This design comes from an exercise in tuning for small area on the open sky130 flow, not from production work. In this exercise RTL edits were held to simulation tests only and were not proved equivalent to the original. The series may have gaps, and a smaller design here may also do less where the tests do not look.

==> flow/design.v <==
`timescale 1ns / 1ps
module skin_detection(
    input clk,
    input n_rst,
    input [23:0] i_vid_data,
    input i_vid_hsync,
    input i_vid_vsync,
    input i_vid_VDE,
    input [3:0] sw,
    output reg [23:0] o_vid_data,
    output reg o_vid_hsync,
    output reg o_vid_vsync,
    output reg o_vid_VDE
);
    localparam [7:0] skin_y = 8'd80;
    localparam [7:0] skin_cb_min = 8'd70;  
    localparam [7:0] skin_cb_max = 8'd135;  
    localparam [7:0] skin_cr_min = 8'd120;  
    localparam [7:0] skin_cr_max = 8'd180;   
    reg signed [8:0] y, ytemp;
    reg signed [8:0] cb;
    reg signed [8:0] cr;
    reg signed [8:0] rtemp,gtemp,btemp, rtemp2, gtemp2, btemp2;
    localparam [7:0] r  = 8'd255;
    localparam [7:0] g = 8'd0;
    localparam [7:0] b = 8'd255;
    wire [7:0] red, green, blue;
    assign {red, blue, green} = i_vid_data;
    wire hsync = i_vid_hsync;
    wire vsync = i_vid_vsync;
    wire VDE = i_vid_VDE;
    always @(posedge clk) begin
        if(sw == 4'd1) begin
        ytemp <= 16+ (256*red+green*645+blue*98)/1000;
        cb <= (577*(btemp-ytemp))/1000+128;
        cr <= (713*(rtemp-ytemp))/1000+128;
        y <= ytemp;
        rtemp <= red;
        gtemp <= green;
        btemp <= blue;
        rtemp2 <= rtemp;
        gtemp2 <= gtemp;
        btemp2 <= btemp;
        if(y > skin_y && skin_cb_min < cb && skin_cb_max > cb && skin_cr_min < cr && skin_cr_max > cr) begin
            o_vid_data[23:16] <= rtemp2;
            o_vid_data[15:8] <= btemp2;
            o_vid_data[7:0] <= gtemp2;
        end else begin
            o_vid_data[23:16] <= r;
            o_vid_data[15:8] <= b;
            o_vid_data[7:0] <= g;
        end
        o_vid_hsync <=  hsync;
        o_vid_vsync <=  vsync;
        o_vid_VDE <=  VDE;
    end
    end
endmodule
`timescale 1ns / 1ps
module inversion(
    input clk,
    input n_rst,
    input [23:0] i_vid_data,
    input i_vid_hsync,
    input i_vid_vsync,
    input i_vid_VDE,
    input [3:0] sw,
    output reg [23:0] o_vid_data,
    output reg o_vid_hsync,
    output reg o_vid_vsync,
    output reg o_vid_VDE
);
    wire [7:0] red, green, blue;
    assign {red, green, blue} = i_vid_data;
 always @(posedge clk) begin
        if(sw == 4'd2) begin
            o_vid_data[23:16] <= 255-red;
            o_vid_data[15:8] <= 255-green;
            o_vid_data[7:0] <= 255-blue;
        end
        o_vid_hsync <= i_vid_hsync;
        o_vid_vsync <=  i_vid_vsync;
        o_vid_VDE <=  i_vid_VDE;
        end
endmodule
`timescale 1ns / 1ps
module position(
input clk,
    input n_rst,
    input [23:0] i_vid_data,
    input i_vid_hsync,
    input i_vid_vsync,
    input i_vid_VDE,
    input [3:0] sw,
    output reg [23:0] o_vid_data,
    output reg o_vid_hsync,
    output reg o_vid_vsync,
    output reg o_vid_VDE
);
    wire [7:0] red, green, blue;
    reg [16:0] vcount, hcount;
    reg [16:0] vcount_q, hcount_q;
    assign {red, blue, green} = i_vid_data;
    always @* begin
        hcount = hcount_q;
        vcount = vcount_q;
        if(!n_rst) begin
            hcount = 0;
            vcount = 0;
        end else
            if(i_vid_VDE) begin
        if(hcount_q>=16'd1919) begin
            hcount = 0;
            if(vcount_q>=16'd1079)
                vcount =0;
         else vcount = vcount_q +1;
    end else hcount = hcount_q +1;
    end
    end
    always @(posedge clk) begin
        hcount_q <= hcount;
        vcount_q <= vcount;
    end
    wire [7:0] grey = (3*red)/100 + (59*green)/100 + (11*blue)/100;
     always @(posedge clk) begin
           if(sw == 4'd3) begin
             if (hcount > 200 && hcount < 800) begin
                o_vid_data[23:16] <= grey;
                 o_vid_data[15:8] <= grey; 
                 o_vid_data[7:0] <= grey;         
           end
           else
             o_vid_data <= i_vid_data;
           end
           o_vid_hsync <= i_vid_hsync;
           o_vid_vsync <=  i_vid_vsync;
           o_vid_VDE <=  i_vid_VDE;
           end
endmodule
`timescale 1ns / 1ps
module colour_change #
(
    parameter DATA_WIDTH = 24  
)
(
    input  wire                   clk,
    input  wire                   n_rst,
    input  wire [DATA_WIDTH-1:0] i_vid_data,
    input  wire                  i_vid_hsync,
    input  wire                  i_vid_vsync,
    input  wire                  i_vid_VDE,
    output reg [DATA_WIDTH-1:0] o_vid_data,
    output reg                  o_vid_hsync,
    output reg                  o_vid_vsync,
    output reg                  o_vid_VDE,
    input wire [3:0] btn,
    input wire [3:0] sw,
    output wire [3:0] led 
);
 assign led = 4'd0;
 wire [23:0] out1, out2,out3;
   wire hsync, vsync, vde, hsync2, vsync2, vde2, hsync3, vsync3, vde3;
   always@* begin
       case(sw)
           4'd1:begin o_vid_data=out1;
           o_vid_hsync = hsync;
           o_vid_vsync = vsync;
           o_vid_VDE = vde;
           end
           4'd2: begin 
            o_vid_data=out2;
            o_vid_hsync = hsync2;
            o_vid_vsync = vsync2;
            o_vid_VDE = vde2;
           end
           4'd3: begin 
           o_vid_data=out3;
           o_vid_hsync = hsync3;
           o_vid_vsync = vsync3;
           o_vid_VDE = vde3;
          end
          default: begin
           o_vid_data=i_vid_data;
           o_vid_hsync = i_vid_hsync;
           o_vid_vsync = i_vid_vsync;
           o_vid_VDE = i_vid_VDE;
           end
       endcase
   end
   skin_detection skin(.clk(clk), .n_rst(n_rst), .i_vid_data(i_vid_data), .i_vid_hsync(i_vid_hsync), .i_vid_vsync(i_vid_vsync), .i_vid_VDE(i_vid_VDE), .o_vid_data(out1), .o_vid_hsync(hsync), .o_vid_vsync(vsync), .o_vid_VDE(vde), .sw(sw));
   inversion inverse(.clk(clk), .n_rst(n_rst), .i_vid_data(i_vid_data), .i_vid_hsync(i_vid_hsync), .i_vid_vsync(i_vid_vsync), .i_vid_VDE(i_vid_VDE), .o_vid_data(out2), .o_vid_hsync(hsync2), .o_vid_vsync(vsync2), .o_vid_VDE(vde2), .sw(sw));
   position pos(.clk(clk), .n_rst(n_rst), .i_vid_data(i_vid_data), .i_vid_hsync(i_vid_hsync), .i_vid_vsync(i_vid_vsync), .i_vid_VDE(i_vid_VDE), .o_vid_data(out3), .o_vid_hsync(hsync3), .o_vid_vsync(vsync3), .o_vid_VDE(vde3), .sw(sw));
endmodule
==> flow/run.sh <==
#!/bin/bash
# synth_recipe.tcl (not shown) runs the flow's synth.tcl, then flattens the netlist and writes it again
# the make line also repeats each setting of config.mk as NAME=value (left out here)
make -C /OpenROAD-flow-scripts/flow DESIGN_CONFIG=/design/flow/config.mk WORK_HOME=/design/flow/orfs CLKGATE_MAP_FILE= SYNTH_SCRIPT=/design/flow/synth_recipe.tcl finish
==> flow/config.mk <==
export PLATFORM = sky130hd
export DESIGN_NAME = colour_change
export DESIGN_NICKNAME = colour_change
export VERILOG_FILES = /design/flow/design.v
export SDC_FILE = /design/flow/constraint.sdc
export NUM_CORES = 4
export LEC_CHECK = 0
export CAP_MARGIN = 20
export CORE_MARGIN = 2
export CORE_UTILIZATION = 40
export SLEW_MARGIN = 20
==> flow/constraint.sdc <==
create_clock -name core_clock -period 20.0 [get_ports {clk}]
set_input_delay 4.0000 -clock core_clock [delete_from_list [all_inputs] [get_ports {clk}]]
set_output_delay 4.0000 -clock core_clock [all_outputs]
set_load 0.01 [all_outputs]
==> impl_metrics.csv, run 1 <==
group,metric,value,unit
logic_synthesis,synthDominantCellAreaShare,18.3,%
cells_and_area,non_clock_inverter_count,253,
sta,finalClockSkew,0.0102,ns
cells_and_area,buffers,78,
logic_synthesis,synth_enable_flop_cells,159,
cells_and_area,drive_above_1_share,7.20,%
grt,grt_pass1_vias,21100,
logic_synthesis,seq_area_frac_synth,19.8,%
placement,routability_driven_placement_congestion_ratio,0.867,
run_status,result_of_the_run,"no timing/DRC/antenna violations",
placement,dp.cells,3962,
cells_and_area,seq_area,5170,µm²
placement,postPlaceCellArea,27500,µm²
worst_setup_path,reg2reg_from,"skin.btemp[0]",
logic_synthesis,syn_area_per_cell,8.41,µm²
grt,grt_antenna_before_repair,1,
sta,hold-worst-slack,0.423,ns
clock_network,cts_hold_buffers_added,0,
drt,highest-signal-layer,"met4",
logic_synthesis,async_reset_ff_share,0,%
logic_synthesis,synth_most_common_cell,"nand2_1",
worst_setup_path,crit_family,"adder cells",
clock_network,clk_latency,0.45,ns
drt,detail_route.drc_violations,0,
floorplanning,rows,93,
clock_network,clock_tree_from_tritoncts,"done",
sta,report.final.hold_viol_count,0,
clock_network,clk_transition_reported_paths,0.07,ns
grt,grt_max_degree,64,
cells_and_area,seq_share,18.4,%
cells_and_area,clk_share,2.07,%
worst_setup_path,cp-start-kind,"input pin",
drt,wl,66.5,mm
drt,dr.first_iter.drc_count,1673,
logic_synthesis,fraction_of_synthesized_area_in_multiplexers,4.07,%
logic_synthesis,synth_top_family_by_area,"compound AO/OA/AOI/OAI gates",
worst_setup_path,timing.critical_path.from,"i_vid_data[2]",
sta,unrepaired_setup_endpoints_after_global_routing,"false",
grt,globalRouteOverflowTotal,0,
cells_and_area,nNetsFinal,3516,
floorplanning,tap_cells,855,
clock_network,clock_sink_count,179,
drt,antenna_violating_nets_post_route,0,
cells_and_area,top_regs,"inverse.o_vid_data (24), pos.o_vid_data (24), skin.o_vid_data (24)",
floorplanning,floorplan.io_pins,68,
cells_and_area,multi_input_area,19600,µm²
sta,final_min_period_over_clock_period,88.9,%
clock_network,cts-root-to-sink-buffers,2,
grt,globalRouteTotalUtil,19.5,%
cells_and_area,num-multi-input-gates,2597,
drt,wl_per_cell,16.7,µm
worst_setup_path,crit_path_max_incr_delay,0.79,ns
drt,number_of_optimization_iterations_in_the_first_detailed_route_pass,7,
floorplanning,die_width,260,µm
flow_run,cap_viol_max_count,0,
grt,grt.met1_usage,26.8,%
logic_synthesis,synth_top_cell_by_area,"edfxtp_1",
logic_synthesis,synth_cell_types,146,
floorplanning,core_area,64500,µm²
sta,finalSetupTns,0,ns
floorplanning,die_height,260,µm
drt,drt-vias-per-instance,5.70,
grt,grt_use_met3,1.59,%
worst_setup_path,r2r_endpoint,"skin.cb[8]",
cells_and_area,num-fill-cells,6467,
worst_setup_path,timing_worst_setup_path_type,"input pin to flop",
drt,wl_met2,31.5,mm
==> run_1/ff_map.png <==
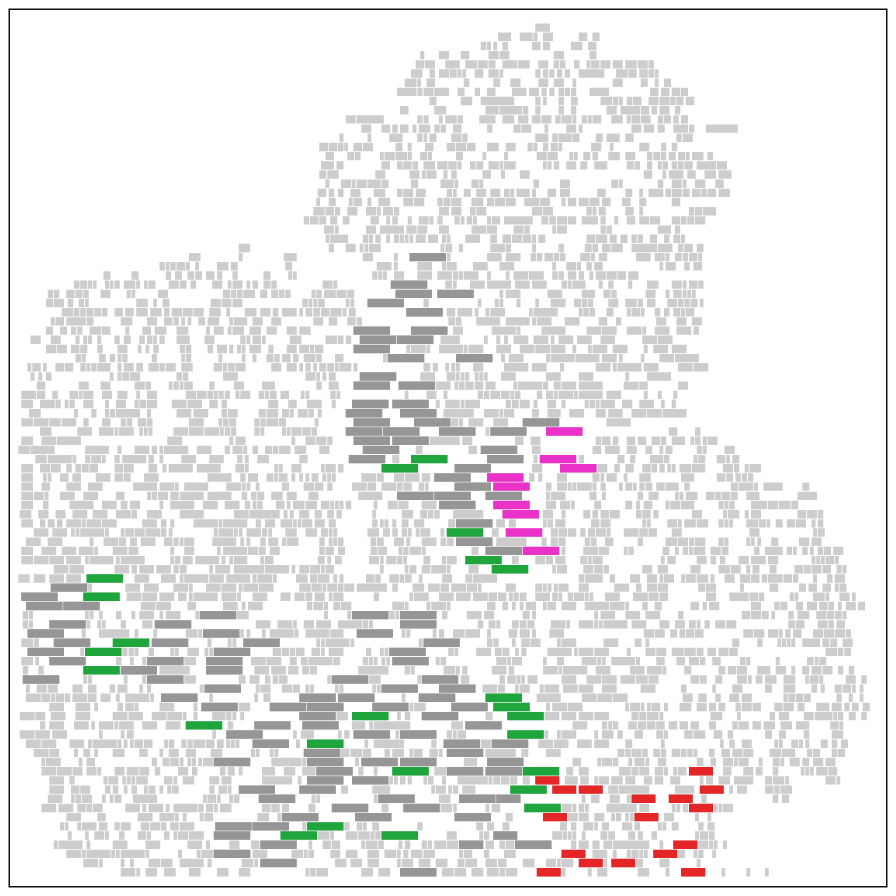
legend:
  skin.o_vid_data:
    colour: green
    flops: 24
  skin.cb:
    colour: magenta
    flops: 9
    where: centre
  pos.hcount_q:
    colour: red
    flops: 17
    where: lower right

==> run_1/critical_path.png <==
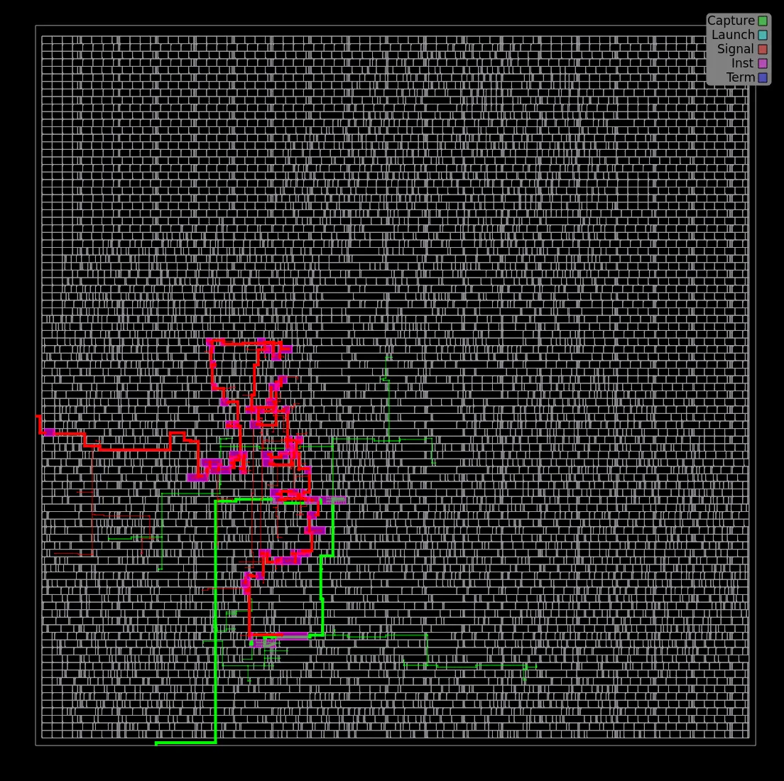
Final Worst Setup Slack: 2.23 ns
count of placed standard cells in the final layout, fillers left out: 3993
share of the core filled with cells in the final layout: 43.6%

==> run_1/m1.png <==
The bar under the picture is 100 µm long. Supply wires on this layer in grey.
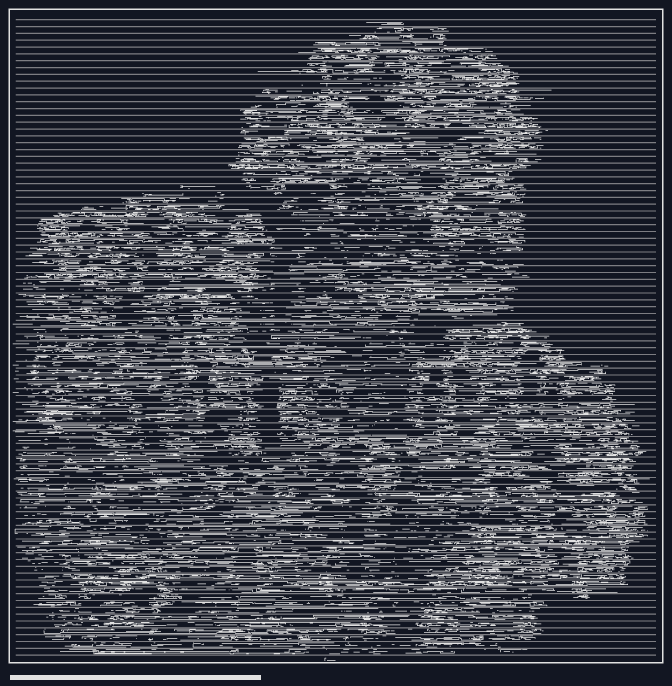
share of all routed wire: 48%
wire length on this layer: 32.1 mm

==> run 2: changes to the inputs <==
==> flow/design.v (replaced) <==
module colour_change #
(
    parameter DATA_WIDTH = 24
)
(
    input  wire                  clk,
    input  wire                  n_rst,
    input  wire [DATA_WIDTH-1:0] i_vid_data,
    input  wire                  i_vid_hsync,
    input  wire                  i_vid_vsync,
    input  wire                  i_vid_VDE,
    output reg  [DATA_WIDTH-1:0] o_vid_data,
    output reg                   o_vid_hsync,
    output reg                   o_vid_vsync,
    output reg                   o_vid_VDE,
    input  wire [3:0]            btn,
    input  wire [3:0]            sw,
    output wire [3:0]            led
);
    assign led = 4'd0;
    wire [7:0] red   = i_vid_data[23:16];
    wire [7:0] blue  = i_vid_data[15:8];
    wire [7:0] green = i_vid_data[7:0];
    wire m1 = (sw == 4'd1);
    wire m2 = (sw == 4'd2);
    wire m3 = (sw == 4'd3);
    reg [23:0] d1, d2, d3;
    reg  [10:0] h;
    always @(posedge clk)
        if (!n_rst) h <= 11'd0;
        else if (i_vid_VDE) h <= (h >= 11'd1919) ? 11'd0 : h + 11'd1;
    wire signed [19:0] s1 = 256*red + 645*green + 98*blue;
    wire signed [19:0] s2 = s1 - 1000*blue;
    wire signed [19:0] s3 = s1 - 1000*red;
    wire skin = (s1 >= 65000) && (s1 < 240000) && (s2 < 85000) && (s2 >= -28000)
             && (s3 < -4000) && (s3 >= -88000);
    wire [23:0] skin_px = skin ? i_vid_data : 24'hFFFF00;
    wire [7:0] q_r = d1[23:16], q_b = d1[15:8], q_g = d1[7:0];
    wire [7:0] grey = (3*q_r)/100 + (59*q_g)/100 + (11*q_b)/100;
    wire band = (h > 11'd200) && (h < 11'd800);
    reg hs, vs, de;
    always @(posedge clk) begin
        if (m1) d1 <= skin_px;
        else if (m2) d1 <= ~i_vid_data;
        else d1 <= i_vid_data;
        d2 <= d1;
        d3 <= d2;
        hs <= i_vid_hsync;
        vs <= i_vid_vsync;
        de <= i_vid_VDE;
    end
    always @* begin
        o_vid_hsync = hs;
        o_vid_vsync = vs;
        o_vid_VDE   = de;
        case (sw)
            4'd1: o_vid_data = d3;
            4'd2: o_vid_data = d1;
            4'd3: o_vid_data = band ? {3{grey}} : d1;
            default: begin
                o_vid_data  = i_vid_data;
                o_vid_hsync = i_vid_hsync;
                o_vid_vsync = i_vid_vsync;
                o_vid_VDE   = i_vid_VDE;
            end
        endcase
    end
endmodule
==> run_2/ff_map.png <==
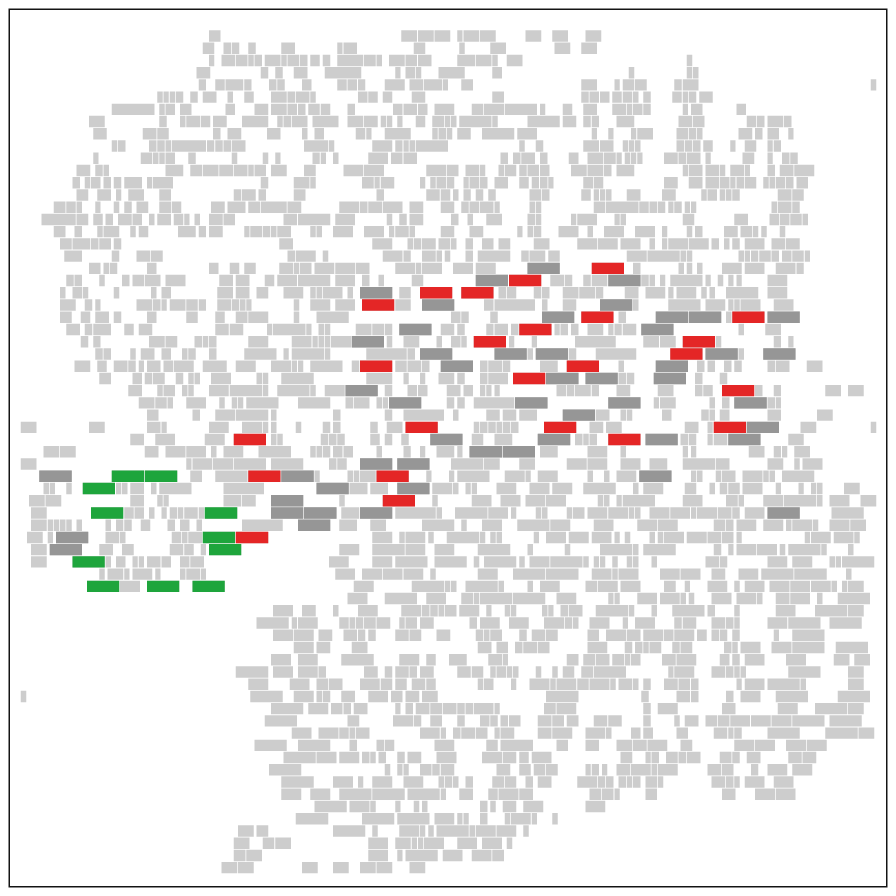
legend:
  h:
    colour: green
    flops: 11
    where: middle left
  d2:
    colour: red
    flops: 24

==> run_2/m1.png <==
The bar under the picture is 50 µm long. Supply wires on this layer in grey.
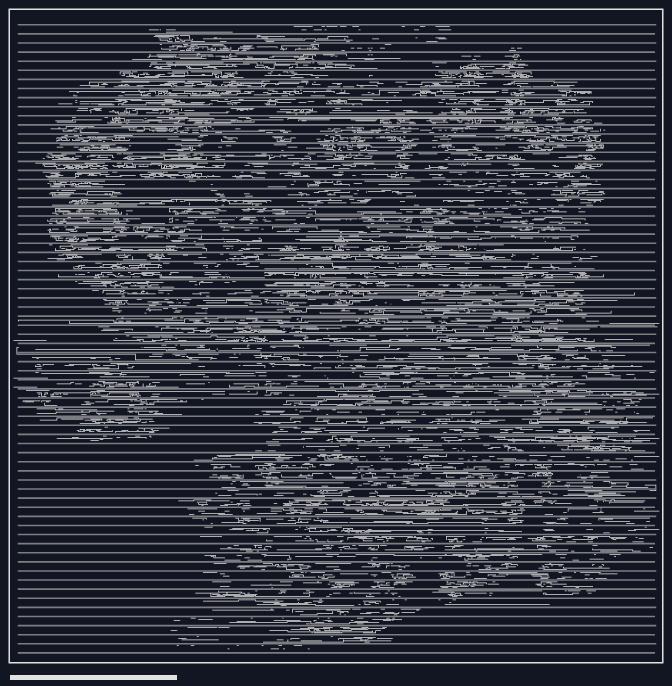
longest straight run: 72.7 µm
nets with wire on the layer: 2041

==> run_2/sizing.png <==
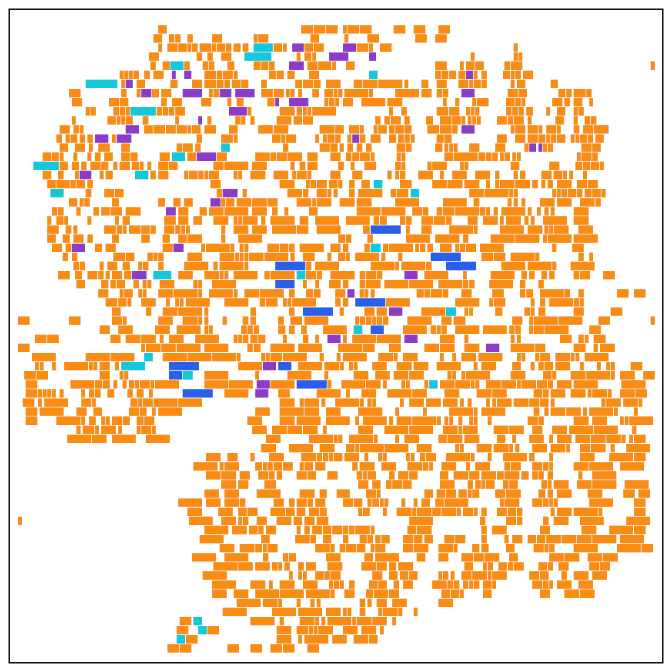
legend:
  x3 and x4:
    colour: cyan
    cells: 25
    share: 1.4%
  x1 and smaller:
    colour: orange
    cells: 1705
    share: 96%
  x2:
    colour: purple
    cells: 42
    share: 2.4%
  x6 and larger:
    colour: blue
    cells: 13
    share: 0.73%

==> impl_metrics.csv, run 2 <==
group,metric,value,unit
cells_and_area,top_regs,"d1 (24), d2 (24), d3 (24)",
logic_synthesis,synthDominantCellAreaShare,21.6,%
sta,final_min_period_over_clock_period,85.7,%
grt,grt_max_degree,34,
sta,report.final.slew_viol_count,0,
floorplanning,floorplan.io_pins,68,
drt,antenna_violating_nets_post_route,0,
clock_network,cts-root-to-sink-buffers,2,
cells_and_area,buffers,70,
grt,globalRouteOverflowTotal,0,
logic_synthesis,seq_area_frac_synth,11.8,%
logic_synthesis,ys_top_cells_by_area,"ha_1 (22%), fa_1 (14%), dfxtp_1 (12%)",
grt,grt.met1_usage,26.7,%
cells_and_area,seq_share,10.8,%
grt,grt_antenna_before_repair,0,
drt,dr.first_iter.drc_count,553,
drt,wl,36.0,mm
drt,wl_met2,16.7,mm
grt,globalRouteTotalUtil,19.4,%
worst_setup_path,r2r_endpoint,"h[0]",
floorplanning,die_width,195,µm
cells_and_area,num-fill-cells,3537,
cells_and_area,final_core_util,44.7,%
sta,finalSetupTns,0,ns
cells_and_area,seq_area,1720,µm²
cells_and_area,numSequentialCells,86,
logic_synthesis,fraction_of_synthesized_area_in_multiplexers,3.36,%
drt,number_of_optimization_iterations_in_the_first_detailed_route_pass,5,
worst_setup_path,critical_path.max_fanout,8,
logic_synthesis,synth_simple_gate_area_share,11.4,%
sta,final_critical_path_setup_slack,2.85,ns
cells_and_area,num-multi-input-gates,1353,
cells_and_area,drive_above_1_share,4.48,%
cells_and_area,multi_input_area,11700,µm²
sta,report.final.hold_viol_count,0,
grt,grt_pass1_vias,12200,
worst_setup_path,timing.critical_path.from,"d1[3]",
cells_and_area,non_clock_inverter_count,260,
drt,drt-vias-per-instance,5.48,
clock_network,cts.repair_timing.setup_buffer_count,0,
worst_setup_path,timing.critical_path.mode_cell,"fa_1",
worst_setup_path,arrival,13.15,ns
logic_synthesis,synth_top_family_by_area,"adder cells",
drt,wl_per_cell,16.0,µm
floorplanning,die_height,195,µm
flow_run,cap_viol_max_count,0,
logic_synthesis,synth_top_cell_by_area,"ha_1",
logic_synthesis,synth_enable_flop_cells,0,
logic_synthesis,async_reset_ff_share,0,%
logic_synthesis,syn_area_per_cell,8.40,µm²
drt,detail_route.drc_violations,0,
logic_synthesis,synth_most_common_cell,"inv_1",
grt,grt_use_met3,1.93,%
logic_synthesis,synth_cell_types,98,
drt,met3WireLength,1.11,mm
clock_network,cts_hold_buffers_added,0,
placement,routability_driven_placement_congestion_ratio,0.873,
cells_and_area,nNetsFinal,2170,
cells_and_area,clk_share,1.89,%
run_status,result_of_the_run,"no timing/DRC/antenna violations",
floorplanning,tap_cells,461,
floorplanning,core_area,35700,µm²
clock_network,clock_tree_from_tritoncts,"done",
clock_network,clk_transition_reported_paths,0.07,ns
floorplanning,rows,69,
placement,postPlaceCellArea,15700,µm²
worst_setup_path,crit_family,"compound AO/OA/AOI/OAI gates",
clock_network,clk_latency,0.34,ns
cells_and_area,top_area_cell_class,"multi-input gates",
cells_and_area,layout.cells.non_filler,2246,
sta,unrepaired_setup_endpoints_after_global_routing,"false",
clock_network,clock_sink_count,86,
worst_setup_path,cp-start-kind,"flop",
drt,highest-signal-layer,"met4",
--- run 3 (changed files replaced; the others as in run 2) ---
==> flow/design.v <==
module skin_detection(input [23:0] px, output skin);
    wire sk0 = px[1] & px[8];
    wire sk1, sk2;
    fa sk1_i(sk0, px[0], px[2], sk1, sk2);
    wire sk3 = px[9] & sk1;
    wire sk4, sk5;
    fa sk4_i(sk2, sk3, px[1], sk4, sk5);
    wire sk6, sk7;
    fa sk6_i(px[3], px[10], sk4, sk6, sk7);
    wire sk8, sk9;
    fa sk8_i(sk5, sk7, sk6, sk8, sk9);
    wire sk10, sk11;
    fa sk10_i(px[2], px[4], px[11], sk10, sk11);
    wire sk12 = ~(sk10 ^ sk8);
    wire sk13 = sk10 & ~sk8;
    wire sk14, sk15;
    fa sk14_i(sk9, sk11, sk8, sk14, sk15);
    wire sk16, sk17;
    fa sk16_i(sk13, px[3], px[5], sk16, sk17);
    wire sk18, sk19;
    fa sk18_i(px[8], px[12], sk14, sk18, sk19);
    wire sk20, sk21;
    ha sk20_i(sk16, sk18, sk20, sk21);
    wire sk22, sk23;
    fa sk22_i(sk15, sk17, sk19, sk22, sk23);
    wire sk24, sk25;
    fa sk24_i(sk21, px[4], px[6], sk24, sk25);
    wire sk26, sk27;
    fa sk26_i(px[8], px[9], px[13], sk26, sk27);
    wire sk28, sk29;
    fa sk28_i(sk22, sk24, sk26, sk28, sk29);
    wire sk30, sk31;
    fa sk30_i(sk23, sk25, sk27, sk30, sk31);
    wire sk32, sk33;
    fa sk32_i(sk29, px[0], px[5], sk32, sk33);
    wire sk34, sk35;
    fa sk34_i(px[7], px[9], px[10], sk34, sk35);
    wire sk36, sk37;
    fa sk36_i(px[14], sk30, sk32, sk36, sk37);
    wire sk38, sk39;
    ha sk38_i(sk34, sk36, sk38, sk39);
    wire sk40, sk41;
    fa sk40_i(sk31, sk33, sk35, sk40, sk41);
    wire sk42, sk43;
    fa sk42_i(sk37, sk39, px[16], sk42, sk43);
    wire sk44, sk45;
    fa sk44_i(px[1], px[6], px[10], sk44, sk45);
    wire sk46, sk47;
    fa sk46_i(px[11], px[15], sk40, sk46, sk47);
    wire sk48, sk49;
    fa sk48_i(sk42, sk44, sk46, sk48, sk49);
    wire sk50, sk51;
    fa sk50_i(sk41, sk43, sk45, sk50, sk51);
    wire sk52, sk53;
    fa sk52_i(sk47, sk49, px[17], sk52, sk53);
    wire sk54, sk55;
    fa sk54_i(px[0], px[2], px[7], sk54, sk55);
    wire sk56, sk57;
    fa sk56_i(px[11], px[12], sk50, sk56, sk57);
    wire sk58, sk59;
    fa sk58_i(sk52, sk54, sk56, sk58, sk59);
    wire sk60, sk61;
    fa sk60_i(sk51, sk53, sk55, sk60, sk61);
    wire sk62, sk63;
    fa sk62_i(sk57, sk59, sk58, sk62, sk63);
    wire sk64, sk65;
    fa sk64_i(px[18], px[1], px[3], sk64, sk65);
    wire sk66, sk67;
    fa sk66_i(px[12], px[13], sk60, sk66, sk67);
    wire sk68, sk69;
    fa sk68_i(sk62, sk64, sk66, sk68, sk69);
    wire sk70, sk71;
    fa sk70_i(sk61, sk63, sk65, sk70, sk71);
    wire sk72, sk73;
    fa sk72_i(sk67, sk69, px[19], sk72, sk73);
    wire sk74, sk75;
    fa sk74_i(px[2], px[4], px[13], sk74, sk75);
    wire sk76, sk77;
    fa sk76_i(px[14], sk70, sk72, sk76, sk77);
    wire sk78, sk79;
    ha sk78_i(sk74, sk76, sk78, sk79);
    wire sk80, sk81;
    fa sk80_i(sk71, sk73, sk75, sk80, sk81);
    wire sk82, sk83;
    fa sk82_i(sk77, sk79, px[20], sk82, sk83);
    wire sk84, sk85;
    fa sk84_i(px[3], px[5], px[14], sk84, sk85);
    wire sk86, sk87;
    fa sk86_i(px[15], sk80, sk82, sk86, sk87);
    wire sk88, sk89;
    ha sk88_i(sk84, sk86, sk88, sk89);
    wire sk90, sk91;
    fa sk90_i(sk81, sk83, sk85, sk90, sk91);
    wire sk92, sk93;
    fa sk92_i(sk87, sk89, px[21], sk92, sk93);
    wire sk94, sk95;
    fa sk94_i(px[4], px[6], px[15], sk94, sk95);
    wire sk96, sk97;
    fa sk96_i(sk90, sk92, sk94, sk96, sk97);
    wire sk98, sk99;
    fa sk98_i(sk91, sk93, sk95, sk98, sk99);
    wire sk100, sk101;
    fa sk100_i(sk97, px[22], px[5], sk100, sk101);
    wire sk102, sk103;
    fa sk102_i(px[7], sk98, sk100, sk102, sk103);
    wire sk104, sk105;
    fa sk104_i(sk99, sk101, sk103, sk104, sk105);
    wire sk106, sk107;
    fa sk106_i(px[23], px[6], sk104, sk106, sk107);
    wire sk108, sk109;
    fa sk108_i(sk105, sk107, px[7], sk108, sk109);
    wire sk110 = ~(sk108 ^ sk109);
    wire sk111 = sk6 ^ px[8];
    wire sk112 = ~(sk6 | px[8]);
    wire sk113, sk114;
    fa sk113_i(sk112, sk12, px[9], sk113, sk114);
    wire sk115, sk116;
    fa sk115_i(sk114, sk20, px[8], sk115, sk116);
    wire sk117 = ~sk115;
    wire sk118, sk119;
    fa sk118_i(px[9], px[10], sk117, sk118, sk119);
    wire sk120, sk121;
    fa sk120_i(sk116, sk28, px[9], sk120, sk121);
    wire sk122, sk123;
    ha sk122_i(sk119, px[11], sk122, sk123);
    wire sk124 = ~(sk120 ^ sk122);
    wire sk125 = sk120 & ~sk122;
    wire sk126, sk127;
    fa sk126_i(sk121, sk125, sk38, sk126, sk127);
    wire sk128 = ~sk123;
    wire sk129, sk130;
    fa sk129_i(px[10], sk126, sk128, sk129, sk130);
    wire sk131 = ~(sk129 ^ px[12]);
    wire sk132 = sk129 & ~px[12];
    wire sk133, sk134;
    fa sk133_i(sk127, sk130, sk132, sk133, sk134);
    wire sk135, sk136;
    fa sk135_i(sk48, px[11], sk133, sk135, sk136);
    wire sk137, sk138;
    ha sk137_i(sk135, px[13], sk137, sk138);
    wire sk139, sk140;
    fa sk139_i(sk134, sk136, sk138, sk139, sk140);
    wire sk141, sk142;
    fa sk141_i(px[13], sk58, px[14], sk141, sk142);
    wire sk143, sk144;
    fa sk143_i(px[12], sk139, sk141, sk143, sk144);
    wire sk145, sk146;
    fa sk145_i(sk140, sk144, sk68, sk145, sk146);
    wire sk147, sk148;
    fa sk147_i(sk142, sk141, px[8], sk147, sk148);
    wire sk149, sk150;
    ha sk149_i(px[15], sk147, sk149, sk150);
    wire sk151 = ~sk149;
    wire sk152, sk153;
    fa sk152_i(px[13], sk145, sk151, sk152, sk153);
    wire sk154, sk155;
    fa sk154_i(sk146, sk153, sk78, sk154, sk155);
    wire sk156, sk157;
    fa sk156_i(sk148, sk150, px[9], sk156, sk157);
    wire sk158 = ~sk156;
    wire sk159, sk160;
    fa sk159_i(px[14], sk154, sk158, sk159, sk160);
    wire sk161, sk162;
    fa sk161_i(sk155, sk160, sk88, sk161, sk162);
    wire sk163 = ~sk157;
    wire sk164, sk165;
    fa sk164_i(px[15], sk161, sk163, sk164, sk165);
    wire sk166 = ~(sk164 ^ px[10]);
    wire sk167 = sk164 & ~px[10];
    wire sk168, sk169;
    fa sk168_i(sk162, sk165, sk167, sk168, sk169);
    wire sk170, sk171;
    fa sk170_i(sk96, sk168, px[11], sk170, sk171);
    wire sk172, sk173;
    fa sk172_i(sk169, sk171, sk102, sk172, sk173);
    wire sk174, sk175;
    ha sk174_i(px[11], px[12], sk174, sk175);
    wire sk176 = ~(sk172 ^ sk174);
    wire sk177 = sk172 & ~sk174;
    wire sk178, sk179;
    fa sk178_i(sk173, sk177, sk106, sk178, sk179);
    wire sk180 = ~sk178;
    wire sk181, sk182;
    fa sk181_i(sk175, px[13], sk180, sk181, sk182);
    wire sk183, sk184;
    fa sk183_i(sk182, sk108, px[14], sk183, sk184);
    wire sk185, sk186;
    ha sk185_i(sk179, sk183, sk185, sk186);
    wire sk187, sk188;
    fa sk187_i(sk184, sk183, px[15], sk187, sk188);
    wire sk189 = ~sk187;
    wire sk190, sk191;
    fa sk190_i(sk186, sk110, sk189, sk190, sk191);
    wire sk192 = sk191 ^ sk188;
    wire sk193 = sk6 ^ px[16];
    wire sk194 = ~(sk6 | px[16]);
    wire sk195, sk196;
    fa sk195_i(sk194, sk12, px[17], sk195, sk196);
    wire sk197, sk198;
    fa sk197_i(sk196, sk20, px[16], sk197, sk198);
    wire sk199, sk200;
    ha sk199_i(px[17], px[18], sk199, sk200);
    wire sk201 = ~(sk197 ^ sk199);
    wire sk202 = sk197 & ~sk199;
    wire sk203, sk204;
    fa sk203_i(sk198, sk202, sk28, sk203, sk204);
    wire sk205 = ~sk200;
    wire sk206, sk207;
    fa sk206_i(px[17], sk203, sk205, sk206, sk207);
    wire sk208 = ~(sk206 ^ px[19]);
    wire sk209 = sk206 & ~px[19];
    wire sk210, sk211;
    fa sk210_i(sk204, sk207, sk209, sk210, sk211);
    wire sk212, sk213;
    fa sk212_i(sk38, px[18], sk210, sk212, sk213);
    wire sk214, sk215;
    ha sk214_i(sk212, px[20], sk214, sk215);
    wire sk216, sk217;
    fa sk216_i(sk211, sk213, sk215, sk216, sk217);
    wire sk218, sk219;
    fa sk218_i(sk48, px[19], sk216, sk218, sk219);
    wire sk220, sk221;
    ha sk220_i(px[20], px[21], sk220, sk221);
    wire sk222 = ~(sk218 ^ sk220);
    wire sk223 = sk218 & ~sk220;
    wire sk224, sk225;
    fa sk224_i(sk217, sk219, sk223, sk224, sk225);
    wire sk226, sk227;
    fa sk226_i(sk221, sk58, px[22], sk226, sk227);
    wire sk228 = ~sk226;
    wire sk229, sk230;
    fa sk229_i(px[20], sk224, sk228, sk229, sk230);
    wire sk231, sk232;
    fa sk231_i(sk225, sk230, sk68, sk231, sk232);
    wire sk233, sk234;
    fa sk233_i(sk227, px[16], px[23], sk233, sk234);
    wire sk235 = ~sk233;
    wire sk236, sk237;
    fa sk236_i(px[21], sk231, sk235, sk236, sk237);
    wire sk238, sk239;
    fa sk238_i(sk232, sk237, sk78, sk238, sk239);
    wire sk240 = ~sk234;
    wire sk241, sk242;
    fa sk241_i(px[22], sk238, sk240, sk241, sk242);
    wire sk243 = ~(sk241 ^ px[17]);
    wire sk244 = sk241 & ~px[17];
    wire sk245, sk246;
    fa sk245_i(sk239, sk242, sk244, sk245, sk246);
    wire sk247, sk248;
    fa sk247_i(sk88, px[23], sk245, sk247, sk248);
    wire sk249, sk250;
    ha sk249_i(sk247, px[18], sk249, sk250);
    wire sk251, sk252;
    fa sk251_i(sk246, sk248, sk250, sk251, sk252);
    wire sk253 = ~px[18];
    wire sk254, sk255;
    fa sk254_i(sk96, sk251, sk253, sk254, sk255);
    wire sk256 = ~(sk254 ^ px[19]);
    wire sk257 = sk254 & ~px[19];
    wire sk258, sk259;
    fa sk258_i(sk252, sk255, sk257, sk258, sk259);
    wire sk260, sk261;
    fa sk260_i(sk102, sk258, px[20], sk260, sk261);
    wire sk262, sk263;
    fa sk262_i(sk259, sk261, sk106, sk262, sk263);
    wire sk264 = ~sk262;
    wire sk265, sk266;
    fa sk265_i(px[20], px[21], sk264, sk265, sk266);
    wire sk267, sk268;
    fa sk267_i(sk266, sk108, px[22], sk267, sk268);
    wire sk269 = ~(sk263 ^ sk267);
    wire sk270 = sk263 & ~sk267;
    wire sk271, sk272;
    ha sk271_i(sk268, px[23], sk271, sk272);
    wire sk273 = ~sk271;
    wire sk274, sk275;
    fa sk274_i(sk270, sk110, sk273, sk274, sk275);
    wire sk276 = sk275 ^ sk272;
    assign skin = (~(sk110) | (~(~sk108) & (~(sk106) | (~(sk102) & (~(sk96) | (~(sk88) & (~(sk78) | (~(sk68) & (~(~sk58) | (~(sk48) | (~(sk38) | (~(sk28) & (~(sk20) & (~(sk12) | ~(~sk6))))))))))))))) & (~(sk192) & (~(sk190) & (~(sk185) | (~(~sk181) | (~(sk176) & (~(sk170) | (~(sk166) | (~(sk159) | (~(sk152) & (~(sk143) & (~(sk137) | (~(sk131) & (~(sk124) | (~(~sk118) | (~(sk113) & ~(sk111)))))))))))))))) & (~(sk276) & (~(sk274) & (~(sk269) | (~(~sk265) & (~(sk260) | (~(sk256) & (~(sk249) & (~(sk243) | (~(sk236) & (~(sk229) & (~(sk222) & (~(sk214) & (~(sk208) & ~(sk201))))))))))))));
endmodule
module fa(input a, input b, input c, output s, output co);
    assign s = a ^ b ^ c;
    assign co = (a & b) | (a & c) | (b & c);
endmodule
module ha(input a, input b, output s, output co);
    assign s = a ^ b;
    assign co = a & b;
endmodule
module position(input [23:0] px, output [7:0] grey);
    wire gr0 = ~(px[19] | px[18]);
    wire gr1, gr2;
    ha gr1_i(px[19], px[21], gr1, gr2);
    wire gr3 = gr0 & ~gr1;
    wire gr4, gr5;
    ha gr4_i(gr2, px[22], gr4, gr5);
    wire gr6 = gr3 & ~gr4;
    wire gr7, gr8;
    fa gr7_i(gr5, px[21], px[23], gr7, gr8);
    wire gr9 = ~gr7;
    wire gr10 = (gr6 & px[16]) | (gr6 & gr9) | (px[16] & gr9);
    wire gr11, gr12;
    ha gr11_i(gr8, px[22], gr11, gr12);
    wire gr13 = ~gr11;
    wire gr14 = (gr10 & px[17]) | (gr10 & gr13) | (px[17] & gr13);
    wire gr15, gr16;
    ha gr15_i(gr12, px[23], gr15, gr16);
    wire gr17 = ~gr15;
    wire gr18 = (gr14 & px[18]) | (gr14 & gr17) | (px[18] & gr17);
    wire gr19 = ~gr16;
    wire gr20 = (gr18 & px[19]) | (gr18 & gr19) | (px[19] & gr19);
    wire gr21 = px[20] & ~gr20;
    wire gr22 = (px[6] & px[7]) | (px[6] & px[2]) | (px[7] & px[2]);
    wire gr23 = ~px[2];
    wire gr24, gr25;
    fa gr24_i(gr22, px[0], gr23, gr24, gr25);
    wire gr26 = gr24 & ~px[3];
    wire gr27, gr28;
    fa gr27_i(gr25, gr26, px[0], gr27, gr28);
    wire gr29 = ~px[4];
    wire gr30 = (px[1] & gr27) | (px[1] & gr29) | (gr27 & gr29);
    wire gr31, gr32;
    fa gr31_i(gr28, gr30, px[1], gr31, gr32);
    wire gr33 = ~px[5];
    wire gr34 = (px[2] & gr31) | (px[2] & gr33) | (gr31 & gr33);
    wire gr35, gr36;
    fa gr35_i(gr32, gr34, px[2], gr35, gr36);
    wire gr37 = ~px[6];
    wire gr38 = (px[3] & gr35) | (px[3] & gr37) | (gr35 & gr37);
    wire gr39, gr40;
    fa gr39_i(gr36, gr38, px[0], gr39, gr40);
    wire gr41, gr42;
    fa gr41_i(px[3], px[4], gr39, gr41, gr42);
    wire gr43 = gr41 & ~px[7];
    wire gr44 = px[14] & ~px[12];
    wire gr45, gr46;
    fa gr45_i(px[12], gr44, px[13], gr45, gr46);
    wire gr47 = (px[15] & gr45) | (px[15] & px[8]) | (gr45 & px[8]);
    wire gr48, gr49;
    fa gr48_i(gr46, gr47, px[14], gr48, gr49);
    wire gr50 = ~gr48;
    wire gr51 = (px[8] & px[9]) | (px[8] & gr50) | (px[9] & gr50);
    wire gr52 = ~gr51;
    wire gr53, gr54;
    fa gr53_i(gr49, px[15], gr52, gr53, gr54);
    wire gr55 = gr53 & ~px[10];
    wire gr56, gr57;
    fa gr56_i(gr54, gr55, px[8], gr56, gr57);
    wire gr58 = gr56 & ~px[11];
    wire gr59, gr60;
    fa gr59_i(gr57, gr58, px[9], gr59, gr60);
    wire gr61 = gr59 & ~px[12];
    wire gr62, gr63;
    fa gr62_i(gr60, gr61, px[10], gr62, gr63);
    wire gr64 = gr62 & ~px[13];
    wire gr65, gr66;
    fa gr65_i(gr20, gr21, px[21], gr65, gr66);
    wire gr67, gr68;
    fa gr67_i(gr40, gr42, gr43, gr67, gr68);
    wire gr69, gr70;
    fa gr69_i(px[1], px[4], px[5], gr69, gr70);
    wire gr71, gr72;
    fa gr71_i(gr63, gr64, px[11], gr71, gr72);
    wire gr73, gr74;
    fa gr73_i(gr65, gr67, gr69, gr73, gr74);
    wire gr75 = ~px[14];
    wire gr76, gr77;
    fa gr76_i(gr71, gr73, gr75, gr76, gr77);
    wire gr78, gr79;
    fa gr78_i(gr66, gr68, gr70, gr78, gr79);
    wire gr80, gr81;
    fa gr80_i(gr72, gr74, gr77, gr80, gr81);
    wire gr82, gr83;
    fa gr82_i(px[22], px[2], px[5], gr82, gr83);
    wire gr84, gr85;
    fa gr84_i(px[6], px[12], gr78, gr84, gr85);
    wire gr86, gr87;
    fa gr86_i(gr80, gr82, gr84, gr86, gr87);
    wire gr88, gr89;
    ha gr88_i(gr86, px[15], gr88, gr89);
    wire gr90, gr91;
    fa gr90_i(gr79, gr81, gr83, gr90, gr91);
    wire gr92, gr93;
    fa gr92_i(gr85, gr87, gr89, gr92, gr93);
    wire gr94, gr95;
    fa gr94_i(px[23], px[3], px[6], gr94, gr95);
    wire gr96, gr97;
    fa gr96_i(px[7], px[13], gr90, gr96, gr97);
    wire gr98, gr99;
    fa gr98_i(gr92, gr94, gr96, gr98, gr99);
    wire gr100 = ~(gr98 ^ px[15]);
    wire gr101 = gr98 & ~px[15];
    wire gr102, gr103;
    fa gr102_i(gr91, gr93, gr95, gr102, gr103);
    wire gr104, gr105;
    fa gr104_i(gr97, gr99, gr101, gr104, gr105);
    wire gr106, gr107;
    fa gr106_i(px[4], px[7], px[14], gr106, gr107);
    wire gr108, gr109;
    fa gr108_i(gr102, gr104, gr106, gr108, gr109);
    wire gr110, gr111;
    fa gr110_i(gr103, gr105, gr107, gr110, gr111);
    wire gr112, gr113;
    fa gr112_i(gr109, gr108, px[5], gr112, gr113);
    wire gr114, gr115;
    fa gr114_i(px[15], gr110, gr112, gr114, gr115);
    wire gr116, gr117;
    fa gr116_i(gr111, gr113, gr115, gr116, gr117);
    wire gr118, gr119;
    fa gr118_i(gr114, px[6], gr116, gr118, gr119);
    wire gr120, gr121;
    fa gr120_i(gr117, gr119, gr118, gr120, gr121);
    wire gr122 = ~(gr120 ^ px[7]);
    wire gr123 = gr120 & ~px[7];
    wire gr124 = gr121 ^ px[7] ^ gr123;
    assign grey = {~gr124, gr122, ~gr118, ~gr114, ~gr108, gr100, gr88, gr76};
endmodule
module colour_change #
(
    parameter DATA_WIDTH = 24
)
(
    input  wire                  clk,
    input  wire                  n_rst,
    input  wire [DATA_WIDTH-1:0] i_vid_data,
    input  wire                  i_vid_hsync,
    input  wire                  i_vid_vsync,
    input  wire                  i_vid_VDE,
    output reg  [DATA_WIDTH-1:0] o_vid_data,
    output reg                   o_vid_hsync,
    output reg                   o_vid_vsync,
    output reg                   o_vid_VDE,
    input  wire [3:0]            btn,
    input  wire [3:0]            sw,
    output wire [3:0]            led
);
    assign led = 4'd0;
    wire m1 = (sw == 4'd1);
    wire m2 = (sw == 4'd2);
    wire m3 = (sw == 4'd3);
    reg [23:0] d1, d2, d3;
    reg sk3;
    reg hs, vs, de;
    wire skin;
    skin_detection u_skin(.px(d2), .skin(skin));
    wire [7:0] grey;
    position u_grey(.px(d1), .grey(grey));
    reg  [10:0] h;
    wire [11:0] hc;
    wire [10:0] hinc;
    assign hc[0] = i_vid_VDE;
    genvar i;
    generate for (i = 0; i < 11; i = i + 1) begin : g_inc
        ha u_ha(.a(h[i]), .b(hc[i]), .s(hinc[i]), .co(hc[i+1]));
    end endgenerate
    wire wrap = hc[7] & h[8] & h[9] & h[10];    
    wire hkeep = n_rst & ~wrap;
    always @(posedge clk)
        h <= hinc & {11{hkeep}};
    wire band = (h > 11'd200) && (h < 11'd800);
    always @(posedge clk) begin
        d1 <= m2 ? ~i_vid_data : i_vid_data;
        d2 <= d1;
        d3 <= d2;
        sk3 <= skin;
        hs <= i_vid_hsync;
        vs <= i_vid_vsync;
        de <= i_vid_VDE;
    end
    always @* begin
        o_vid_hsync = hs;
        o_vid_vsync = vs;
        o_vid_VDE   = de;
        case (sw)
            4'd1: o_vid_data = sk3 ? d3 : 24'hFFFF00;
            4'd2: o_vid_data = d1;
            4'd3: o_vid_data = band ? {3{grey}} : d1;
            default: begin
                o_vid_data  = i_vid_data;
                o_vid_hsync = i_vid_hsync;
                o_vid_vsync = i_vid_vsync;
                o_vid_VDE   = i_vid_VDE;
            end
        endcase
    end
endmodule
==> flow/config.mk <==
export PLATFORM = sky130hd
export DESIGN_NAME = colour_change
export DESIGN_NICKNAME = colour_change
export VERILOG_FILES = /design/flow/design.v
export SDC_FILE = /design/flow/constraint.sdc
export NUM_CORES = 4
export LEC_CHECK = 0
export CAP_MARGIN = 20
export CORE_MARGIN = 2
export CORE_UTILIZATION = 40
export CTS_BUF_LIST = sky130_fd_sc_hd__clkbuf_8
export CTS_CLUSTER_DIAMETER = 100
export CTS_CLUSTER_SIZE = 50
export SLEW_MARGIN = 20
export SYNTH_HIERARCHICAL = 1
==> run_3/critical_path.png <==
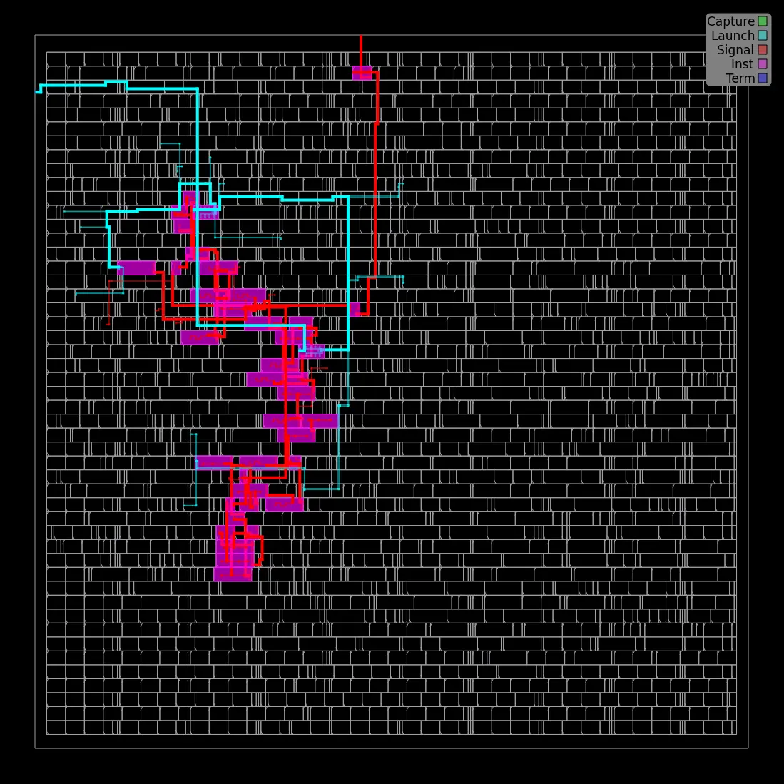
Final Worst Setup Slack: 1.43 ns
final setup TNS: 0 ns
count of placed standard cells in the final layout, fillers left out: 894
share of the core filled with cells in the final layout: 46.2%

==> run_3/sizing.png <==
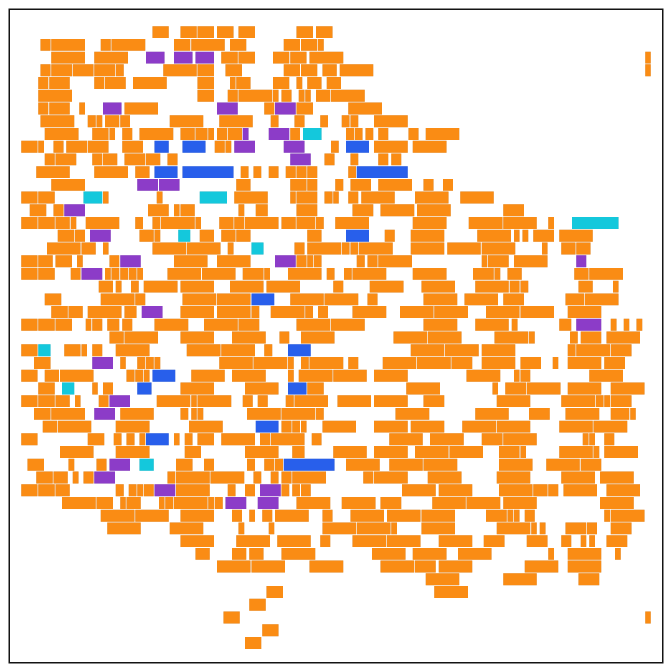
legend:
  x6 and larger:
    colour: blue
    cells: 15
    share: 2.3%
  x3 and x4:
    colour: cyan
    cells: 9
    share: 1.4%
  x2:
    colour: purple
    cells: 30
    share: 4.5%
  x1 and smaller:
    colour: orange
    cells: 611
    share: 92%

==> run_3/port_trees.png <==
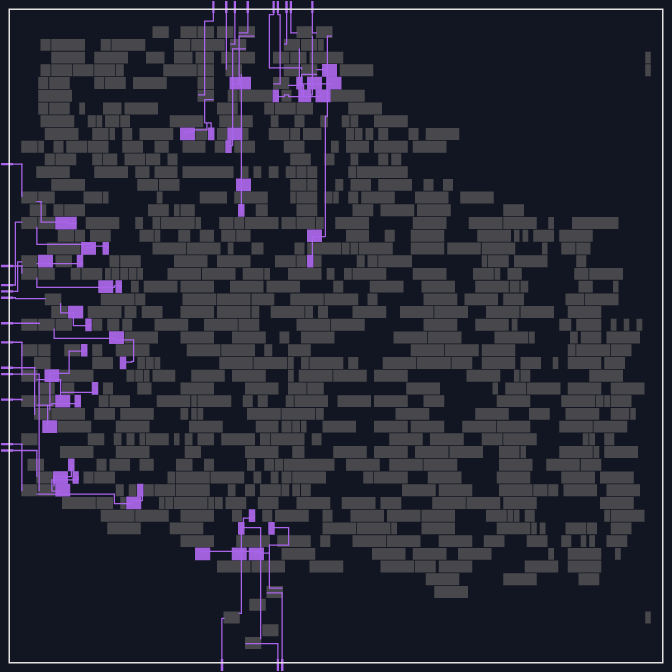
legend:
  i_vid_data:
    colour: purple
    bits: 24
    direction: input
    end_cells: 48
    buffers: 24
    wire: 759 µm

==> impl_metrics.csv, run 3 <==
group,metric,value,unit
grt,grt_use_met3,2.51,%
drt,met3WireLength,727,µm
logic_synthesis,synth_most_common_cell,"fa_1",
placement,routability_driven_placement_congestion_ratio,0.905,
clock_network,clock_sink_count,87,
clock_network,cts.repair_timing.setup_buffer_count,0,
flow_run,cap_viol_max_count,0,
worst_setup_path,timing.critical_path.mode_cell,"fa_1",
drt,wl,17.3,mm
grt,grt.met1_usage,25.6,%
clock_network,clk_latency,0.36,ns
cells_and_area,seq_area,1740,µm²
grt,grt_antenna_before_repair,0,
cells_and_area,non_clock_inverter_count,52,
logic_synthesis,synthDominantCellAreaShare,38.5,%
logic_synthesis,synth_cell_types,48,
floorplanning,die_width,139,µm
sta,hold-worst-slack,0.420,ns
logic_synthesis,synth_top_cell_by_area,"fa_1",
cells_and_area,top_regs,"d1 (24), d2 (24), d3 (24)",
grt,globalRouteOverflowTotal,0,
worst_setup_path,timing.critical_path.from,"d1[6]",
cells_and_area,drive_above_1_share,8.12,%
placement,postPlaceCellArea,8050,µm²
floorplanning,tap_cells,229,
drt,antenna_violating_nets_post_route,0,
sta,finalClockSkew,0.0107,ns
worst_setup_path,crit_path_max_incr_delay,0.62,ns
sta,final_min_period_over_clock_period,92.8,%
logic_synthesis,seq_area_frac_synth,23.8,%
drt,dr.first_iter.drc_count,218,
drt,highest-signal-layer,"met4",
cells_and_area,multi_input_area,5210,µm²
cells_and_area,num-multi-input-gates,447,
worst_setup_path,critical_path.max_fanout,8,
worst_setup_path,timing_worst_setup_path_type,"flop to primary output",
drt,wl_per_cell,19.3,µm
logic_synthesis,async_reset_ff_share,0,%
clock_network,clock_tree_from_tritoncts,"done",
cells_and_area,seq_share,21.0,%
logic_synthesis,synth_simple_gate_area_share,7.53,%
cells_and_area,numSequentialCells,87,
sta,unrepaired_setup_endpoints_after_global_routing,"false",
cells_and_area,num-fill-cells,1669,
floorplanning,floorplan.io_pins,68,
logic_synthesis,synth_enable_flop_cells,0,
run_status,result_of_the_run,"no timing/DRC/antenna violations",
clock_network,clk_transition_reported_paths,0.09,ns
drt,wl_met2,8.61,mm
grt,globalRouteTotalUtil,19.0,%
logic_synthesis,synth_top_family_by_area,"adder cells",
sta,report.final.hold_viol_count,0,
logic_synthesis,fraction_of_synthesized_area_in_multiplexers,0.461,%
worst_setup_path,r2r_endpoint,"sk3",
floorplanning,die_height,139,µm
worst_setup_path,crit_family,"adder cells",
worst_setup_path,arrival,14.57,ns
cells_and_area,clk_share,3.03,%
==> run 4: changes to the inputs <==
--- a/flow/config.mk
+++ b/flow/config.mk
@@ -10,5 +10,2 @@
 export CORE_UTILIZATION = 40
-export CTS_BUF_LIST = sky130_fd_sc_hd__clkbuf_8
-export CTS_CLUSTER_DIAMETER = 100
-export CTS_CLUSTER_SIZE = 50
 export SLEW_MARGIN = 20
==> run_4/port_trees.png <==
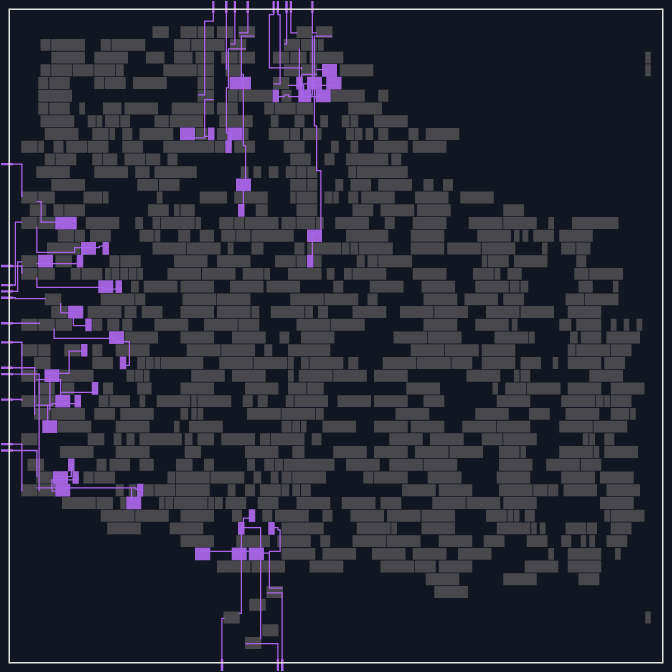
legend:
  i_vid_data:
    colour: purple
    bits: 24
    direction: input
    end_cells: 48
    buffers: 24
    wire: 760 µm

==> run_4/critical_path.png <==
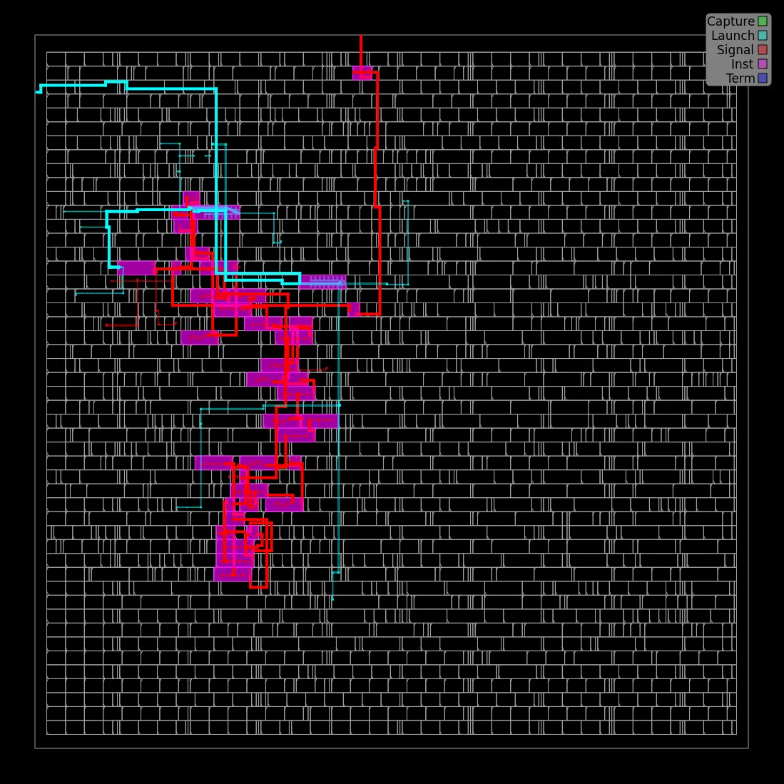
Final Worst Setup Slack: 1.46 ns
final critical path time including I/O delays and setup: 18.54 ns

==> run_4/sizing.png <==
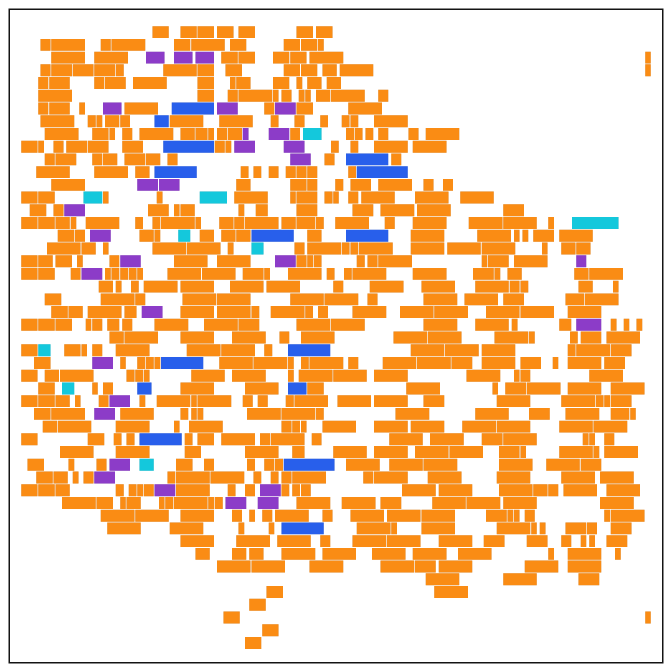
legend:
  x3 and x4:
    colour: cyan
    cells: 9
    share: 1.4%
  x2:
    colour: purple
    cells: 30
    share: 4.5%
  x1 and smaller:
    colour: orange
    cells: 611
    share: 92%
  x6 and larger:
    colour: blue
    cells: 15
    share: 2.3%

==> impl_metrics.csv, run 4 <==
group,metric,value,unit
logic_synthesis,ys_top_cells_by_area,"fa_1 (39%), dfxtp_1 (24%), ha_1 (7.5%)",
worst_setup_path,timing_worst_setup_path_type,"flop to primary output",
sta,max_freq,0.0539,GHz
worst_setup_path,crit_path_max_incr_delay,0.60,ns
clock_network,cts.repair_timing.setup_buffer_count,0,
cells_and_area,non_clock_inverter_count,52,
cells_and_area,numSequentialCells,87,
sta,finalClockSkew,0.00689,ns
cells_and_area,top_area_cell_class,"multi-input gates",
cells_and_area,seq_share,20.7,%
run_status,result_of_the_run,"no timing/DRC/antenna violations",
worst_setup_path,cp-start-kind,"flop",
flow_run,cap_viol_max_count,0,
cells_and_area,layout.cells.non_filler,894,
logic_synthesis,synthDominantCellAreaShare,38.5,%
logic_synthesis,synth_top_family_by_area,"adder cells",
cells_and_area,top_regs,"d1 (24), d2 (24), d3 (24)",
cells_and_area,drive_above_1_share,8.12,%
logic_synthesis,syn_area_per_cell,11.9,µm²
grt,grt_pass1_vias,5444,
worst_setup_path,critical_path.max_fanout,8,
sta,unrepaired_setup_endpoints_after_global_routing,"false",
floorplanning,core_area,18000,µm²
logic_synthesis,synth_enable_flop_cells,0,
worst_setup_path,crit_family,"adder cells",
logic_synthesis,synth_xor_area_share,3.46,%
clock_network,clock_sink_count,87,
cells_and_area,multi_input_gate_share_of_total_cell_area,62.0,%
logic_synthesis,synth_cell_types,48,
grt,grt_antenna_before_repair,0,
floorplanning,floorplan.io_pins,68,
clock_network,cts_hold_buffers_added,0,
sta,final_min_period_over_clock_period,92.7,%
cells_and_area,final_core_util,46.8,%
clock_network,clock_tree_from_tritoncts,"done",
drt,dr.first_iter.drc_count,242,
drt,wl_met2,8.66,mm
floorplanning,die_height,139,µm
worst_setup_path,timing.critical_path.mode_cell,"fa_1",
sta,report.final.slew_viol_count,0,
grt,globalRouteOverflowTotal,0,
drt,met3WireLength,683,µm
cells_and_area,multi_input_area,5210,µm²
clock_network,clk_transition_reported_paths,0.06,ns
grt,globalRouteTotalUtil,19.1,%
floorplanning,die_width,139,µm
worst_setup_path,reg2reg_from,"d2[8]",
grt,grt_max_degree,33,
drt,wl_per_cell,19.4,µm
logic_synthesis,synth_simple_gate_area_share,7.53,%
floorplanning,tap_cells,229,
worst_setup_path,r2r_endpoint,"sk3",
logic_synthesis,synthAdderAreaFrac,46.7,%
worst_hold_path,min_delay_path_depth,0,
drt,highest-signal-layer,"met4",
drt,number_of_optimization_iterations_in_the_first_detailed_route_pass,5,
sta,finalSetupTns,0,ns
placement,postPlaceCellArea,8050,µm²
worst_setup_path,required,16.00,ns
grt,grt.met1_usage,25.4,%
floorplanning,rows,49,
grt,global_route.usage.met2,33.0,%
worst_setup_path,timing.critical_path.from,"d1[6]",
logic_synthesis,synth_top_cell_by_area,"fa_1",
clock_network,clk_latency,0.34,ns
logic_synthesis,synth_most_common_cell,"fa_1",
placement,dp.cells,878,
sta,report.final.hold_viol_count,0,
placement,routability_driven_placement_congestion_ratio,0.905,
sta,hold-worst-slack,0.421,ns
logic_synthesis,fraction_of_synthesized_area_in_multiplexers,0.461,%
drt,detail_route.drc_violations,0,
logic_synthesis,async_reset_ff_share,0,%
drt,antenna_violating_nets_post_route,0,
cells_and_area,num-fill-cells,1659,
clock_network,cts-root-to-sink-buffers,2,
logic_synthesis,post_synth_most_frequent_cells,"fa_1 (141), dfxtp_1 (87), inv_1 (51)",
cells_and_area,seq_area,1740,µm²
clock_network,ctsResizeCount,0,
worst_setup_path,arrival,14.54,ns
grt,grt_use_met3,2.34,%
drt,drt-vias-per-instance,5.33,
cells_and_area,clk_share,4.20,%
cells_and_area,num-multi-input-gates,447,
logic_synthesis,seq_area_frac_synth,23.8,%
cells_and_area,nNetsFinal,882,
cells_and_area,buffers,63,
## Run 5: files that changed since run 4, shown whole
==> flow/design.v <==
module skin_detection(input [23:0] px, output skin);
    wire sk0 = px[1] & px[8];
    wire sk1, sk2;
    fa sk1_i(px[0], px[2], px[9], sk1, sk2);
    wire sk3 = sk0 & sk1;
    wire sk4, sk5;
    fa sk4_i(px[1], px[3], px[10], sk4, sk5);
    wire sk6, sk7;
    fa sk6_i(sk2, sk4, sk3, sk6, sk7);
    wire sk8, sk9;
    fa sk8_i(px[2], px[4], px[11], sk8, sk9);
    wire sk10, sk11;
    fa sk10_i(sk5, sk8, sk7, sk10, sk11);
    wire sk12 = ~(sk10 ^ sk6);
    wire sk13 = sk10 & ~sk6;
    wire sk14, sk15;
    fa sk14_i(px[3], px[5], px[8], sk14, sk15);
    wire sk16, sk17;
    fa sk16_i(px[12], sk9, sk14, sk16, sk17);
    wire sk18, sk19;
    fa sk18_i(sk16, sk6, sk11, sk18, sk19);
    wire sk20, sk21;
    ha sk20_i(sk13, sk18, sk20, sk21);
    wire sk22, sk23;
    fa sk22_i(px[4], px[6], px[8], sk22, sk23);
    wire sk24, sk25;
    fa sk24_i(px[9], px[13], sk15, sk24, sk25);
    wire sk26, sk27;
    fa sk26_i(sk22, sk17, sk24, sk26, sk27);
    wire sk28, sk29;
    fa sk28_i(sk26, sk19, sk21, sk28, sk29);
    wire sk30, sk31;
    fa sk30_i(px[0], px[5], px[7], sk30, sk31);
    wire sk32, sk33;
    fa sk32_i(px[9], px[10], px[14], sk32, sk33);
    wire sk34, sk35;
    fa sk34_i(sk23, sk30, sk32, sk34, sk35);
    wire sk36, sk37;
    fa sk36_i(sk25, sk34, sk27, sk36, sk37);
    wire sk38, sk39;
    ha sk38_i(sk36, sk29, sk38, sk39);
    wire sk40, sk41;
    fa sk40_i(px[16], px[1], px[6], sk40, sk41);
    wire sk42, sk43;
    fa sk42_i(px[10], px[11], px[15], sk42, sk43);
    wire sk44, sk45;
    fa sk44_i(sk31, sk33, sk40, sk44, sk45);
    wire sk46, sk47;
    fa sk46_i(sk42, sk35, sk44, sk46, sk47);
    wire sk48, sk49;
    fa sk48_i(sk46, sk37, sk39, sk48, sk49);
    wire sk50, sk51;
    fa sk50_i(px[17], px[0], px[2], sk50, sk51);
    wire sk52, sk53;
    fa sk52_i(px[7], px[11], px[12], sk52, sk53);
    wire sk54, sk55;
    fa sk54_i(sk41, sk43, sk50, sk54, sk55);
    wire sk56, sk57;
    fa sk56_i(sk52, sk45, sk54, sk56, sk57);
    wire sk58, sk59;
    fa sk58_i(sk47, sk56, sk49, sk58, sk59);
    wire sk60, sk61;
    fa sk60_i(px[18], px[1], px[3], sk60, sk61);
    wire sk62, sk63;
    fa sk62_i(px[12], px[13], sk51, sk62, sk63);
    wire sk64, sk65;
    fa sk64_i(sk53, sk60, sk55, sk64, sk65);
    wire sk66, sk67;
    fa sk66_i(sk62, sk57, sk64, sk66, sk67);
    wire sk68, sk69;
    fa sk68_i(sk66, sk59, sk58, sk68, sk69);
    wire sk70, sk71;
    fa sk70_i(px[19], px[2], px[4], sk70, sk71);
    wire sk72, sk73;
    fa sk72_i(px[13], px[14], sk61, sk72, sk73);
    wire sk74, sk75;
    fa sk74_i(sk70, sk63, sk72, sk74, sk75);
    wire sk76, sk77;
    fa sk76_i(sk65, sk74, sk67, sk76, sk77);
    wire sk78, sk79;
    ha sk78_i(sk76, sk69, sk78, sk79);
    wire sk80, sk81;
    fa sk80_i(px[20], px[3], px[5], sk80, sk81);
    wire sk82, sk83;
    fa sk82_i(px[14], px[15], sk71, sk82, sk83);
    wire sk84, sk85;
    fa sk84_i(sk80, sk73, sk82, sk84, sk85);
    wire sk86, sk87;
    fa sk86_i(sk75, sk84, sk77, sk86, sk87);
    wire sk88, sk89;
    ha sk88_i(sk86, sk79, sk88, sk89);
    wire sk90, sk91;
    fa sk90_i(px[21], px[4], px[6], sk90, sk91);
    wire sk92, sk93;
    fa sk92_i(px[15], sk81, sk90, sk92, sk93);
    wire sk94, sk95;
    fa sk94_i(sk83, sk92, sk85, sk94, sk95);
    wire sk96, sk97;
    fa sk96_i(sk94, sk87, sk89, sk96, sk97);
    wire sk98, sk99;
    fa sk98_i(px[22], px[5], px[7], sk98, sk99);
    wire sk100, sk101;
    fa sk100_i(sk91, sk98, sk93, sk100, sk101);
    wire sk102, sk103;
    fa sk102_i(sk100, sk95, sk97, sk102, sk103);
    wire sk104, sk105;
    fa sk104_i(px[23], px[6], sk99, sk104, sk105);
    wire sk106, sk107;
    fa sk106_i(sk104, sk101, sk103, sk106, sk107);
    wire sk108, sk109;
    fa sk108_i(px[7], sk105, sk107, sk108, sk109);
    wire sk110 = ~(sk108 ^ sk109);
    wire sk111 = px[8] ^ sk6;
    wire sk112 = ~(px[8] | sk6);
    wire sk113, sk114;
    fa sk113_i(px[9], sk112, sk12, sk113, sk114);
    wire sk115, sk116;
    fa sk115_i(px[8], sk114, sk20, sk115, sk116);
    wire sk117 = ~sk115;
    wire sk118, sk119;
    fa sk118_i(px[9], px[10], sk117, sk118, sk119);
    wire sk120, sk121;
    fa sk120_i(px[9], sk116, sk28, sk120, sk121);
    wire sk122, sk123;
    ha sk122_i(px[11], sk119, sk122, sk123);
    wire sk124 = ~(sk120 ^ sk122);
    wire sk125 = sk120 & ~sk122;
    wire sk126, sk127;
    fa sk126_i(px[10], sk38, sk121, sk126, sk127);
    wire sk128 = ~px[12];
    wire sk129, sk130;
    fa sk129_i(sk128, sk126, sk125, sk129, sk130);
    wire sk131 = ~(sk129 ^ sk123);
    wire sk132 = sk129 & ~sk123;
    wire sk133, sk134;
    fa sk133_i(px[11], sk48, sk127, sk133, sk134);
    wire sk135, sk136;
    fa sk135_i(sk133, sk130, sk132, sk135, sk136);
    wire sk137, sk138;
    ha sk137_i(px[13], sk135, sk137, sk138);
    wire sk139, sk140;
    fa sk139_i(px[13], px[14], sk58, sk139, sk140);
    wire sk141, sk142;
    fa sk141_i(px[12], sk134, sk136, sk141, sk142);
    wire sk143, sk144;
    fa sk143_i(sk139, sk138, sk141, sk143, sk144);
    wire sk145, sk146;
    fa sk145_i(px[8], px[15], sk140, sk145, sk146);
    wire sk147, sk148;
    fa sk147_i(px[13], sk68, sk142, sk147, sk148);
    wire sk149, sk150;
    ha sk149_i(sk139, sk145, sk149, sk150);
    wire sk151 = ~sk149;
    wire sk152, sk153;
    fa sk152_i(sk151, sk144, sk147, sk152, sk153);
    wire sk154, sk155;
    fa sk154_i(px[9], sk146, sk150, sk154, sk155);
    wire sk156, sk157;
    fa sk156_i(px[14], sk78, sk148, sk156, sk157);
    wire sk158 = ~sk154;
    wire sk159, sk160;
    fa sk159_i(sk158, sk153, sk156, sk159, sk160);
    wire sk161, sk162;
    fa sk161_i(px[15], sk88, sk157, sk161, sk162);
    wire sk163 = ~px[10];
    wire sk164, sk165;
    fa sk164_i(sk163, sk160, sk161, sk164, sk165);
    wire sk166 = ~(sk164 ^ sk155);
    wire sk167 = sk164 & ~sk155;
    wire sk168, sk169;
    fa sk168_i(sk96, sk162, sk165, sk168, sk169);
    wire sk170, sk171;
    fa sk170_i(px[11], sk167, sk168, sk170, sk171);
    wire sk172, sk173;
    fa sk172_i(sk102, sk169, sk171, sk172, sk173);
    wire sk174, sk175;
    ha sk174_i(px[11], px[12], sk174, sk175);
    wire sk176 = ~(sk172 ^ sk174);
    wire sk177 = sk172 & ~sk174;
    wire sk178, sk179;
    fa sk178_i(sk106, sk173, sk177, sk178, sk179);
    wire sk180 = ~sk178;
    wire sk181, sk182;
    fa sk181_i(px[13], sk175, sk180, sk181, sk182);
    wire sk183, sk184;
    fa sk183_i(px[14], sk108, sk182, sk183, sk184);
    wire sk185, sk186;
    ha sk185_i(sk179, sk183, sk185, sk186);
    wire sk187, sk188;
    fa sk187_i(px[15], sk184, sk183, sk187, sk188);
    wire sk189 = ~sk187;
    wire sk190, sk191;
    fa sk190_i(sk110, sk186, sk189, sk190, sk191);
    wire sk192 = sk188 ^ sk191;
    wire sk193 = px[16] ^ sk6;
    wire sk194 = ~(px[16] | sk6);
    wire sk195, sk196;
    fa sk195_i(px[17], sk194, sk12, sk195, sk196);
    wire sk197, sk198;
    fa sk197_i(px[16], sk196, sk20, sk197, sk198);
    wire sk199, sk200;
    ha sk199_i(px[17], px[18], sk199, sk200);
    wire sk201 = ~(sk197 ^ sk199);
    wire sk202 = sk197 & ~sk199;
    wire sk203, sk204;
    fa sk203_i(px[17], sk198, sk28, sk203, sk204);
    wire sk205 = ~px[19];
    wire sk206, sk207;
    fa sk206_i(sk205, sk202, sk203, sk206, sk207);
    wire sk208 = ~(sk206 ^ sk200);
    wire sk209 = sk206 & ~sk200;
    wire sk210, sk211;
    fa sk210_i(px[18], sk38, sk204, sk210, sk211);
    wire sk212, sk213;
    fa sk212_i(sk207, sk210, sk209, sk212, sk213);
    wire sk214, sk215;
    ha sk214_i(px[20], sk212, sk214, sk215);
    wire sk216, sk217;
    fa sk216_i(px[19], sk48, sk211, sk216, sk217);
    wire sk218, sk219;
    fa sk218_i(sk216, sk213, sk215, sk218, sk219);
    wire sk220, sk221;
    ha sk220_i(px[20], px[21], sk220, sk221);
    wire sk222 = ~(sk218 ^ sk220);
    wire sk223 = sk218 & ~sk220;
    wire sk224, sk225;
    fa sk224_i(px[22], sk221, sk58, sk224, sk225);
    wire sk226, sk227;
    fa sk226_i(px[20], sk217, sk219, sk226, sk227);
    wire sk228 = ~sk224;
    wire sk229, sk230;
    fa sk229_i(sk228, sk223, sk226, sk229, sk230);
    wire sk231, sk232;
    fa sk231_i(px[16], px[23], sk225, sk231, sk232);
    wire sk233, sk234;
    fa sk233_i(px[21], sk68, sk227, sk233, sk234);
    wire sk235 = ~sk231;
    wire sk236, sk237;
    fa sk236_i(sk235, sk230, sk233, sk236, sk237);
    wire sk238, sk239;
    fa sk238_i(px[22], sk78, sk234, sk238, sk239);
    wire sk240 = ~px[17];
    wire sk241, sk242;
    fa sk241_i(sk240, sk237, sk238, sk241, sk242);
    wire sk243 = ~(sk241 ^ sk232);
    wire sk244 = sk241 & ~sk232;
    wire sk245, sk246;
    fa sk245_i(px[23], sk88, sk239, sk245, sk246);
    wire sk247, sk248;
    fa sk247_i(sk242, sk245, sk244, sk247, sk248);
    wire sk249, sk250;
    ha sk249_i(px[18], sk247, sk249, sk250);
    wire sk251, sk252;
    fa sk251_i(sk96, sk246, sk248, sk251, sk252);
    wire sk253 = ~px[18];
    wire sk254, sk255;
    fa sk254_i(sk253, sk250, sk251, sk254, sk255);
    wire sk256 = ~(sk254 ^ px[19]);
    wire sk257 = sk254 & ~px[19];
    wire sk258, sk259;
    fa sk258_i(sk102, sk252, sk255, sk258, sk259);
    wire sk260, sk261;
    fa sk260_i(px[20], sk257, sk258, sk260, sk261);
    wire sk262, sk263;
    fa sk262_i(sk106, sk259, sk261, sk262, sk263);
    wire sk264 = ~sk262;
    wire sk265, sk266;
    fa sk265_i(px[20], px[21], sk264, sk265, sk266);
    wire sk267, sk268;
    fa sk267_i(px[22], sk108, sk266, sk267, sk268);
    wire sk269 = ~(sk263 ^ sk267);
    wire sk270 = sk263 & ~sk267;
    wire sk271, sk272;
    ha sk271_i(px[23], sk268, sk271, sk272);
    wire sk273 = ~sk271;
    wire sk274, sk275;
    fa sk274_i(sk110, sk270, sk273, sk274, sk275);
    wire sk276 = sk272 ^ sk275;
    assign skin = (~(sk110) | (~(~sk108) & (~(sk106) | (~(sk102) & (~(sk96) | (~(sk88) & (~(sk78) | (~(sk68) & (~(~sk58) | (~(sk48) | (~(sk38) | (~(sk28) & (~(sk20) & (~(sk12) | ~(~sk6))))))))))))))) & (~(sk192) & (~(sk190) & (~(sk185) | (~(~sk181) | (~(sk176) & (~(sk170) | (~(sk166) | (~(sk159) | (~(sk152) & (~(sk143) & (~(sk137) | (~(sk131) & (~(sk124) | (~(~sk118) | (~(sk113) & ~(sk111)))))))))))))))) & (~(sk276) & (~(sk274) & (~(sk269) | (~(~sk265) & (~(sk260) | (~(sk256) & (~(sk249) & (~(sk243) | (~(sk236) & (~(sk229) & (~(sk222) & (~(sk214) & (~(sk208) & ~(sk201))))))))))))));
endmodule
module fa(input a, input b, input c, output s, output co);
    assign s = a ^ b ^ c;
    assign co = (a & b) | (a & c) | (b & c);
endmodule
module ha(input a, input b, output s, output co);
    assign s = a ^ b;
    assign co = a & b;
endmodule
module position(input [23:0] px, output [7:0] grey);
    wire [2:0] gr_t3;
    grey_r3 u_t3(.r(px[23:16]), .q(gr_t3));
    wire gr0 = (px[6] & px[7]) | (px[6] & px[2]) | (px[7] & px[2]);
    wire gr1 = ~px[2];
    wire gr2, gr3;
    fa gr2_i(px[0], gr1, gr0, gr2, gr3);
    wire gr4 = gr2 & ~px[3];
    wire gr5, gr6;
    fa gr5_i(px[0], px[1], gr3, gr5, gr6);
    wire gr7 = ~px[4];
    wire gr8 = (gr7 & gr4) | (gr7 & gr5) | (gr4 & gr5);
    wire gr9, gr10;
    fa gr9_i(px[1], px[2], gr6, gr9, gr10);
    wire gr11 = ~px[5];
    wire gr12 = (gr11 & gr8) | (gr11 & gr9) | (gr8 & gr9);
    wire gr13, gr14;
    fa gr13_i(px[2], px[3], gr10, gr13, gr14);
    wire gr15 = ~px[6];
    wire gr16 = (gr15 & gr12) | (gr15 & gr13) | (gr12 & gr13);
    wire gr17, gr18;
    fa gr17_i(px[0], px[3], px[4], gr17, gr18);
    wire gr19, gr20;
    fa gr19_i(gr17, gr14, gr16, gr19, gr20);
    wire gr21 = gr19 & ~px[7];
    wire gr22 = px[14] & ~px[12];
    wire gr23, gr24;
    fa gr23_i(px[12], px[13], px[15], gr23, gr24);
    wire gr25 = (px[8] & gr22) | (px[8] & gr23) | (gr22 & gr23);
    wire gr26, gr27;
    fa gr26_i(px[14], gr24, gr25, gr26, gr27);
    wire gr28 = ~gr26;
    wire gr29 = (px[8] & px[9]) | (px[8] & gr28) | (px[9] & gr28);
    wire gr30 = ~px[10];
    wire gr31, gr32;
    fa gr31_i(px[15], gr30, gr27, gr31, gr32);
    wire gr33 = gr31 & ~gr29;
    wire gr34, gr35;
    fa gr34_i(px[8], gr32, gr33, gr34, gr35);
    wire gr36 = gr34 & ~px[11];
    wire gr37, gr38;
    fa gr37_i(px[9], gr35, gr36, gr37, gr38);
    wire gr39 = gr37 & ~px[12];
    wire gr40, gr41;
    fa gr40_i(px[10], gr38, gr39, gr40, gr41);
    wire gr42 = gr40 & ~px[13];
    wire gr43, gr44;
    fa gr43_i(px[1], px[4], px[5], gr43, gr44);
    wire gr45, gr46;
    fa gr45_i(px[11], gr18, gr43, gr45, gr46);
    wire gr47, gr48;
    fa gr47_i(gr45, gr_t3[0], gr20, gr47, gr48);
    wire gr49, gr50;
    fa gr49_i(gr21, gr47, gr41, gr49, gr50);
    wire gr51, gr52;
    fa gr51_i(px[14], gr42, gr49, gr51, gr52);
    wire gr53, gr54;
    fa gr53_i(px[2], px[5], px[6], gr53, gr54);
    wire gr55, gr56;
    fa gr55_i(px[12], gr44, gr53, gr55, gr56);
    wire gr57, gr58;
    fa gr57_i(gr46, gr55, gr_t3[1], gr57, gr58);
    wire gr59, gr60;
    fa gr59_i(gr57, gr48, gr50, gr59, gr60);
    wire gr61, gr62;
    ha gr61_i(px[14], px[15], gr61, gr62);
    wire gr63 = ~gr61;
    wire gr64, gr65;
    fa gr64_i(gr63, gr52, gr59, gr64, gr65);
    wire gr66, gr67;
    fa gr66_i(px[3], px[6], px[7], gr66, gr67);
    wire gr68, gr69;
    fa gr68_i(px[13], gr54, gr66, gr68, gr69);
    wire gr70, gr71;
    fa gr70_i(gr56, gr68, gr_t3[2], gr70, gr71);
    wire gr72, gr73;
    fa gr72_i(gr58, gr70, gr60, gr72, gr73);
    wire gr74 = ~gr62;
    wire gr75, gr76;
    fa gr75_i(gr74, gr65, gr72, gr75, gr76);
    wire gr77, gr78;
    fa gr77_i(px[4], px[7], px[14], gr77, gr78);
    wire gr79, gr80;
    fa gr79_i(gr67, gr77, gr69, gr79, gr80);
    wire gr81, gr82;
    fa gr81_i(gr79, gr71, gr73, gr81, gr82);
    wire gr83 = ~(gr81 ^ gr76);
    wire gr84 = gr81 & ~gr76;
    wire gr85, gr86;
    fa gr85_i(px[5], px[15], gr78, gr85, gr86);
    wire gr87, gr88;
    fa gr87_i(gr85, gr80, gr82, gr87, gr88);
    wire gr89, gr90;
    fa gr89_i(gr76, gr84, gr87, gr89, gr90);
    wire gr91, gr92;
    fa gr91_i(px[6], gr86, gr88, gr91, gr92);
    wire gr93, gr94;
    fa gr93_i(gr90, gr91, gr89, gr93, gr94);
    wire gr95, gr96;
    fa gr95_i(px[7], gr92, gr94, gr95, gr96);
    wire gr97 = ~(gr95 ^ gr93);
    wire gr98 = gr95 & ~gr93;
    wire gr99 = gr93 ^ gr96 ^ gr98;
    assign grey = {~gr99, gr97, ~gr93, ~gr89, gr83, gr75, gr64, gr51};
endmodule
module grey_r3(input [7:0] r, output reg [2:0] q);
    always @* case (r)
        8'd0: q = 3'd0;
        8'd1: q = 3'd0;
        8'd2: q = 3'd0;
        8'd3: q = 3'd0;
        8'd4: q = 3'd0;
        8'd5: q = 3'd0;
        8'd6: q = 3'd0;
        8'd7: q = 3'd0;
        8'd8: q = 3'd0;
        8'd9: q = 3'd0;
        8'd10: q = 3'd0;
        8'd11: q = 3'd0;
        8'd12: q = 3'd0;
        8'd13: q = 3'd0;
        8'd14: q = 3'd0;
        8'd15: q = 3'd0;
        8'd16: q = 3'd0;
        8'd17: q = 3'd0;
        8'd18: q = 3'd0;
        8'd19: q = 3'd0;
        8'd20: q = 3'd0;
        8'd21: q = 3'd0;
        8'd22: q = 3'd0;
        8'd23: q = 3'd0;
        8'd24: q = 3'd0;
        8'd25: q = 3'd0;
        8'd26: q = 3'd0;
        8'd27: q = 3'd0;
        8'd28: q = 3'd0;
        8'd29: q = 3'd0;
        8'd30: q = 3'd0;
        8'd31: q = 3'd0;
        8'd32: q = 3'd0;
        8'd33: q = 3'd0;
        8'd34: q = 3'd1;
        8'd35: q = 3'd1;
        8'd36: q = 3'd1;
        8'd37: q = 3'd1;
        8'd38: q = 3'd1;
        8'd39: q = 3'd1;
        8'd40: q = 3'd1;
        8'd41: q = 3'd1;
        8'd42: q = 3'd1;
        8'd43: q = 3'd1;
        8'd44: q = 3'd1;
        8'd45: q = 3'd1;
        8'd46: q = 3'd1;
        8'd47: q = 3'd1;
        8'd48: q = 3'd1;
        8'd49: q = 3'd1;
        8'd50: q = 3'd1;
        8'd51: q = 3'd1;
        8'd52: q = 3'd1;
        8'd53: q = 3'd1;
        8'd54: q = 3'd1;
        8'd55: q = 3'd1;
        8'd56: q = 3'd1;
        8'd57: q = 3'd1;
        8'd58: q = 3'd1;
        8'd59: q = 3'd1;
        8'd60: q = 3'd1;
        8'd61: q = 3'd1;
        8'd62: q = 3'd1;
        8'd63: q = 3'd1;
        8'd64: q = 3'd1;
        8'd65: q = 3'd1;
        8'd66: q = 3'd1;
        8'd67: q = 3'd2;
        8'd68: q = 3'd2;
        8'd69: q = 3'd2;
        8'd70: q = 3'd2;
        8'd71: q = 3'd2;
        8'd72: q = 3'd2;
        8'd73: q = 3'd2;
        8'd74: q = 3'd2;
        8'd75: q = 3'd2;
        8'd76: q = 3'd2;
        8'd77: q = 3'd2;
        8'd78: q = 3'd2;
        8'd79: q = 3'd2;
        8'd80: q = 3'd2;
        8'd81: q = 3'd2;
        8'd82: q = 3'd2;
        8'd83: q = 3'd2;
        8'd84: q = 3'd2;
        8'd85: q = 3'd2;
        8'd86: q = 3'd2;
        8'd87: q = 3'd2;
        8'd88: q = 3'd2;
        8'd89: q = 3'd2;
        8'd90: q = 3'd2;
        8'd91: q = 3'd2;
        8'd92: q = 3'd2;
        8'd93: q = 3'd2;
        8'd94: q = 3'd2;
        8'd95: q = 3'd2;
        8'd96: q = 3'd2;
        8'd97: q = 3'd2;
        8'd98: q = 3'd2;
        8'd99: q = 3'd2;
        8'd100: q = 3'd3;
        8'd101: q = 3'd3;
        8'd102: q = 3'd3;
        8'd103: q = 3'd3;
        8'd104: q = 3'd3;
        8'd105: q = 3'd3;
        8'd106: q = 3'd3;
        8'd107: q = 3'd3;
        8'd108: q = 3'd3;
        8'd109: q = 3'd3;
        8'd110: q = 3'd3;
        8'd111: q = 3'd3;
        8'd112: q = 3'd3;
        8'd113: q = 3'd3;
        8'd114: q = 3'd3;
        8'd115: q = 3'd3;
        8'd116: q = 3'd3;
        8'd117: q = 3'd3;
        8'd118: q = 3'd3;
        8'd119: q = 3'd3;
        8'd120: q = 3'd3;
        8'd121: q = 3'd3;
        8'd122: q = 3'd3;
        8'd123: q = 3'd3;
        8'd124: q = 3'd3;
        8'd125: q = 3'd3;
        8'd126: q = 3'd3;
        8'd127: q = 3'd3;
        8'd128: q = 3'd3;
        8'd129: q = 3'd3;
        8'd130: q = 3'd3;
        8'd131: q = 3'd3;
        8'd132: q = 3'd3;
        8'd133: q = 3'd3;
        8'd134: q = 3'd4;
        8'd135: q = 3'd4;
        8'd136: q = 3'd4;
        8'd137: q = 3'd4;
        8'd138: q = 3'd4;
        8'd139: q = 3'd4;
        8'd140: q = 3'd4;
        8'd141: q = 3'd4;
        8'd142: q = 3'd4;
        8'd143: q = 3'd4;
        8'd144: q = 3'd4;
        8'd145: q = 3'd4;
        8'd146: q = 3'd4;
        8'd147: q = 3'd4;
        8'd148: q = 3'd4;
        8'd149: q = 3'd4;
        8'd150: q = 3'd4;
        8'd151: q = 3'd4;
        8'd152: q = 3'd4;
        8'd153: q = 3'd4;
        8'd154: q = 3'd4;
        8'd155: q = 3'd4;
        8'd156: q = 3'd4;
        8'd157: q = 3'd4;
        8'd158: q = 3'd4;
        8'd159: q = 3'd4;
        8'd160: q = 3'd4;
        8'd161: q = 3'd4;
        8'd162: q = 3'd4;
        8'd163: q = 3'd4;
        8'd164: q = 3'd4;
        8'd165: q = 3'd4;
        8'd166: q = 3'd4;
        8'd167: q = 3'd5;
        8'd168: q = 3'd5;
        8'd169: q = 3'd5;
        8'd170: q = 3'd5;
        8'd171: q = 3'd5;
        8'd172: q = 3'd5;
        8'd173: q = 3'd5;
        8'd174: q = 3'd5;
        8'd175: q = 3'd5;
        8'd176: q = 3'd5;
        8'd177: q = 3'd5;
        8'd178: q = 3'd5;
        8'd179: q = 3'd5;
        8'd180: q = 3'd5;
        8'd181: q = 3'd5;
        8'd182: q = 3'd5;
        8'd183: q = 3'd5;
        8'd184: q = 3'd5;
        8'd185: q = 3'd5;
        8'd186: q = 3'd5;
        8'd187: q = 3'd5;
        8'd188: q = 3'd5;
        8'd189: q = 3'd5;
        8'd190: q = 3'd5;
        8'd191: q = 3'd5;
        8'd192: q = 3'd5;
        8'd193: q = 3'd5;
        8'd194: q = 3'd5;
        8'd195: q = 3'd5;
        8'd196: q = 3'd5;
        8'd197: q = 3'd5;
        8'd198: q = 3'd5;
        8'd199: q = 3'd5;
        8'd200: q = 3'd6;
        8'd201: q = 3'd6;
        8'd202: q = 3'd6;
        8'd203: q = 3'd6;
        8'd204: q = 3'd6;
        8'd205: q = 3'd6;
        8'd206: q = 3'd6;
        8'd207: q = 3'd6;
        8'd208: q = 3'd6;
        8'd209: q = 3'd6;
        8'd210: q = 3'd6;
        8'd211: q = 3'd6;
        8'd212: q = 3'd6;
        8'd213: q = 3'd6;
        8'd214: q = 3'd6;
        8'd215: q = 3'd6;
        8'd216: q = 3'd6;
        8'd217: q = 3'd6;
        8'd218: q = 3'd6;
        8'd219: q = 3'd6;
        8'd220: q = 3'd6;
        8'd221: q = 3'd6;
        8'd222: q = 3'd6;
        8'd223: q = 3'd6;
        8'd224: q = 3'd6;
        8'd225: q = 3'd6;
        8'd226: q = 3'd6;
        8'd227: q = 3'd6;
        8'd228: q = 3'd6;
        8'd229: q = 3'd6;
        8'd230: q = 3'd6;
        8'd231: q = 3'd6;
        8'd232: q = 3'd6;
        8'd233: q = 3'd6;
        8'd234: q = 3'd7;
        8'd235: q = 3'd7;
        8'd236: q = 3'd7;
        8'd237: q = 3'd7;
        8'd238: q = 3'd7;
        8'd239: q = 3'd7;
        8'd240: q = 3'd7;
        8'd241: q = 3'd7;
        8'd242: q = 3'd7;
        8'd243: q = 3'd7;
        8'd244: q = 3'd7;
        8'd245: q = 3'd7;
        8'd246: q = 3'd7;
        8'd247: q = 3'd7;
        8'd248: q = 3'd7;
        8'd249: q = 3'd7;
        8'd250: q = 3'd7;
        8'd251: q = 3'd7;
        8'd252: q = 3'd7;
        8'd253: q = 3'd7;
        8'd254: q = 3'd7;
        8'd255: q = 3'd7;
    endcase
endmodule
module colour_change #
(
    parameter DATA_WIDTH = 24
)
(
    input  wire                  clk,
    input  wire                  n_rst,
    input  wire [DATA_WIDTH-1:0] i_vid_data,
    input  wire                  i_vid_hsync,
    input  wire                  i_vid_vsync,
    input  wire                  i_vid_VDE,
    output wire [DATA_WIDTH-1:0] o_vid_data,
    output wire                  o_vid_hsync,
    output wire                  o_vid_vsync,
    output wire                  o_vid_VDE,
    input  wire [3:0]            btn,
    input  wire [3:0]            sw,
    output wire [3:0]            led
);
    assign led = 4'd0;
    wire m1 = (sw == 4'd1);
    wire m2 = (sw == 4'd2);
    wire m3 = (sw == 4'd3);
    wire fx = m1 | m2 | m3;           
    reg [23:0] d1, d2, d3;
    reg sk3;
    reg hs, vs, de;
    wire skin;
    skin_detection u_skin(.px(d2), .skin(skin));
    wire [7:0] grey;
    position u_grey(.px(d1), .grey(grey));
    reg  [10:0] h;
    wire [11:0] hc;
    wire [10:0] hinc;
    assign hc[0] = i_vid_VDE;
    genvar i;
    generate for (i = 0; i < 11; i = i + 1) begin : g_inc
        ha u_ha(.a(h[i]), .b(hc[i]), .s(hinc[i]), .co(hc[i+1]));
    end endgenerate
    wire wrap = hc[7] & h[8] & h[9] & h[10];    
    wire hkeep = n_rst & ~wrap;
    always @(posedge clk)
        h <= hinc & {11{hkeep}};
    wire band = (h > 11'd200) && (h < 11'd800);
    always @(posedge clk) begin
        d1 <= m2 ? ~i_vid_data : i_vid_data;
        d2 <= d1;
        d3 <= d2;
        sk3 <= skin;
        hs <= i_vid_hsync;
        vs <= i_vid_vsync;
        de <= i_vid_VDE;
    end
    wire s_d3  = m1 & sk3;                  
    wire s_ff  = m1 & ~sk3;                 
    wire s_d1  = m2 | (m3 & ~band);         
    wire s_gr  = m3 & band;                 
    wire s_in  = ~fx;                       
    wire [7:0] gx_n  = ~({8{s_gr}} & grey);            
    wire [7:0] gxf_n = ~(({8{s_gr}} & grey) | {8{s_ff}});  
    wire [23:0] x_n = {gxf_n, gxf_n, gx_n};
    generate for (i = 0; i < 24; i = i + 1) begin : g_out
        omux u_mux(.a1(s_d3), .a2(d3[i]), .b1(s_d1), .b2(d1[i]), .c1(s_in), .c2(i_vid_data[i]),
                   .xn(x_n[i]), .o(o_vid_data[i]));
    end endgenerate
    assign o_vid_hsync = fx ? hs : i_vid_hsync;
    assign o_vid_vsync = fx ? vs : i_vid_vsync;
    assign o_vid_VDE   = fx ? de : i_vid_VDE;
endmodule
module omux(input a1, input a2, input b1, input b2, input c1, input c2, input xn, output o);
    assign o = ~(~((a1 & a2) | (b1 & b2) | (c1 & c2)) & xn);
endmodule
==> flow/config.mk <==
export PLATFORM = sky130hd
export DESIGN_NAME = colour_change
export DESIGN_NICKNAME = colour_change
export VERILOG_FILES = /design/flow/design.v
export SDC_FILE = /design/flow/constraint.sdc
export NUM_CORES = 4
export LEC_CHECK = 0
export CAP_MARGIN = 20
export CORE_MARGIN = 2
export CORE_UTILIZATION = 40
export CTS_BUF_LIST = sky130_fd_sc_hd__clkbuf_8
export CTS_CLUSTER_DIAMETER = 100
export CTS_CLUSTER_SIZE = 50
export SLEW_MARGIN = 20
export SYNTH_HIERARCHICAL = 1
==> run_5/m1.png <==
The bar under the picture is 50 µm long. Supply wires on this layer in grey.
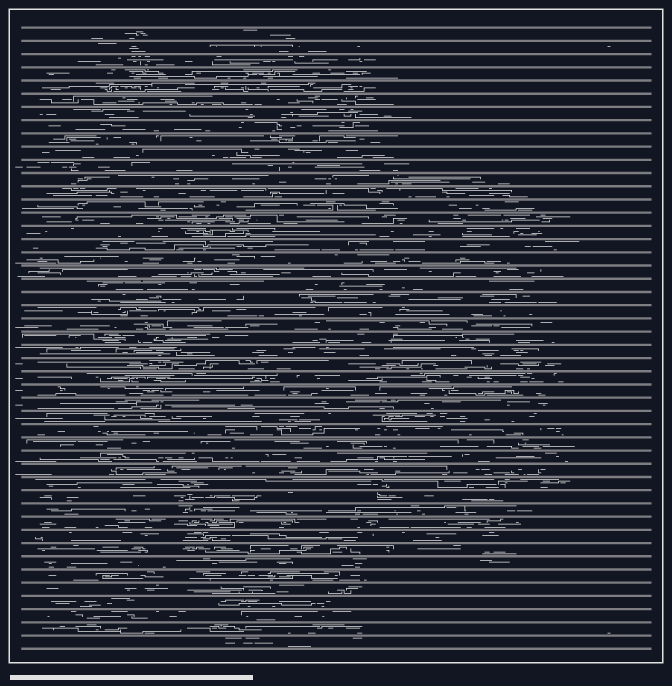
share of all routed wire: 42%
main direction: horizontal
longest straight run: 46.0 µm
wire length on this layer: 6420 µm

==> run_5/ff_map.png <==
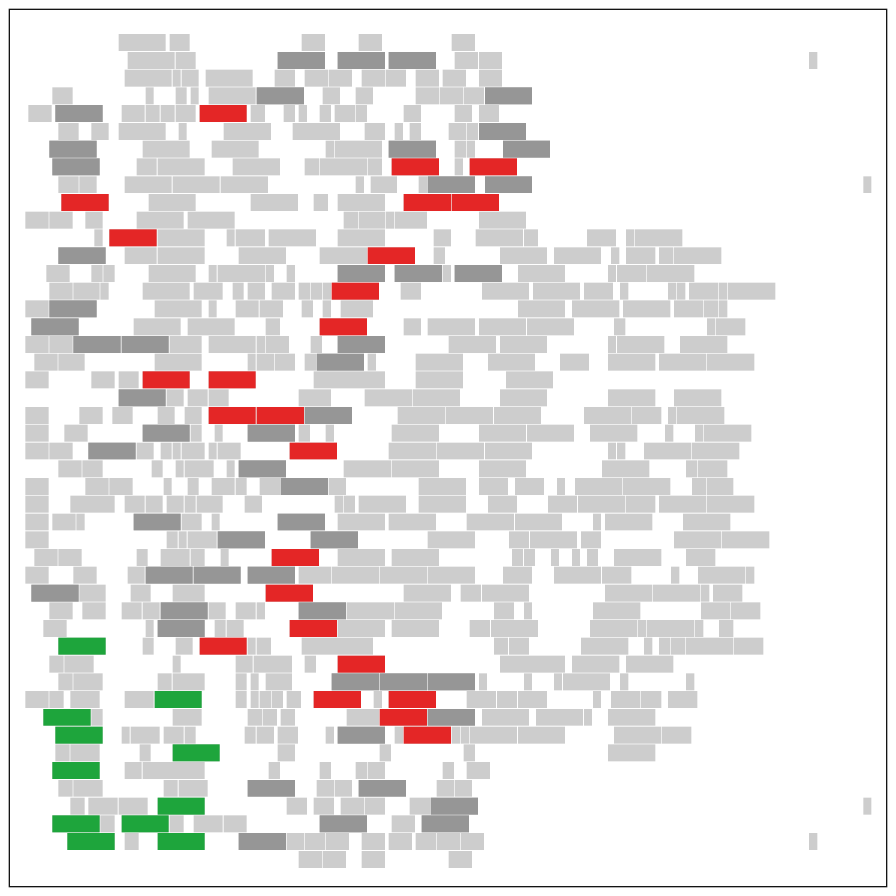
legend:
  h:
    colour: green
    flops: 11
    where: lower left
  d2:
    colour: red
    flops: 24
not coloured: 52

==> run_5/sizing.png <==
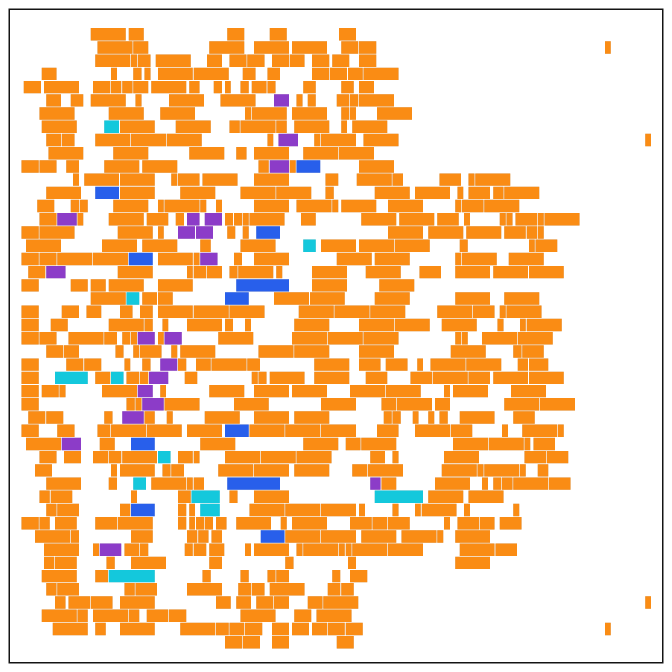
legend:
  x3 and x4:
    colour: cyan
    cells: 11
    share: 1.8%
  x2:
    colour: purple
    cells: 20
    share: 3.3%
  x1 and smaller:
    colour: orange
    cells: 562
    share: 93%
  x6 and larger:
    colour: blue
    cells: 11
    share: 1.8%

==> impl_metrics.csv, run 5 <==
group,metric,value,unit
drt,wl,15.3,mm
cells_and_area,multi_input_gate_share_of_total_cell_area,61.4,%
logic_synthesis,seq_area_frac_synth,25.7,%
cells_and_area,nNetsFinal,816,
grt,globalRouteOverflowTotal,0,
worst_setup_path,required,16.00,ns
logic_synthesis,synth_enable_flop_cells,0,
cells_and_area,layout.cells.most_common_list,"fa_1 (138), dfxtp_1 (87), clkdlybuf4s50_1 (59)",
logic_synthesis,number_of_cells_produced_by_synthesis,539,
cells_and_area,num-fill-cells,1495,
cells_and_area,numSequentialCells,87,
worst_setup_path,reg2reg_from,"d2[9]",
logic_synthesis,fraction_of_synthesized_area_in_multiplexers,0.498,%
worst_setup_path,crit_path_max_incr_delay,0.59,ns
placement,placement.io_buffers,59,
worst_setup_path,critical_path.endpoint,"o_vid_data[23]",
sta,maxSlewHeadroom,48.6,%
logic_synthesis,ys_seq_elements,87,
worst_setup_path,arrival,9.29,ns
sta,unrepaired_setup_endpoints_after_global_routing,"false",
cells_and_area,seq_share,22.4,%
placement,hpwl,12.6,mm
logic_synthesis,async_reset_ff_share,0,%
logic_synthesis,yosysWarningCount,8,
cells_and_area,seq_area,1740,µm²
clock_network,cts.root.buffer_cell,"clkbuf_8",
floorplanning,floorplan.io_pins,68,
worst_setup_path,cp-start-kind,"flop",
cells_and_area,buffers,62,
grt,grt_antenna_before_repair,0,
placement,postPlaceCellArea,7560,µm²
logic_synthesis,synth-compound-area-share,7.40,%
floorplanning,die_width,134,µm
drt,detail_route.drc_violations,0,
grt,grt_first_pass_wirelength,25.2,mm
cells_and_area,top_regs,"d1 (24), d2 (24), d3 (24)",
logic_synthesis,synth_most_common_cell,"fa_1",
worst_hold_path,timing.hold.worst_endpoint,"d2[16]",
worst_setup_path,critical_path.n_buffers_inverters,1,
logic_synthesis,synth_xor_area_share,3.75,%
cells_and_area,num-multi-input-gates,397,
clock_network,cts.repair_timing.setup_buffer_count,0,
floorplanning,core_area,16600,µm²
drt,met3WireLength,558,µm
sta,finalClockSkew,0.0101,ns
cells_and_area,top_area_cell_class,"multi-input gates",
logic_synthesis,synthAdderAreaFrac,48.8,%
logic_synthesis,syn_area,6780,µm²
worst_setup_path,crit_family,"adder cells",
drt,wl_per_cell,18.5,µm
sta,layout_min_cycle_time,13.29,ns
drt,antenna_violating_nets_post_route,0,
worst_setup_path,cp-end-kind,"primary output",
placement,dp_worst_setup_slack,7.02,ns
clock_network,clk_transition_reported_paths,0.09,ns
worst_setup_path,r2r_cells,35,
sta,final_min_period_over_clock_period,66.5,%
worst_setup_path,critical_path.max_fanout,6,
placement,dp.cells,809,
cells_and_area,layout.cells.non_filler,824,
worst_hold_path,worstHoldStart,"d1[16]",
cells_and_area,signal_buffer_area_fraction,7.89,%
grt,grt.met1_usage,23.7,%
logic_synthesis,post_synth_most_frequent_cells,"fa_1 (138), dfxtp_1 (87), inv_1 (43)",
cells_and_area,antenna-diode-count,0,
cells_and_area,clkbuf_count,9,
sta,finalSetupTns,0,ns
drt,wl_met2,8.08,mm
clock_network,clock_tree_from_tritoncts,"done",
clock_network,cts-root-to-sink-buffers,2,
floorplanning,floorplan.initialDensity,40.9,%
cells_and_area,area_growth,14.6,%
logic_synthesis,synth_simple_gate_area_share,9.50,%
floorplanning,tap_cells,220,
run_status,result_of_the_run,"no timing/DRC/antenna violations",
grt,globalRouteTotalUtil,18.2,%
clock_network,cts-htree-levels,3,
sta,report.final.hold_viol_count,0,
logic_synthesis,synth_top_family_by_area,"adder cells",
floorplanning,rows,47,
sta,worst-slew-pin-transition,0.769,ns
worst_setup_path,critical_path_cell_count,25,
logic_synthesis,syn_area_per_cell,12.6,µm²
cells_and_area,final_core_util,46.9,%
grt,grt_max_degree,25,
drt,detail_route.wirelength.met1,6.42,mm
floorplanning,die_height,134,µm
logic_synthesis,ys.flop_type,"dfxtp_1",
clock_network,cts_hold_buffers_added,0,
sta,final_critical_path_setup_slack,6.71,ns
cells_and_area,multi_input_area,4770,µm²
clock_network,ctsResizeCount,0,
worst_setup_path,r2r_endpoint,"sk3",
sta,final-setup-viol-count,0,
clock_network,clk_latency,0.36,ns
worst_setup_path,timing_worst_setup_path_type,"flop to primary output",
grt,grt_use_met3,2.46,%
placement,routability_driven_placement_congestion_ratio,0.835,
cells_and_area,clk_share,2.72,%
drt,via_count,4243,
worst_hold_path,min_delay_path_depth,0,
logic_synthesis,synth_top_cell_by_area,"fa_1",
drt,dr.first_iter.drc_count,198,
sta,hold-worst-slack,0.420,ns
worst_setup_path,ff2ff_setup_slack,7.07,ns
cells_and_area,final_common_cell,"fa_1",
drt,drt-vias-per-instance,5.15,
worst_setup_path,timing.critical_path.from,"d1[15]",
drt,number_of_optimization_iterations_in_the_first_detailed_route_pass,4,
worst_setup_path,timing.critical_path.mode_cell,"fa_1",
cells_and_area,finish.instance_area,7770,µm²
clock_network,clock_sink_count,87,
sta,max_freq,0.0752,GHz
logic_synthesis,synth_cell_types,55,
worst_setup_path,master_of_the_slowest_instance_on_the_critical_path,"dfxtp_1",
cells_and_area,non_clock_inverter_count,43,
flow_run,cap_viol_max_count,0,
cells_and_area,drive_above_1_share,6.95,%
grt,gr-max-usage-layer,"met2",
logic_synthesis,ys_top_cells_by_area,"fa_1 (41%), dfxtp_1 (26%), ha_1 (7.6%)",
grt,grt_pass1_vias,4750,
floorplanning,fp.dieArea,18000,µm²
sta,report.final.slew_viol_count,0,
logic_synthesis,synthDominantCellAreaShare,40.7,%
grt,global_route.usage.met2,32.3,%
drt,highest-signal-layer,"met4",
clock_network,cts_made_buffers,9,
==> run 6: changes to the inputs <==
==> flow/flow/run.sh (new file) <==
#!/bin/bash
# Standard ORFS layout (standard.sh) with two changes:
#  - port buffers use the smallest buffer cell instead of the default choice
#  - clock tree synthesis without dummy load cells
set -e
export BUFFER_PORTS_ARGS="-buffer_cell sky130_fd_sc_hd__buf_1"
export CTS_ARGS="-sink_clustering_enable -repair_clock_nets -dont_use_dummy_load -buf_list sky130_fd_sc_hd__clkbuf_8 -sink_clustering_size 50 -sink_clustering_max_diameter 100"
bash standard.sh > standard.log 2>&1
==> flow/standard.sh (new file) <==
#!/bin/bash
# synth_recipe.tcl (not shown) runs the flow's synth.tcl, then flattens the netlist and writes it again
# the make line also repeats each setting of config.mk as NAME=value (left out here)
make -C /OpenROAD-flow-scripts/flow DESIGN_CONFIG=/design/flow/config.mk WORK_HOME=/design/flow/orfs CLKGATE_MAP_FILE= SYNTH_SCRIPT=/design/flow/synth_recipe.tcl "${@:-finish}"
removed: flow/run.sh
==> run_6/m1.png <==
The bar under the picture is 50 µm long. Supply wires on this layer in grey.
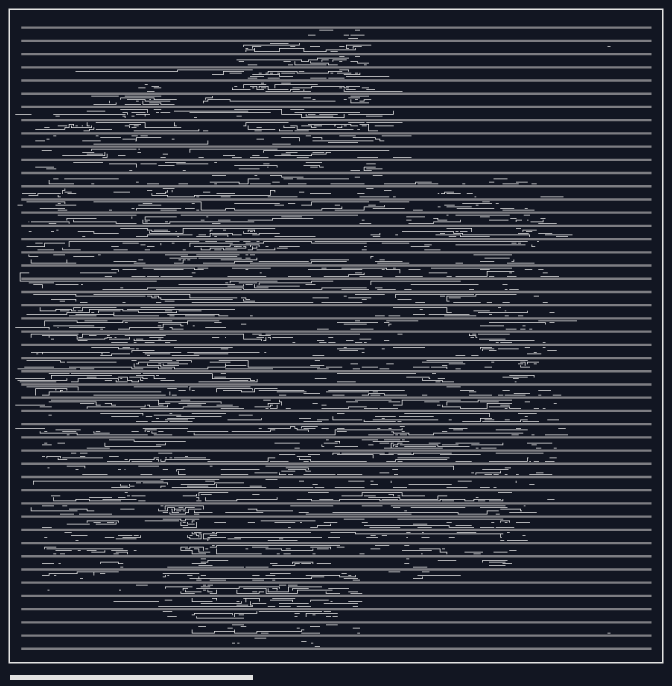
share of all routed wire: 42%
main direction: horizontal
longest straight run: 43.7 µm
nets with wire on the layer: 738
wire length on this layer: 6410 µm

==> run_6/port_trees.png <==
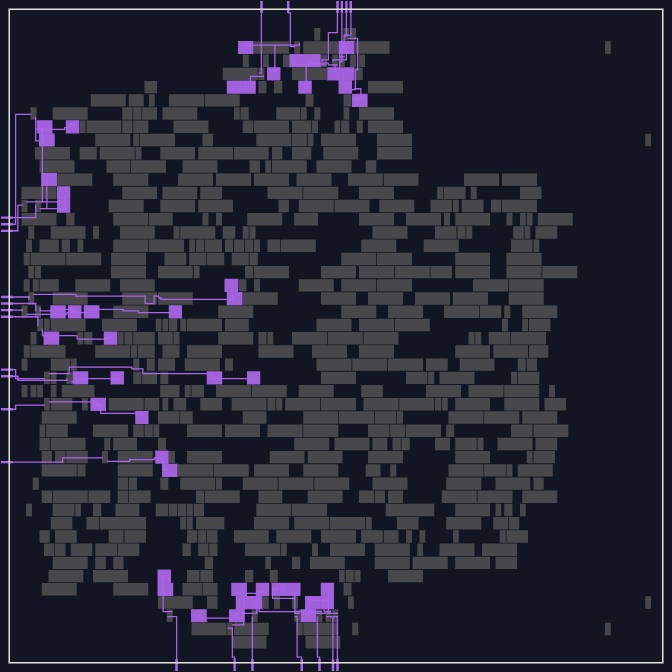
legend:
  i_vid_data:
    colour: purple
    bits: 24
    direction: input
    end_cells: 48
    buffers: 24
    wire: 665 µm

==> run_6/ff_map.png <==
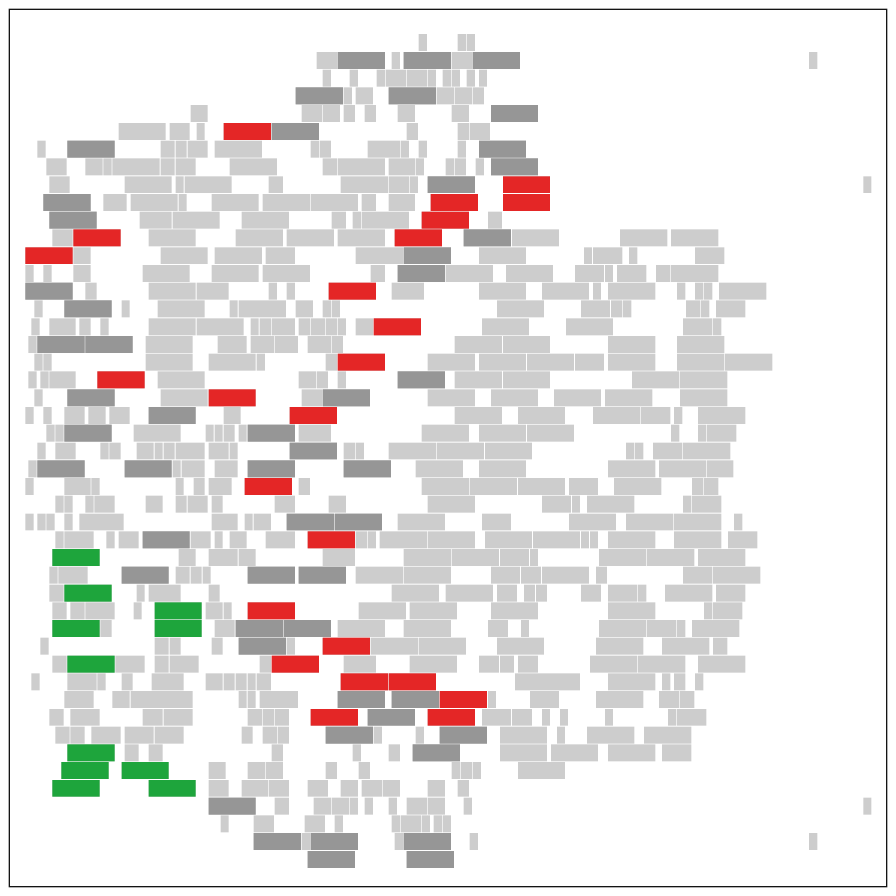
legend:
  h:
    colour: green
    flops: 11
    where: lower left
  d2:
    colour: red
    flops: 24

==> impl_metrics.csv, run 6 <==
group,metric,value,unit
sta,maxSlewHeadroom,51.7,%
floorplanning,die_height,134,µm
drt,met3WireLength,485,µm
cells_and_area,layout.cells.non_filler,818,
cells_and_area,multi_input_gate_share_of_total_cell_area,65.2,%
worst_setup_path,timing.critical_path.mode_cell,"fa_1",
logic_synthesis,ys_seq_elements,87,
grt,grt_pass1_vias,4770,
grt,global_route.usage.met2,31.7,%
clock_network,cts-root-to-sink-buffers,2,
worst_setup_path,crit_family,"adder cells",
logic_synthesis,synth_top_family_by_area,"adder cells",
placement,routability_driven_placement_congestion_ratio,0.830,
logic_synthesis,number_of_cells_produced_by_synthesis,539,
drt,drt-vias-per-instance,5.11,
logic_synthesis,synth_cell_types,55,
worst_hold_path,min_delay_path_depth,0,
logic_synthesis,post_synth_most_frequent_cells,"fa_1 (138), dfxtp_1 (87), inv_1 (43)",
drt,via_count,4183,
floorplanning,fp.dieArea,18000,µm²
worst_setup_path,crit_path_max_incr_delay,0.66,ns
drt,antenna_violating_nets_post_route,0,
sta,max_freq,0.0777,GHz
grt,gr-max-usage-layer,"met2",
run_status,result_of_the_run,"no timing/DRC/antenna violations",
sta,report.final.slew_viol_count,0,
placement,dp_worst_setup_slack,7.10,ns
worst_setup_path,critical_path_cell_count,35,
cells_and_area,top_area_cell_class,"multi-input gates",
worst_setup_path,timing_worst_setup_path_type,"flop to flop",
logic_synthesis,ys_top_cells_by_area,"fa_1 (41%), dfxtp_1 (26%), ha_1 (7.6%)",
clock_network,clock_tree_from_tritoncts,"done",
drt,dr.first_iter.drc_count,225,
worst_setup_path,cp-start-kind,"flop",
cells_and_area,num-fill-cells,1574,
floorplanning,floorplan.initialDensity,40.9,%
logic_synthesis,seq_area_frac_synth,25.7,%
cells_and_area,seq_area,1740,µm²
clock_network,clock_sink_count,87,
sta,unrepaired_setup_endpoints_after_global_routing,"false",
clock_network,cts_made_buffers,9,
sta,layout_min_cycle_time,12.87,ns
cells_and_area,final_common_cell,"fa_1",
worst_setup_path,ff2ff_setup_slack,7.13,ns
cells_and_area,num-multi-input-gates,397,
worst_hold_path,worstHoldStart,"d1[22]",
worst_setup_path,critical_path.n_buffers_inverters,4,
placement,dp.cells,809,
cells_and_area,multi_input_area,4770,µm²
placement,hpwl,12.5,mm
cells_and_area,finish.instance_area,7310,µm²
logic_synthesis,synth_simple_gate_area_share,9.50,%
logic_synthesis,ys.flop_type,"dfxtp_1",
floorplanning,tap_cells,220,
cells_and_area,drive_above_1_share,6.19,%
clock_network,cts.root.buffer_cell,"clkbuf_8",
grt,globalRouteTotalUtil,18.2,%
cells_and_area,nNetsFinal,816,
clock_network,clk_transition_reported_paths,0.10,ns
cells_and_area,seq_share,23.8,%

==> notes/layouts.md <==
Pictures saved along the way, in no particular order.

Port wiring.
shot_01.png
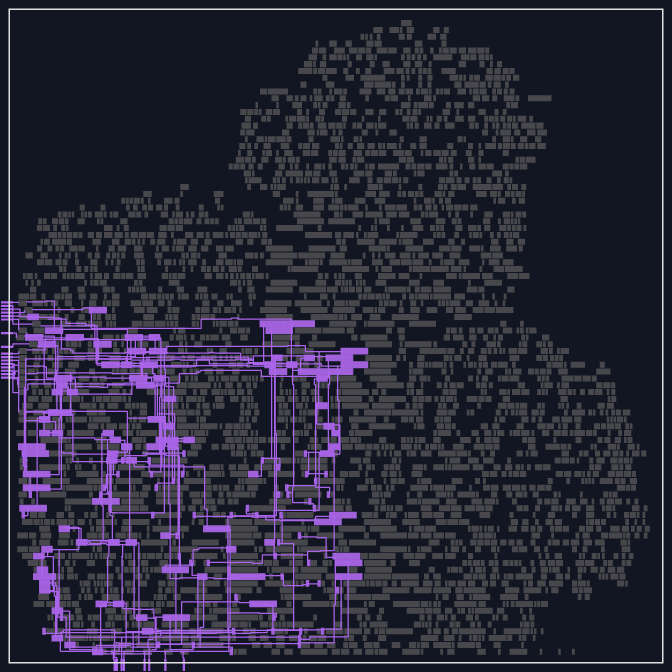
shot_02.png
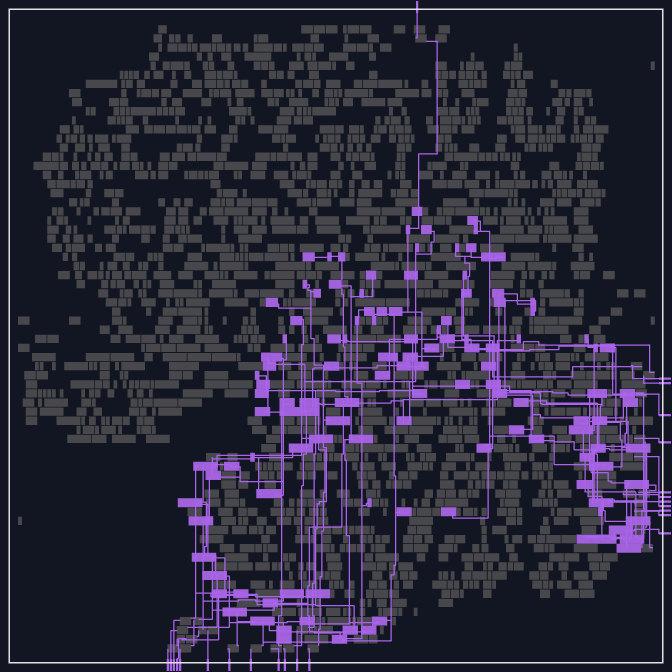
shot_03.png
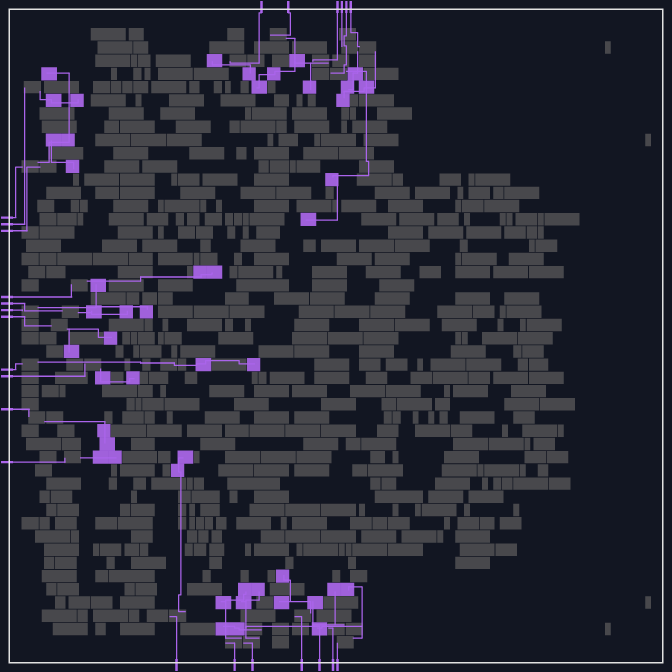
- most cells: shot_01.png
- fewest cells: shot_03.png
For run 2, see shot_02.png.
For run 1, see shot_01.png.
For run 5, see shot_03.png.


==> gallery <==
Path with the least slack.
image #1
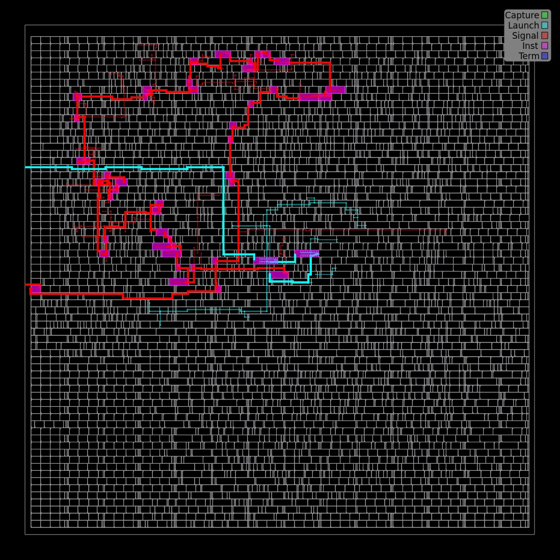
image #2
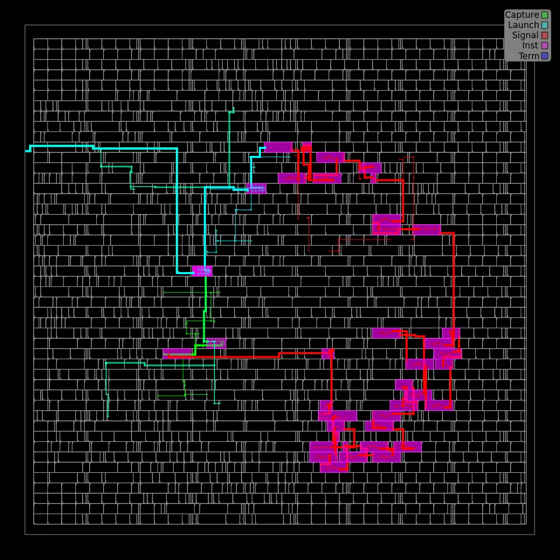
Of these, most cells: image #1
image #1 -> run 2
image #2 -> run 6

## afterwards: timing with drivers on the ports
How much do the figures lean on ideal ports? The routed layouts below were timed once more, with nothing changed but the port constraints.
Step 1 assumes that a clkbuf_16 drives the clock port and a buf_2 every other input.
Step 2 also shifts input and output timing later by t, the mid clock arrival at the registers, as if the neighbouring blocks saw the same clock.
a / b / c = ideal / step 1 / step 2; a / b = the first two.
run | t (ns) | setup slack, ns | latest minus earliest clock arrival (ns) | worst register clock-pin slew, ns | pins driven straight from the clock port
run 1 | 0.492 | 2.229 / 2.254 / 1.761 | 0.010 / 0.011 | 0.07 / 0.07 | 1
run 2 | 0.384 | 2.852 / 2.808 / 3.191 | 0.013 / 0.013 | 0.08 / 0.08 | 1
run 3 | 0.394 | 1.434 / 1.396 / 1.790 | 0.012 / 0.013 | 0.09 / 0.09 | 1
run 4 | 0.375 | 1.460 / 1.422 / 1.797 | 0.008 / 0.008 | 0.07 / 0.07 | 1
run 5 | 0.380 | 6.708 / 6.678 / 7.058 | 0.010 / 0.010 | 0.09 / 0.09 | 1
run 6 | 0.377 | 7.132 / 7.132 / 7.132 | 0.031 / 0.031 | 0.10 / 0.10 | 1
After both steps every run listed still meets setup and hold. For run 1, which loses most, drivers alone change the setup slack by +0.025 ns; drivers and shift together by -0.468 ns.
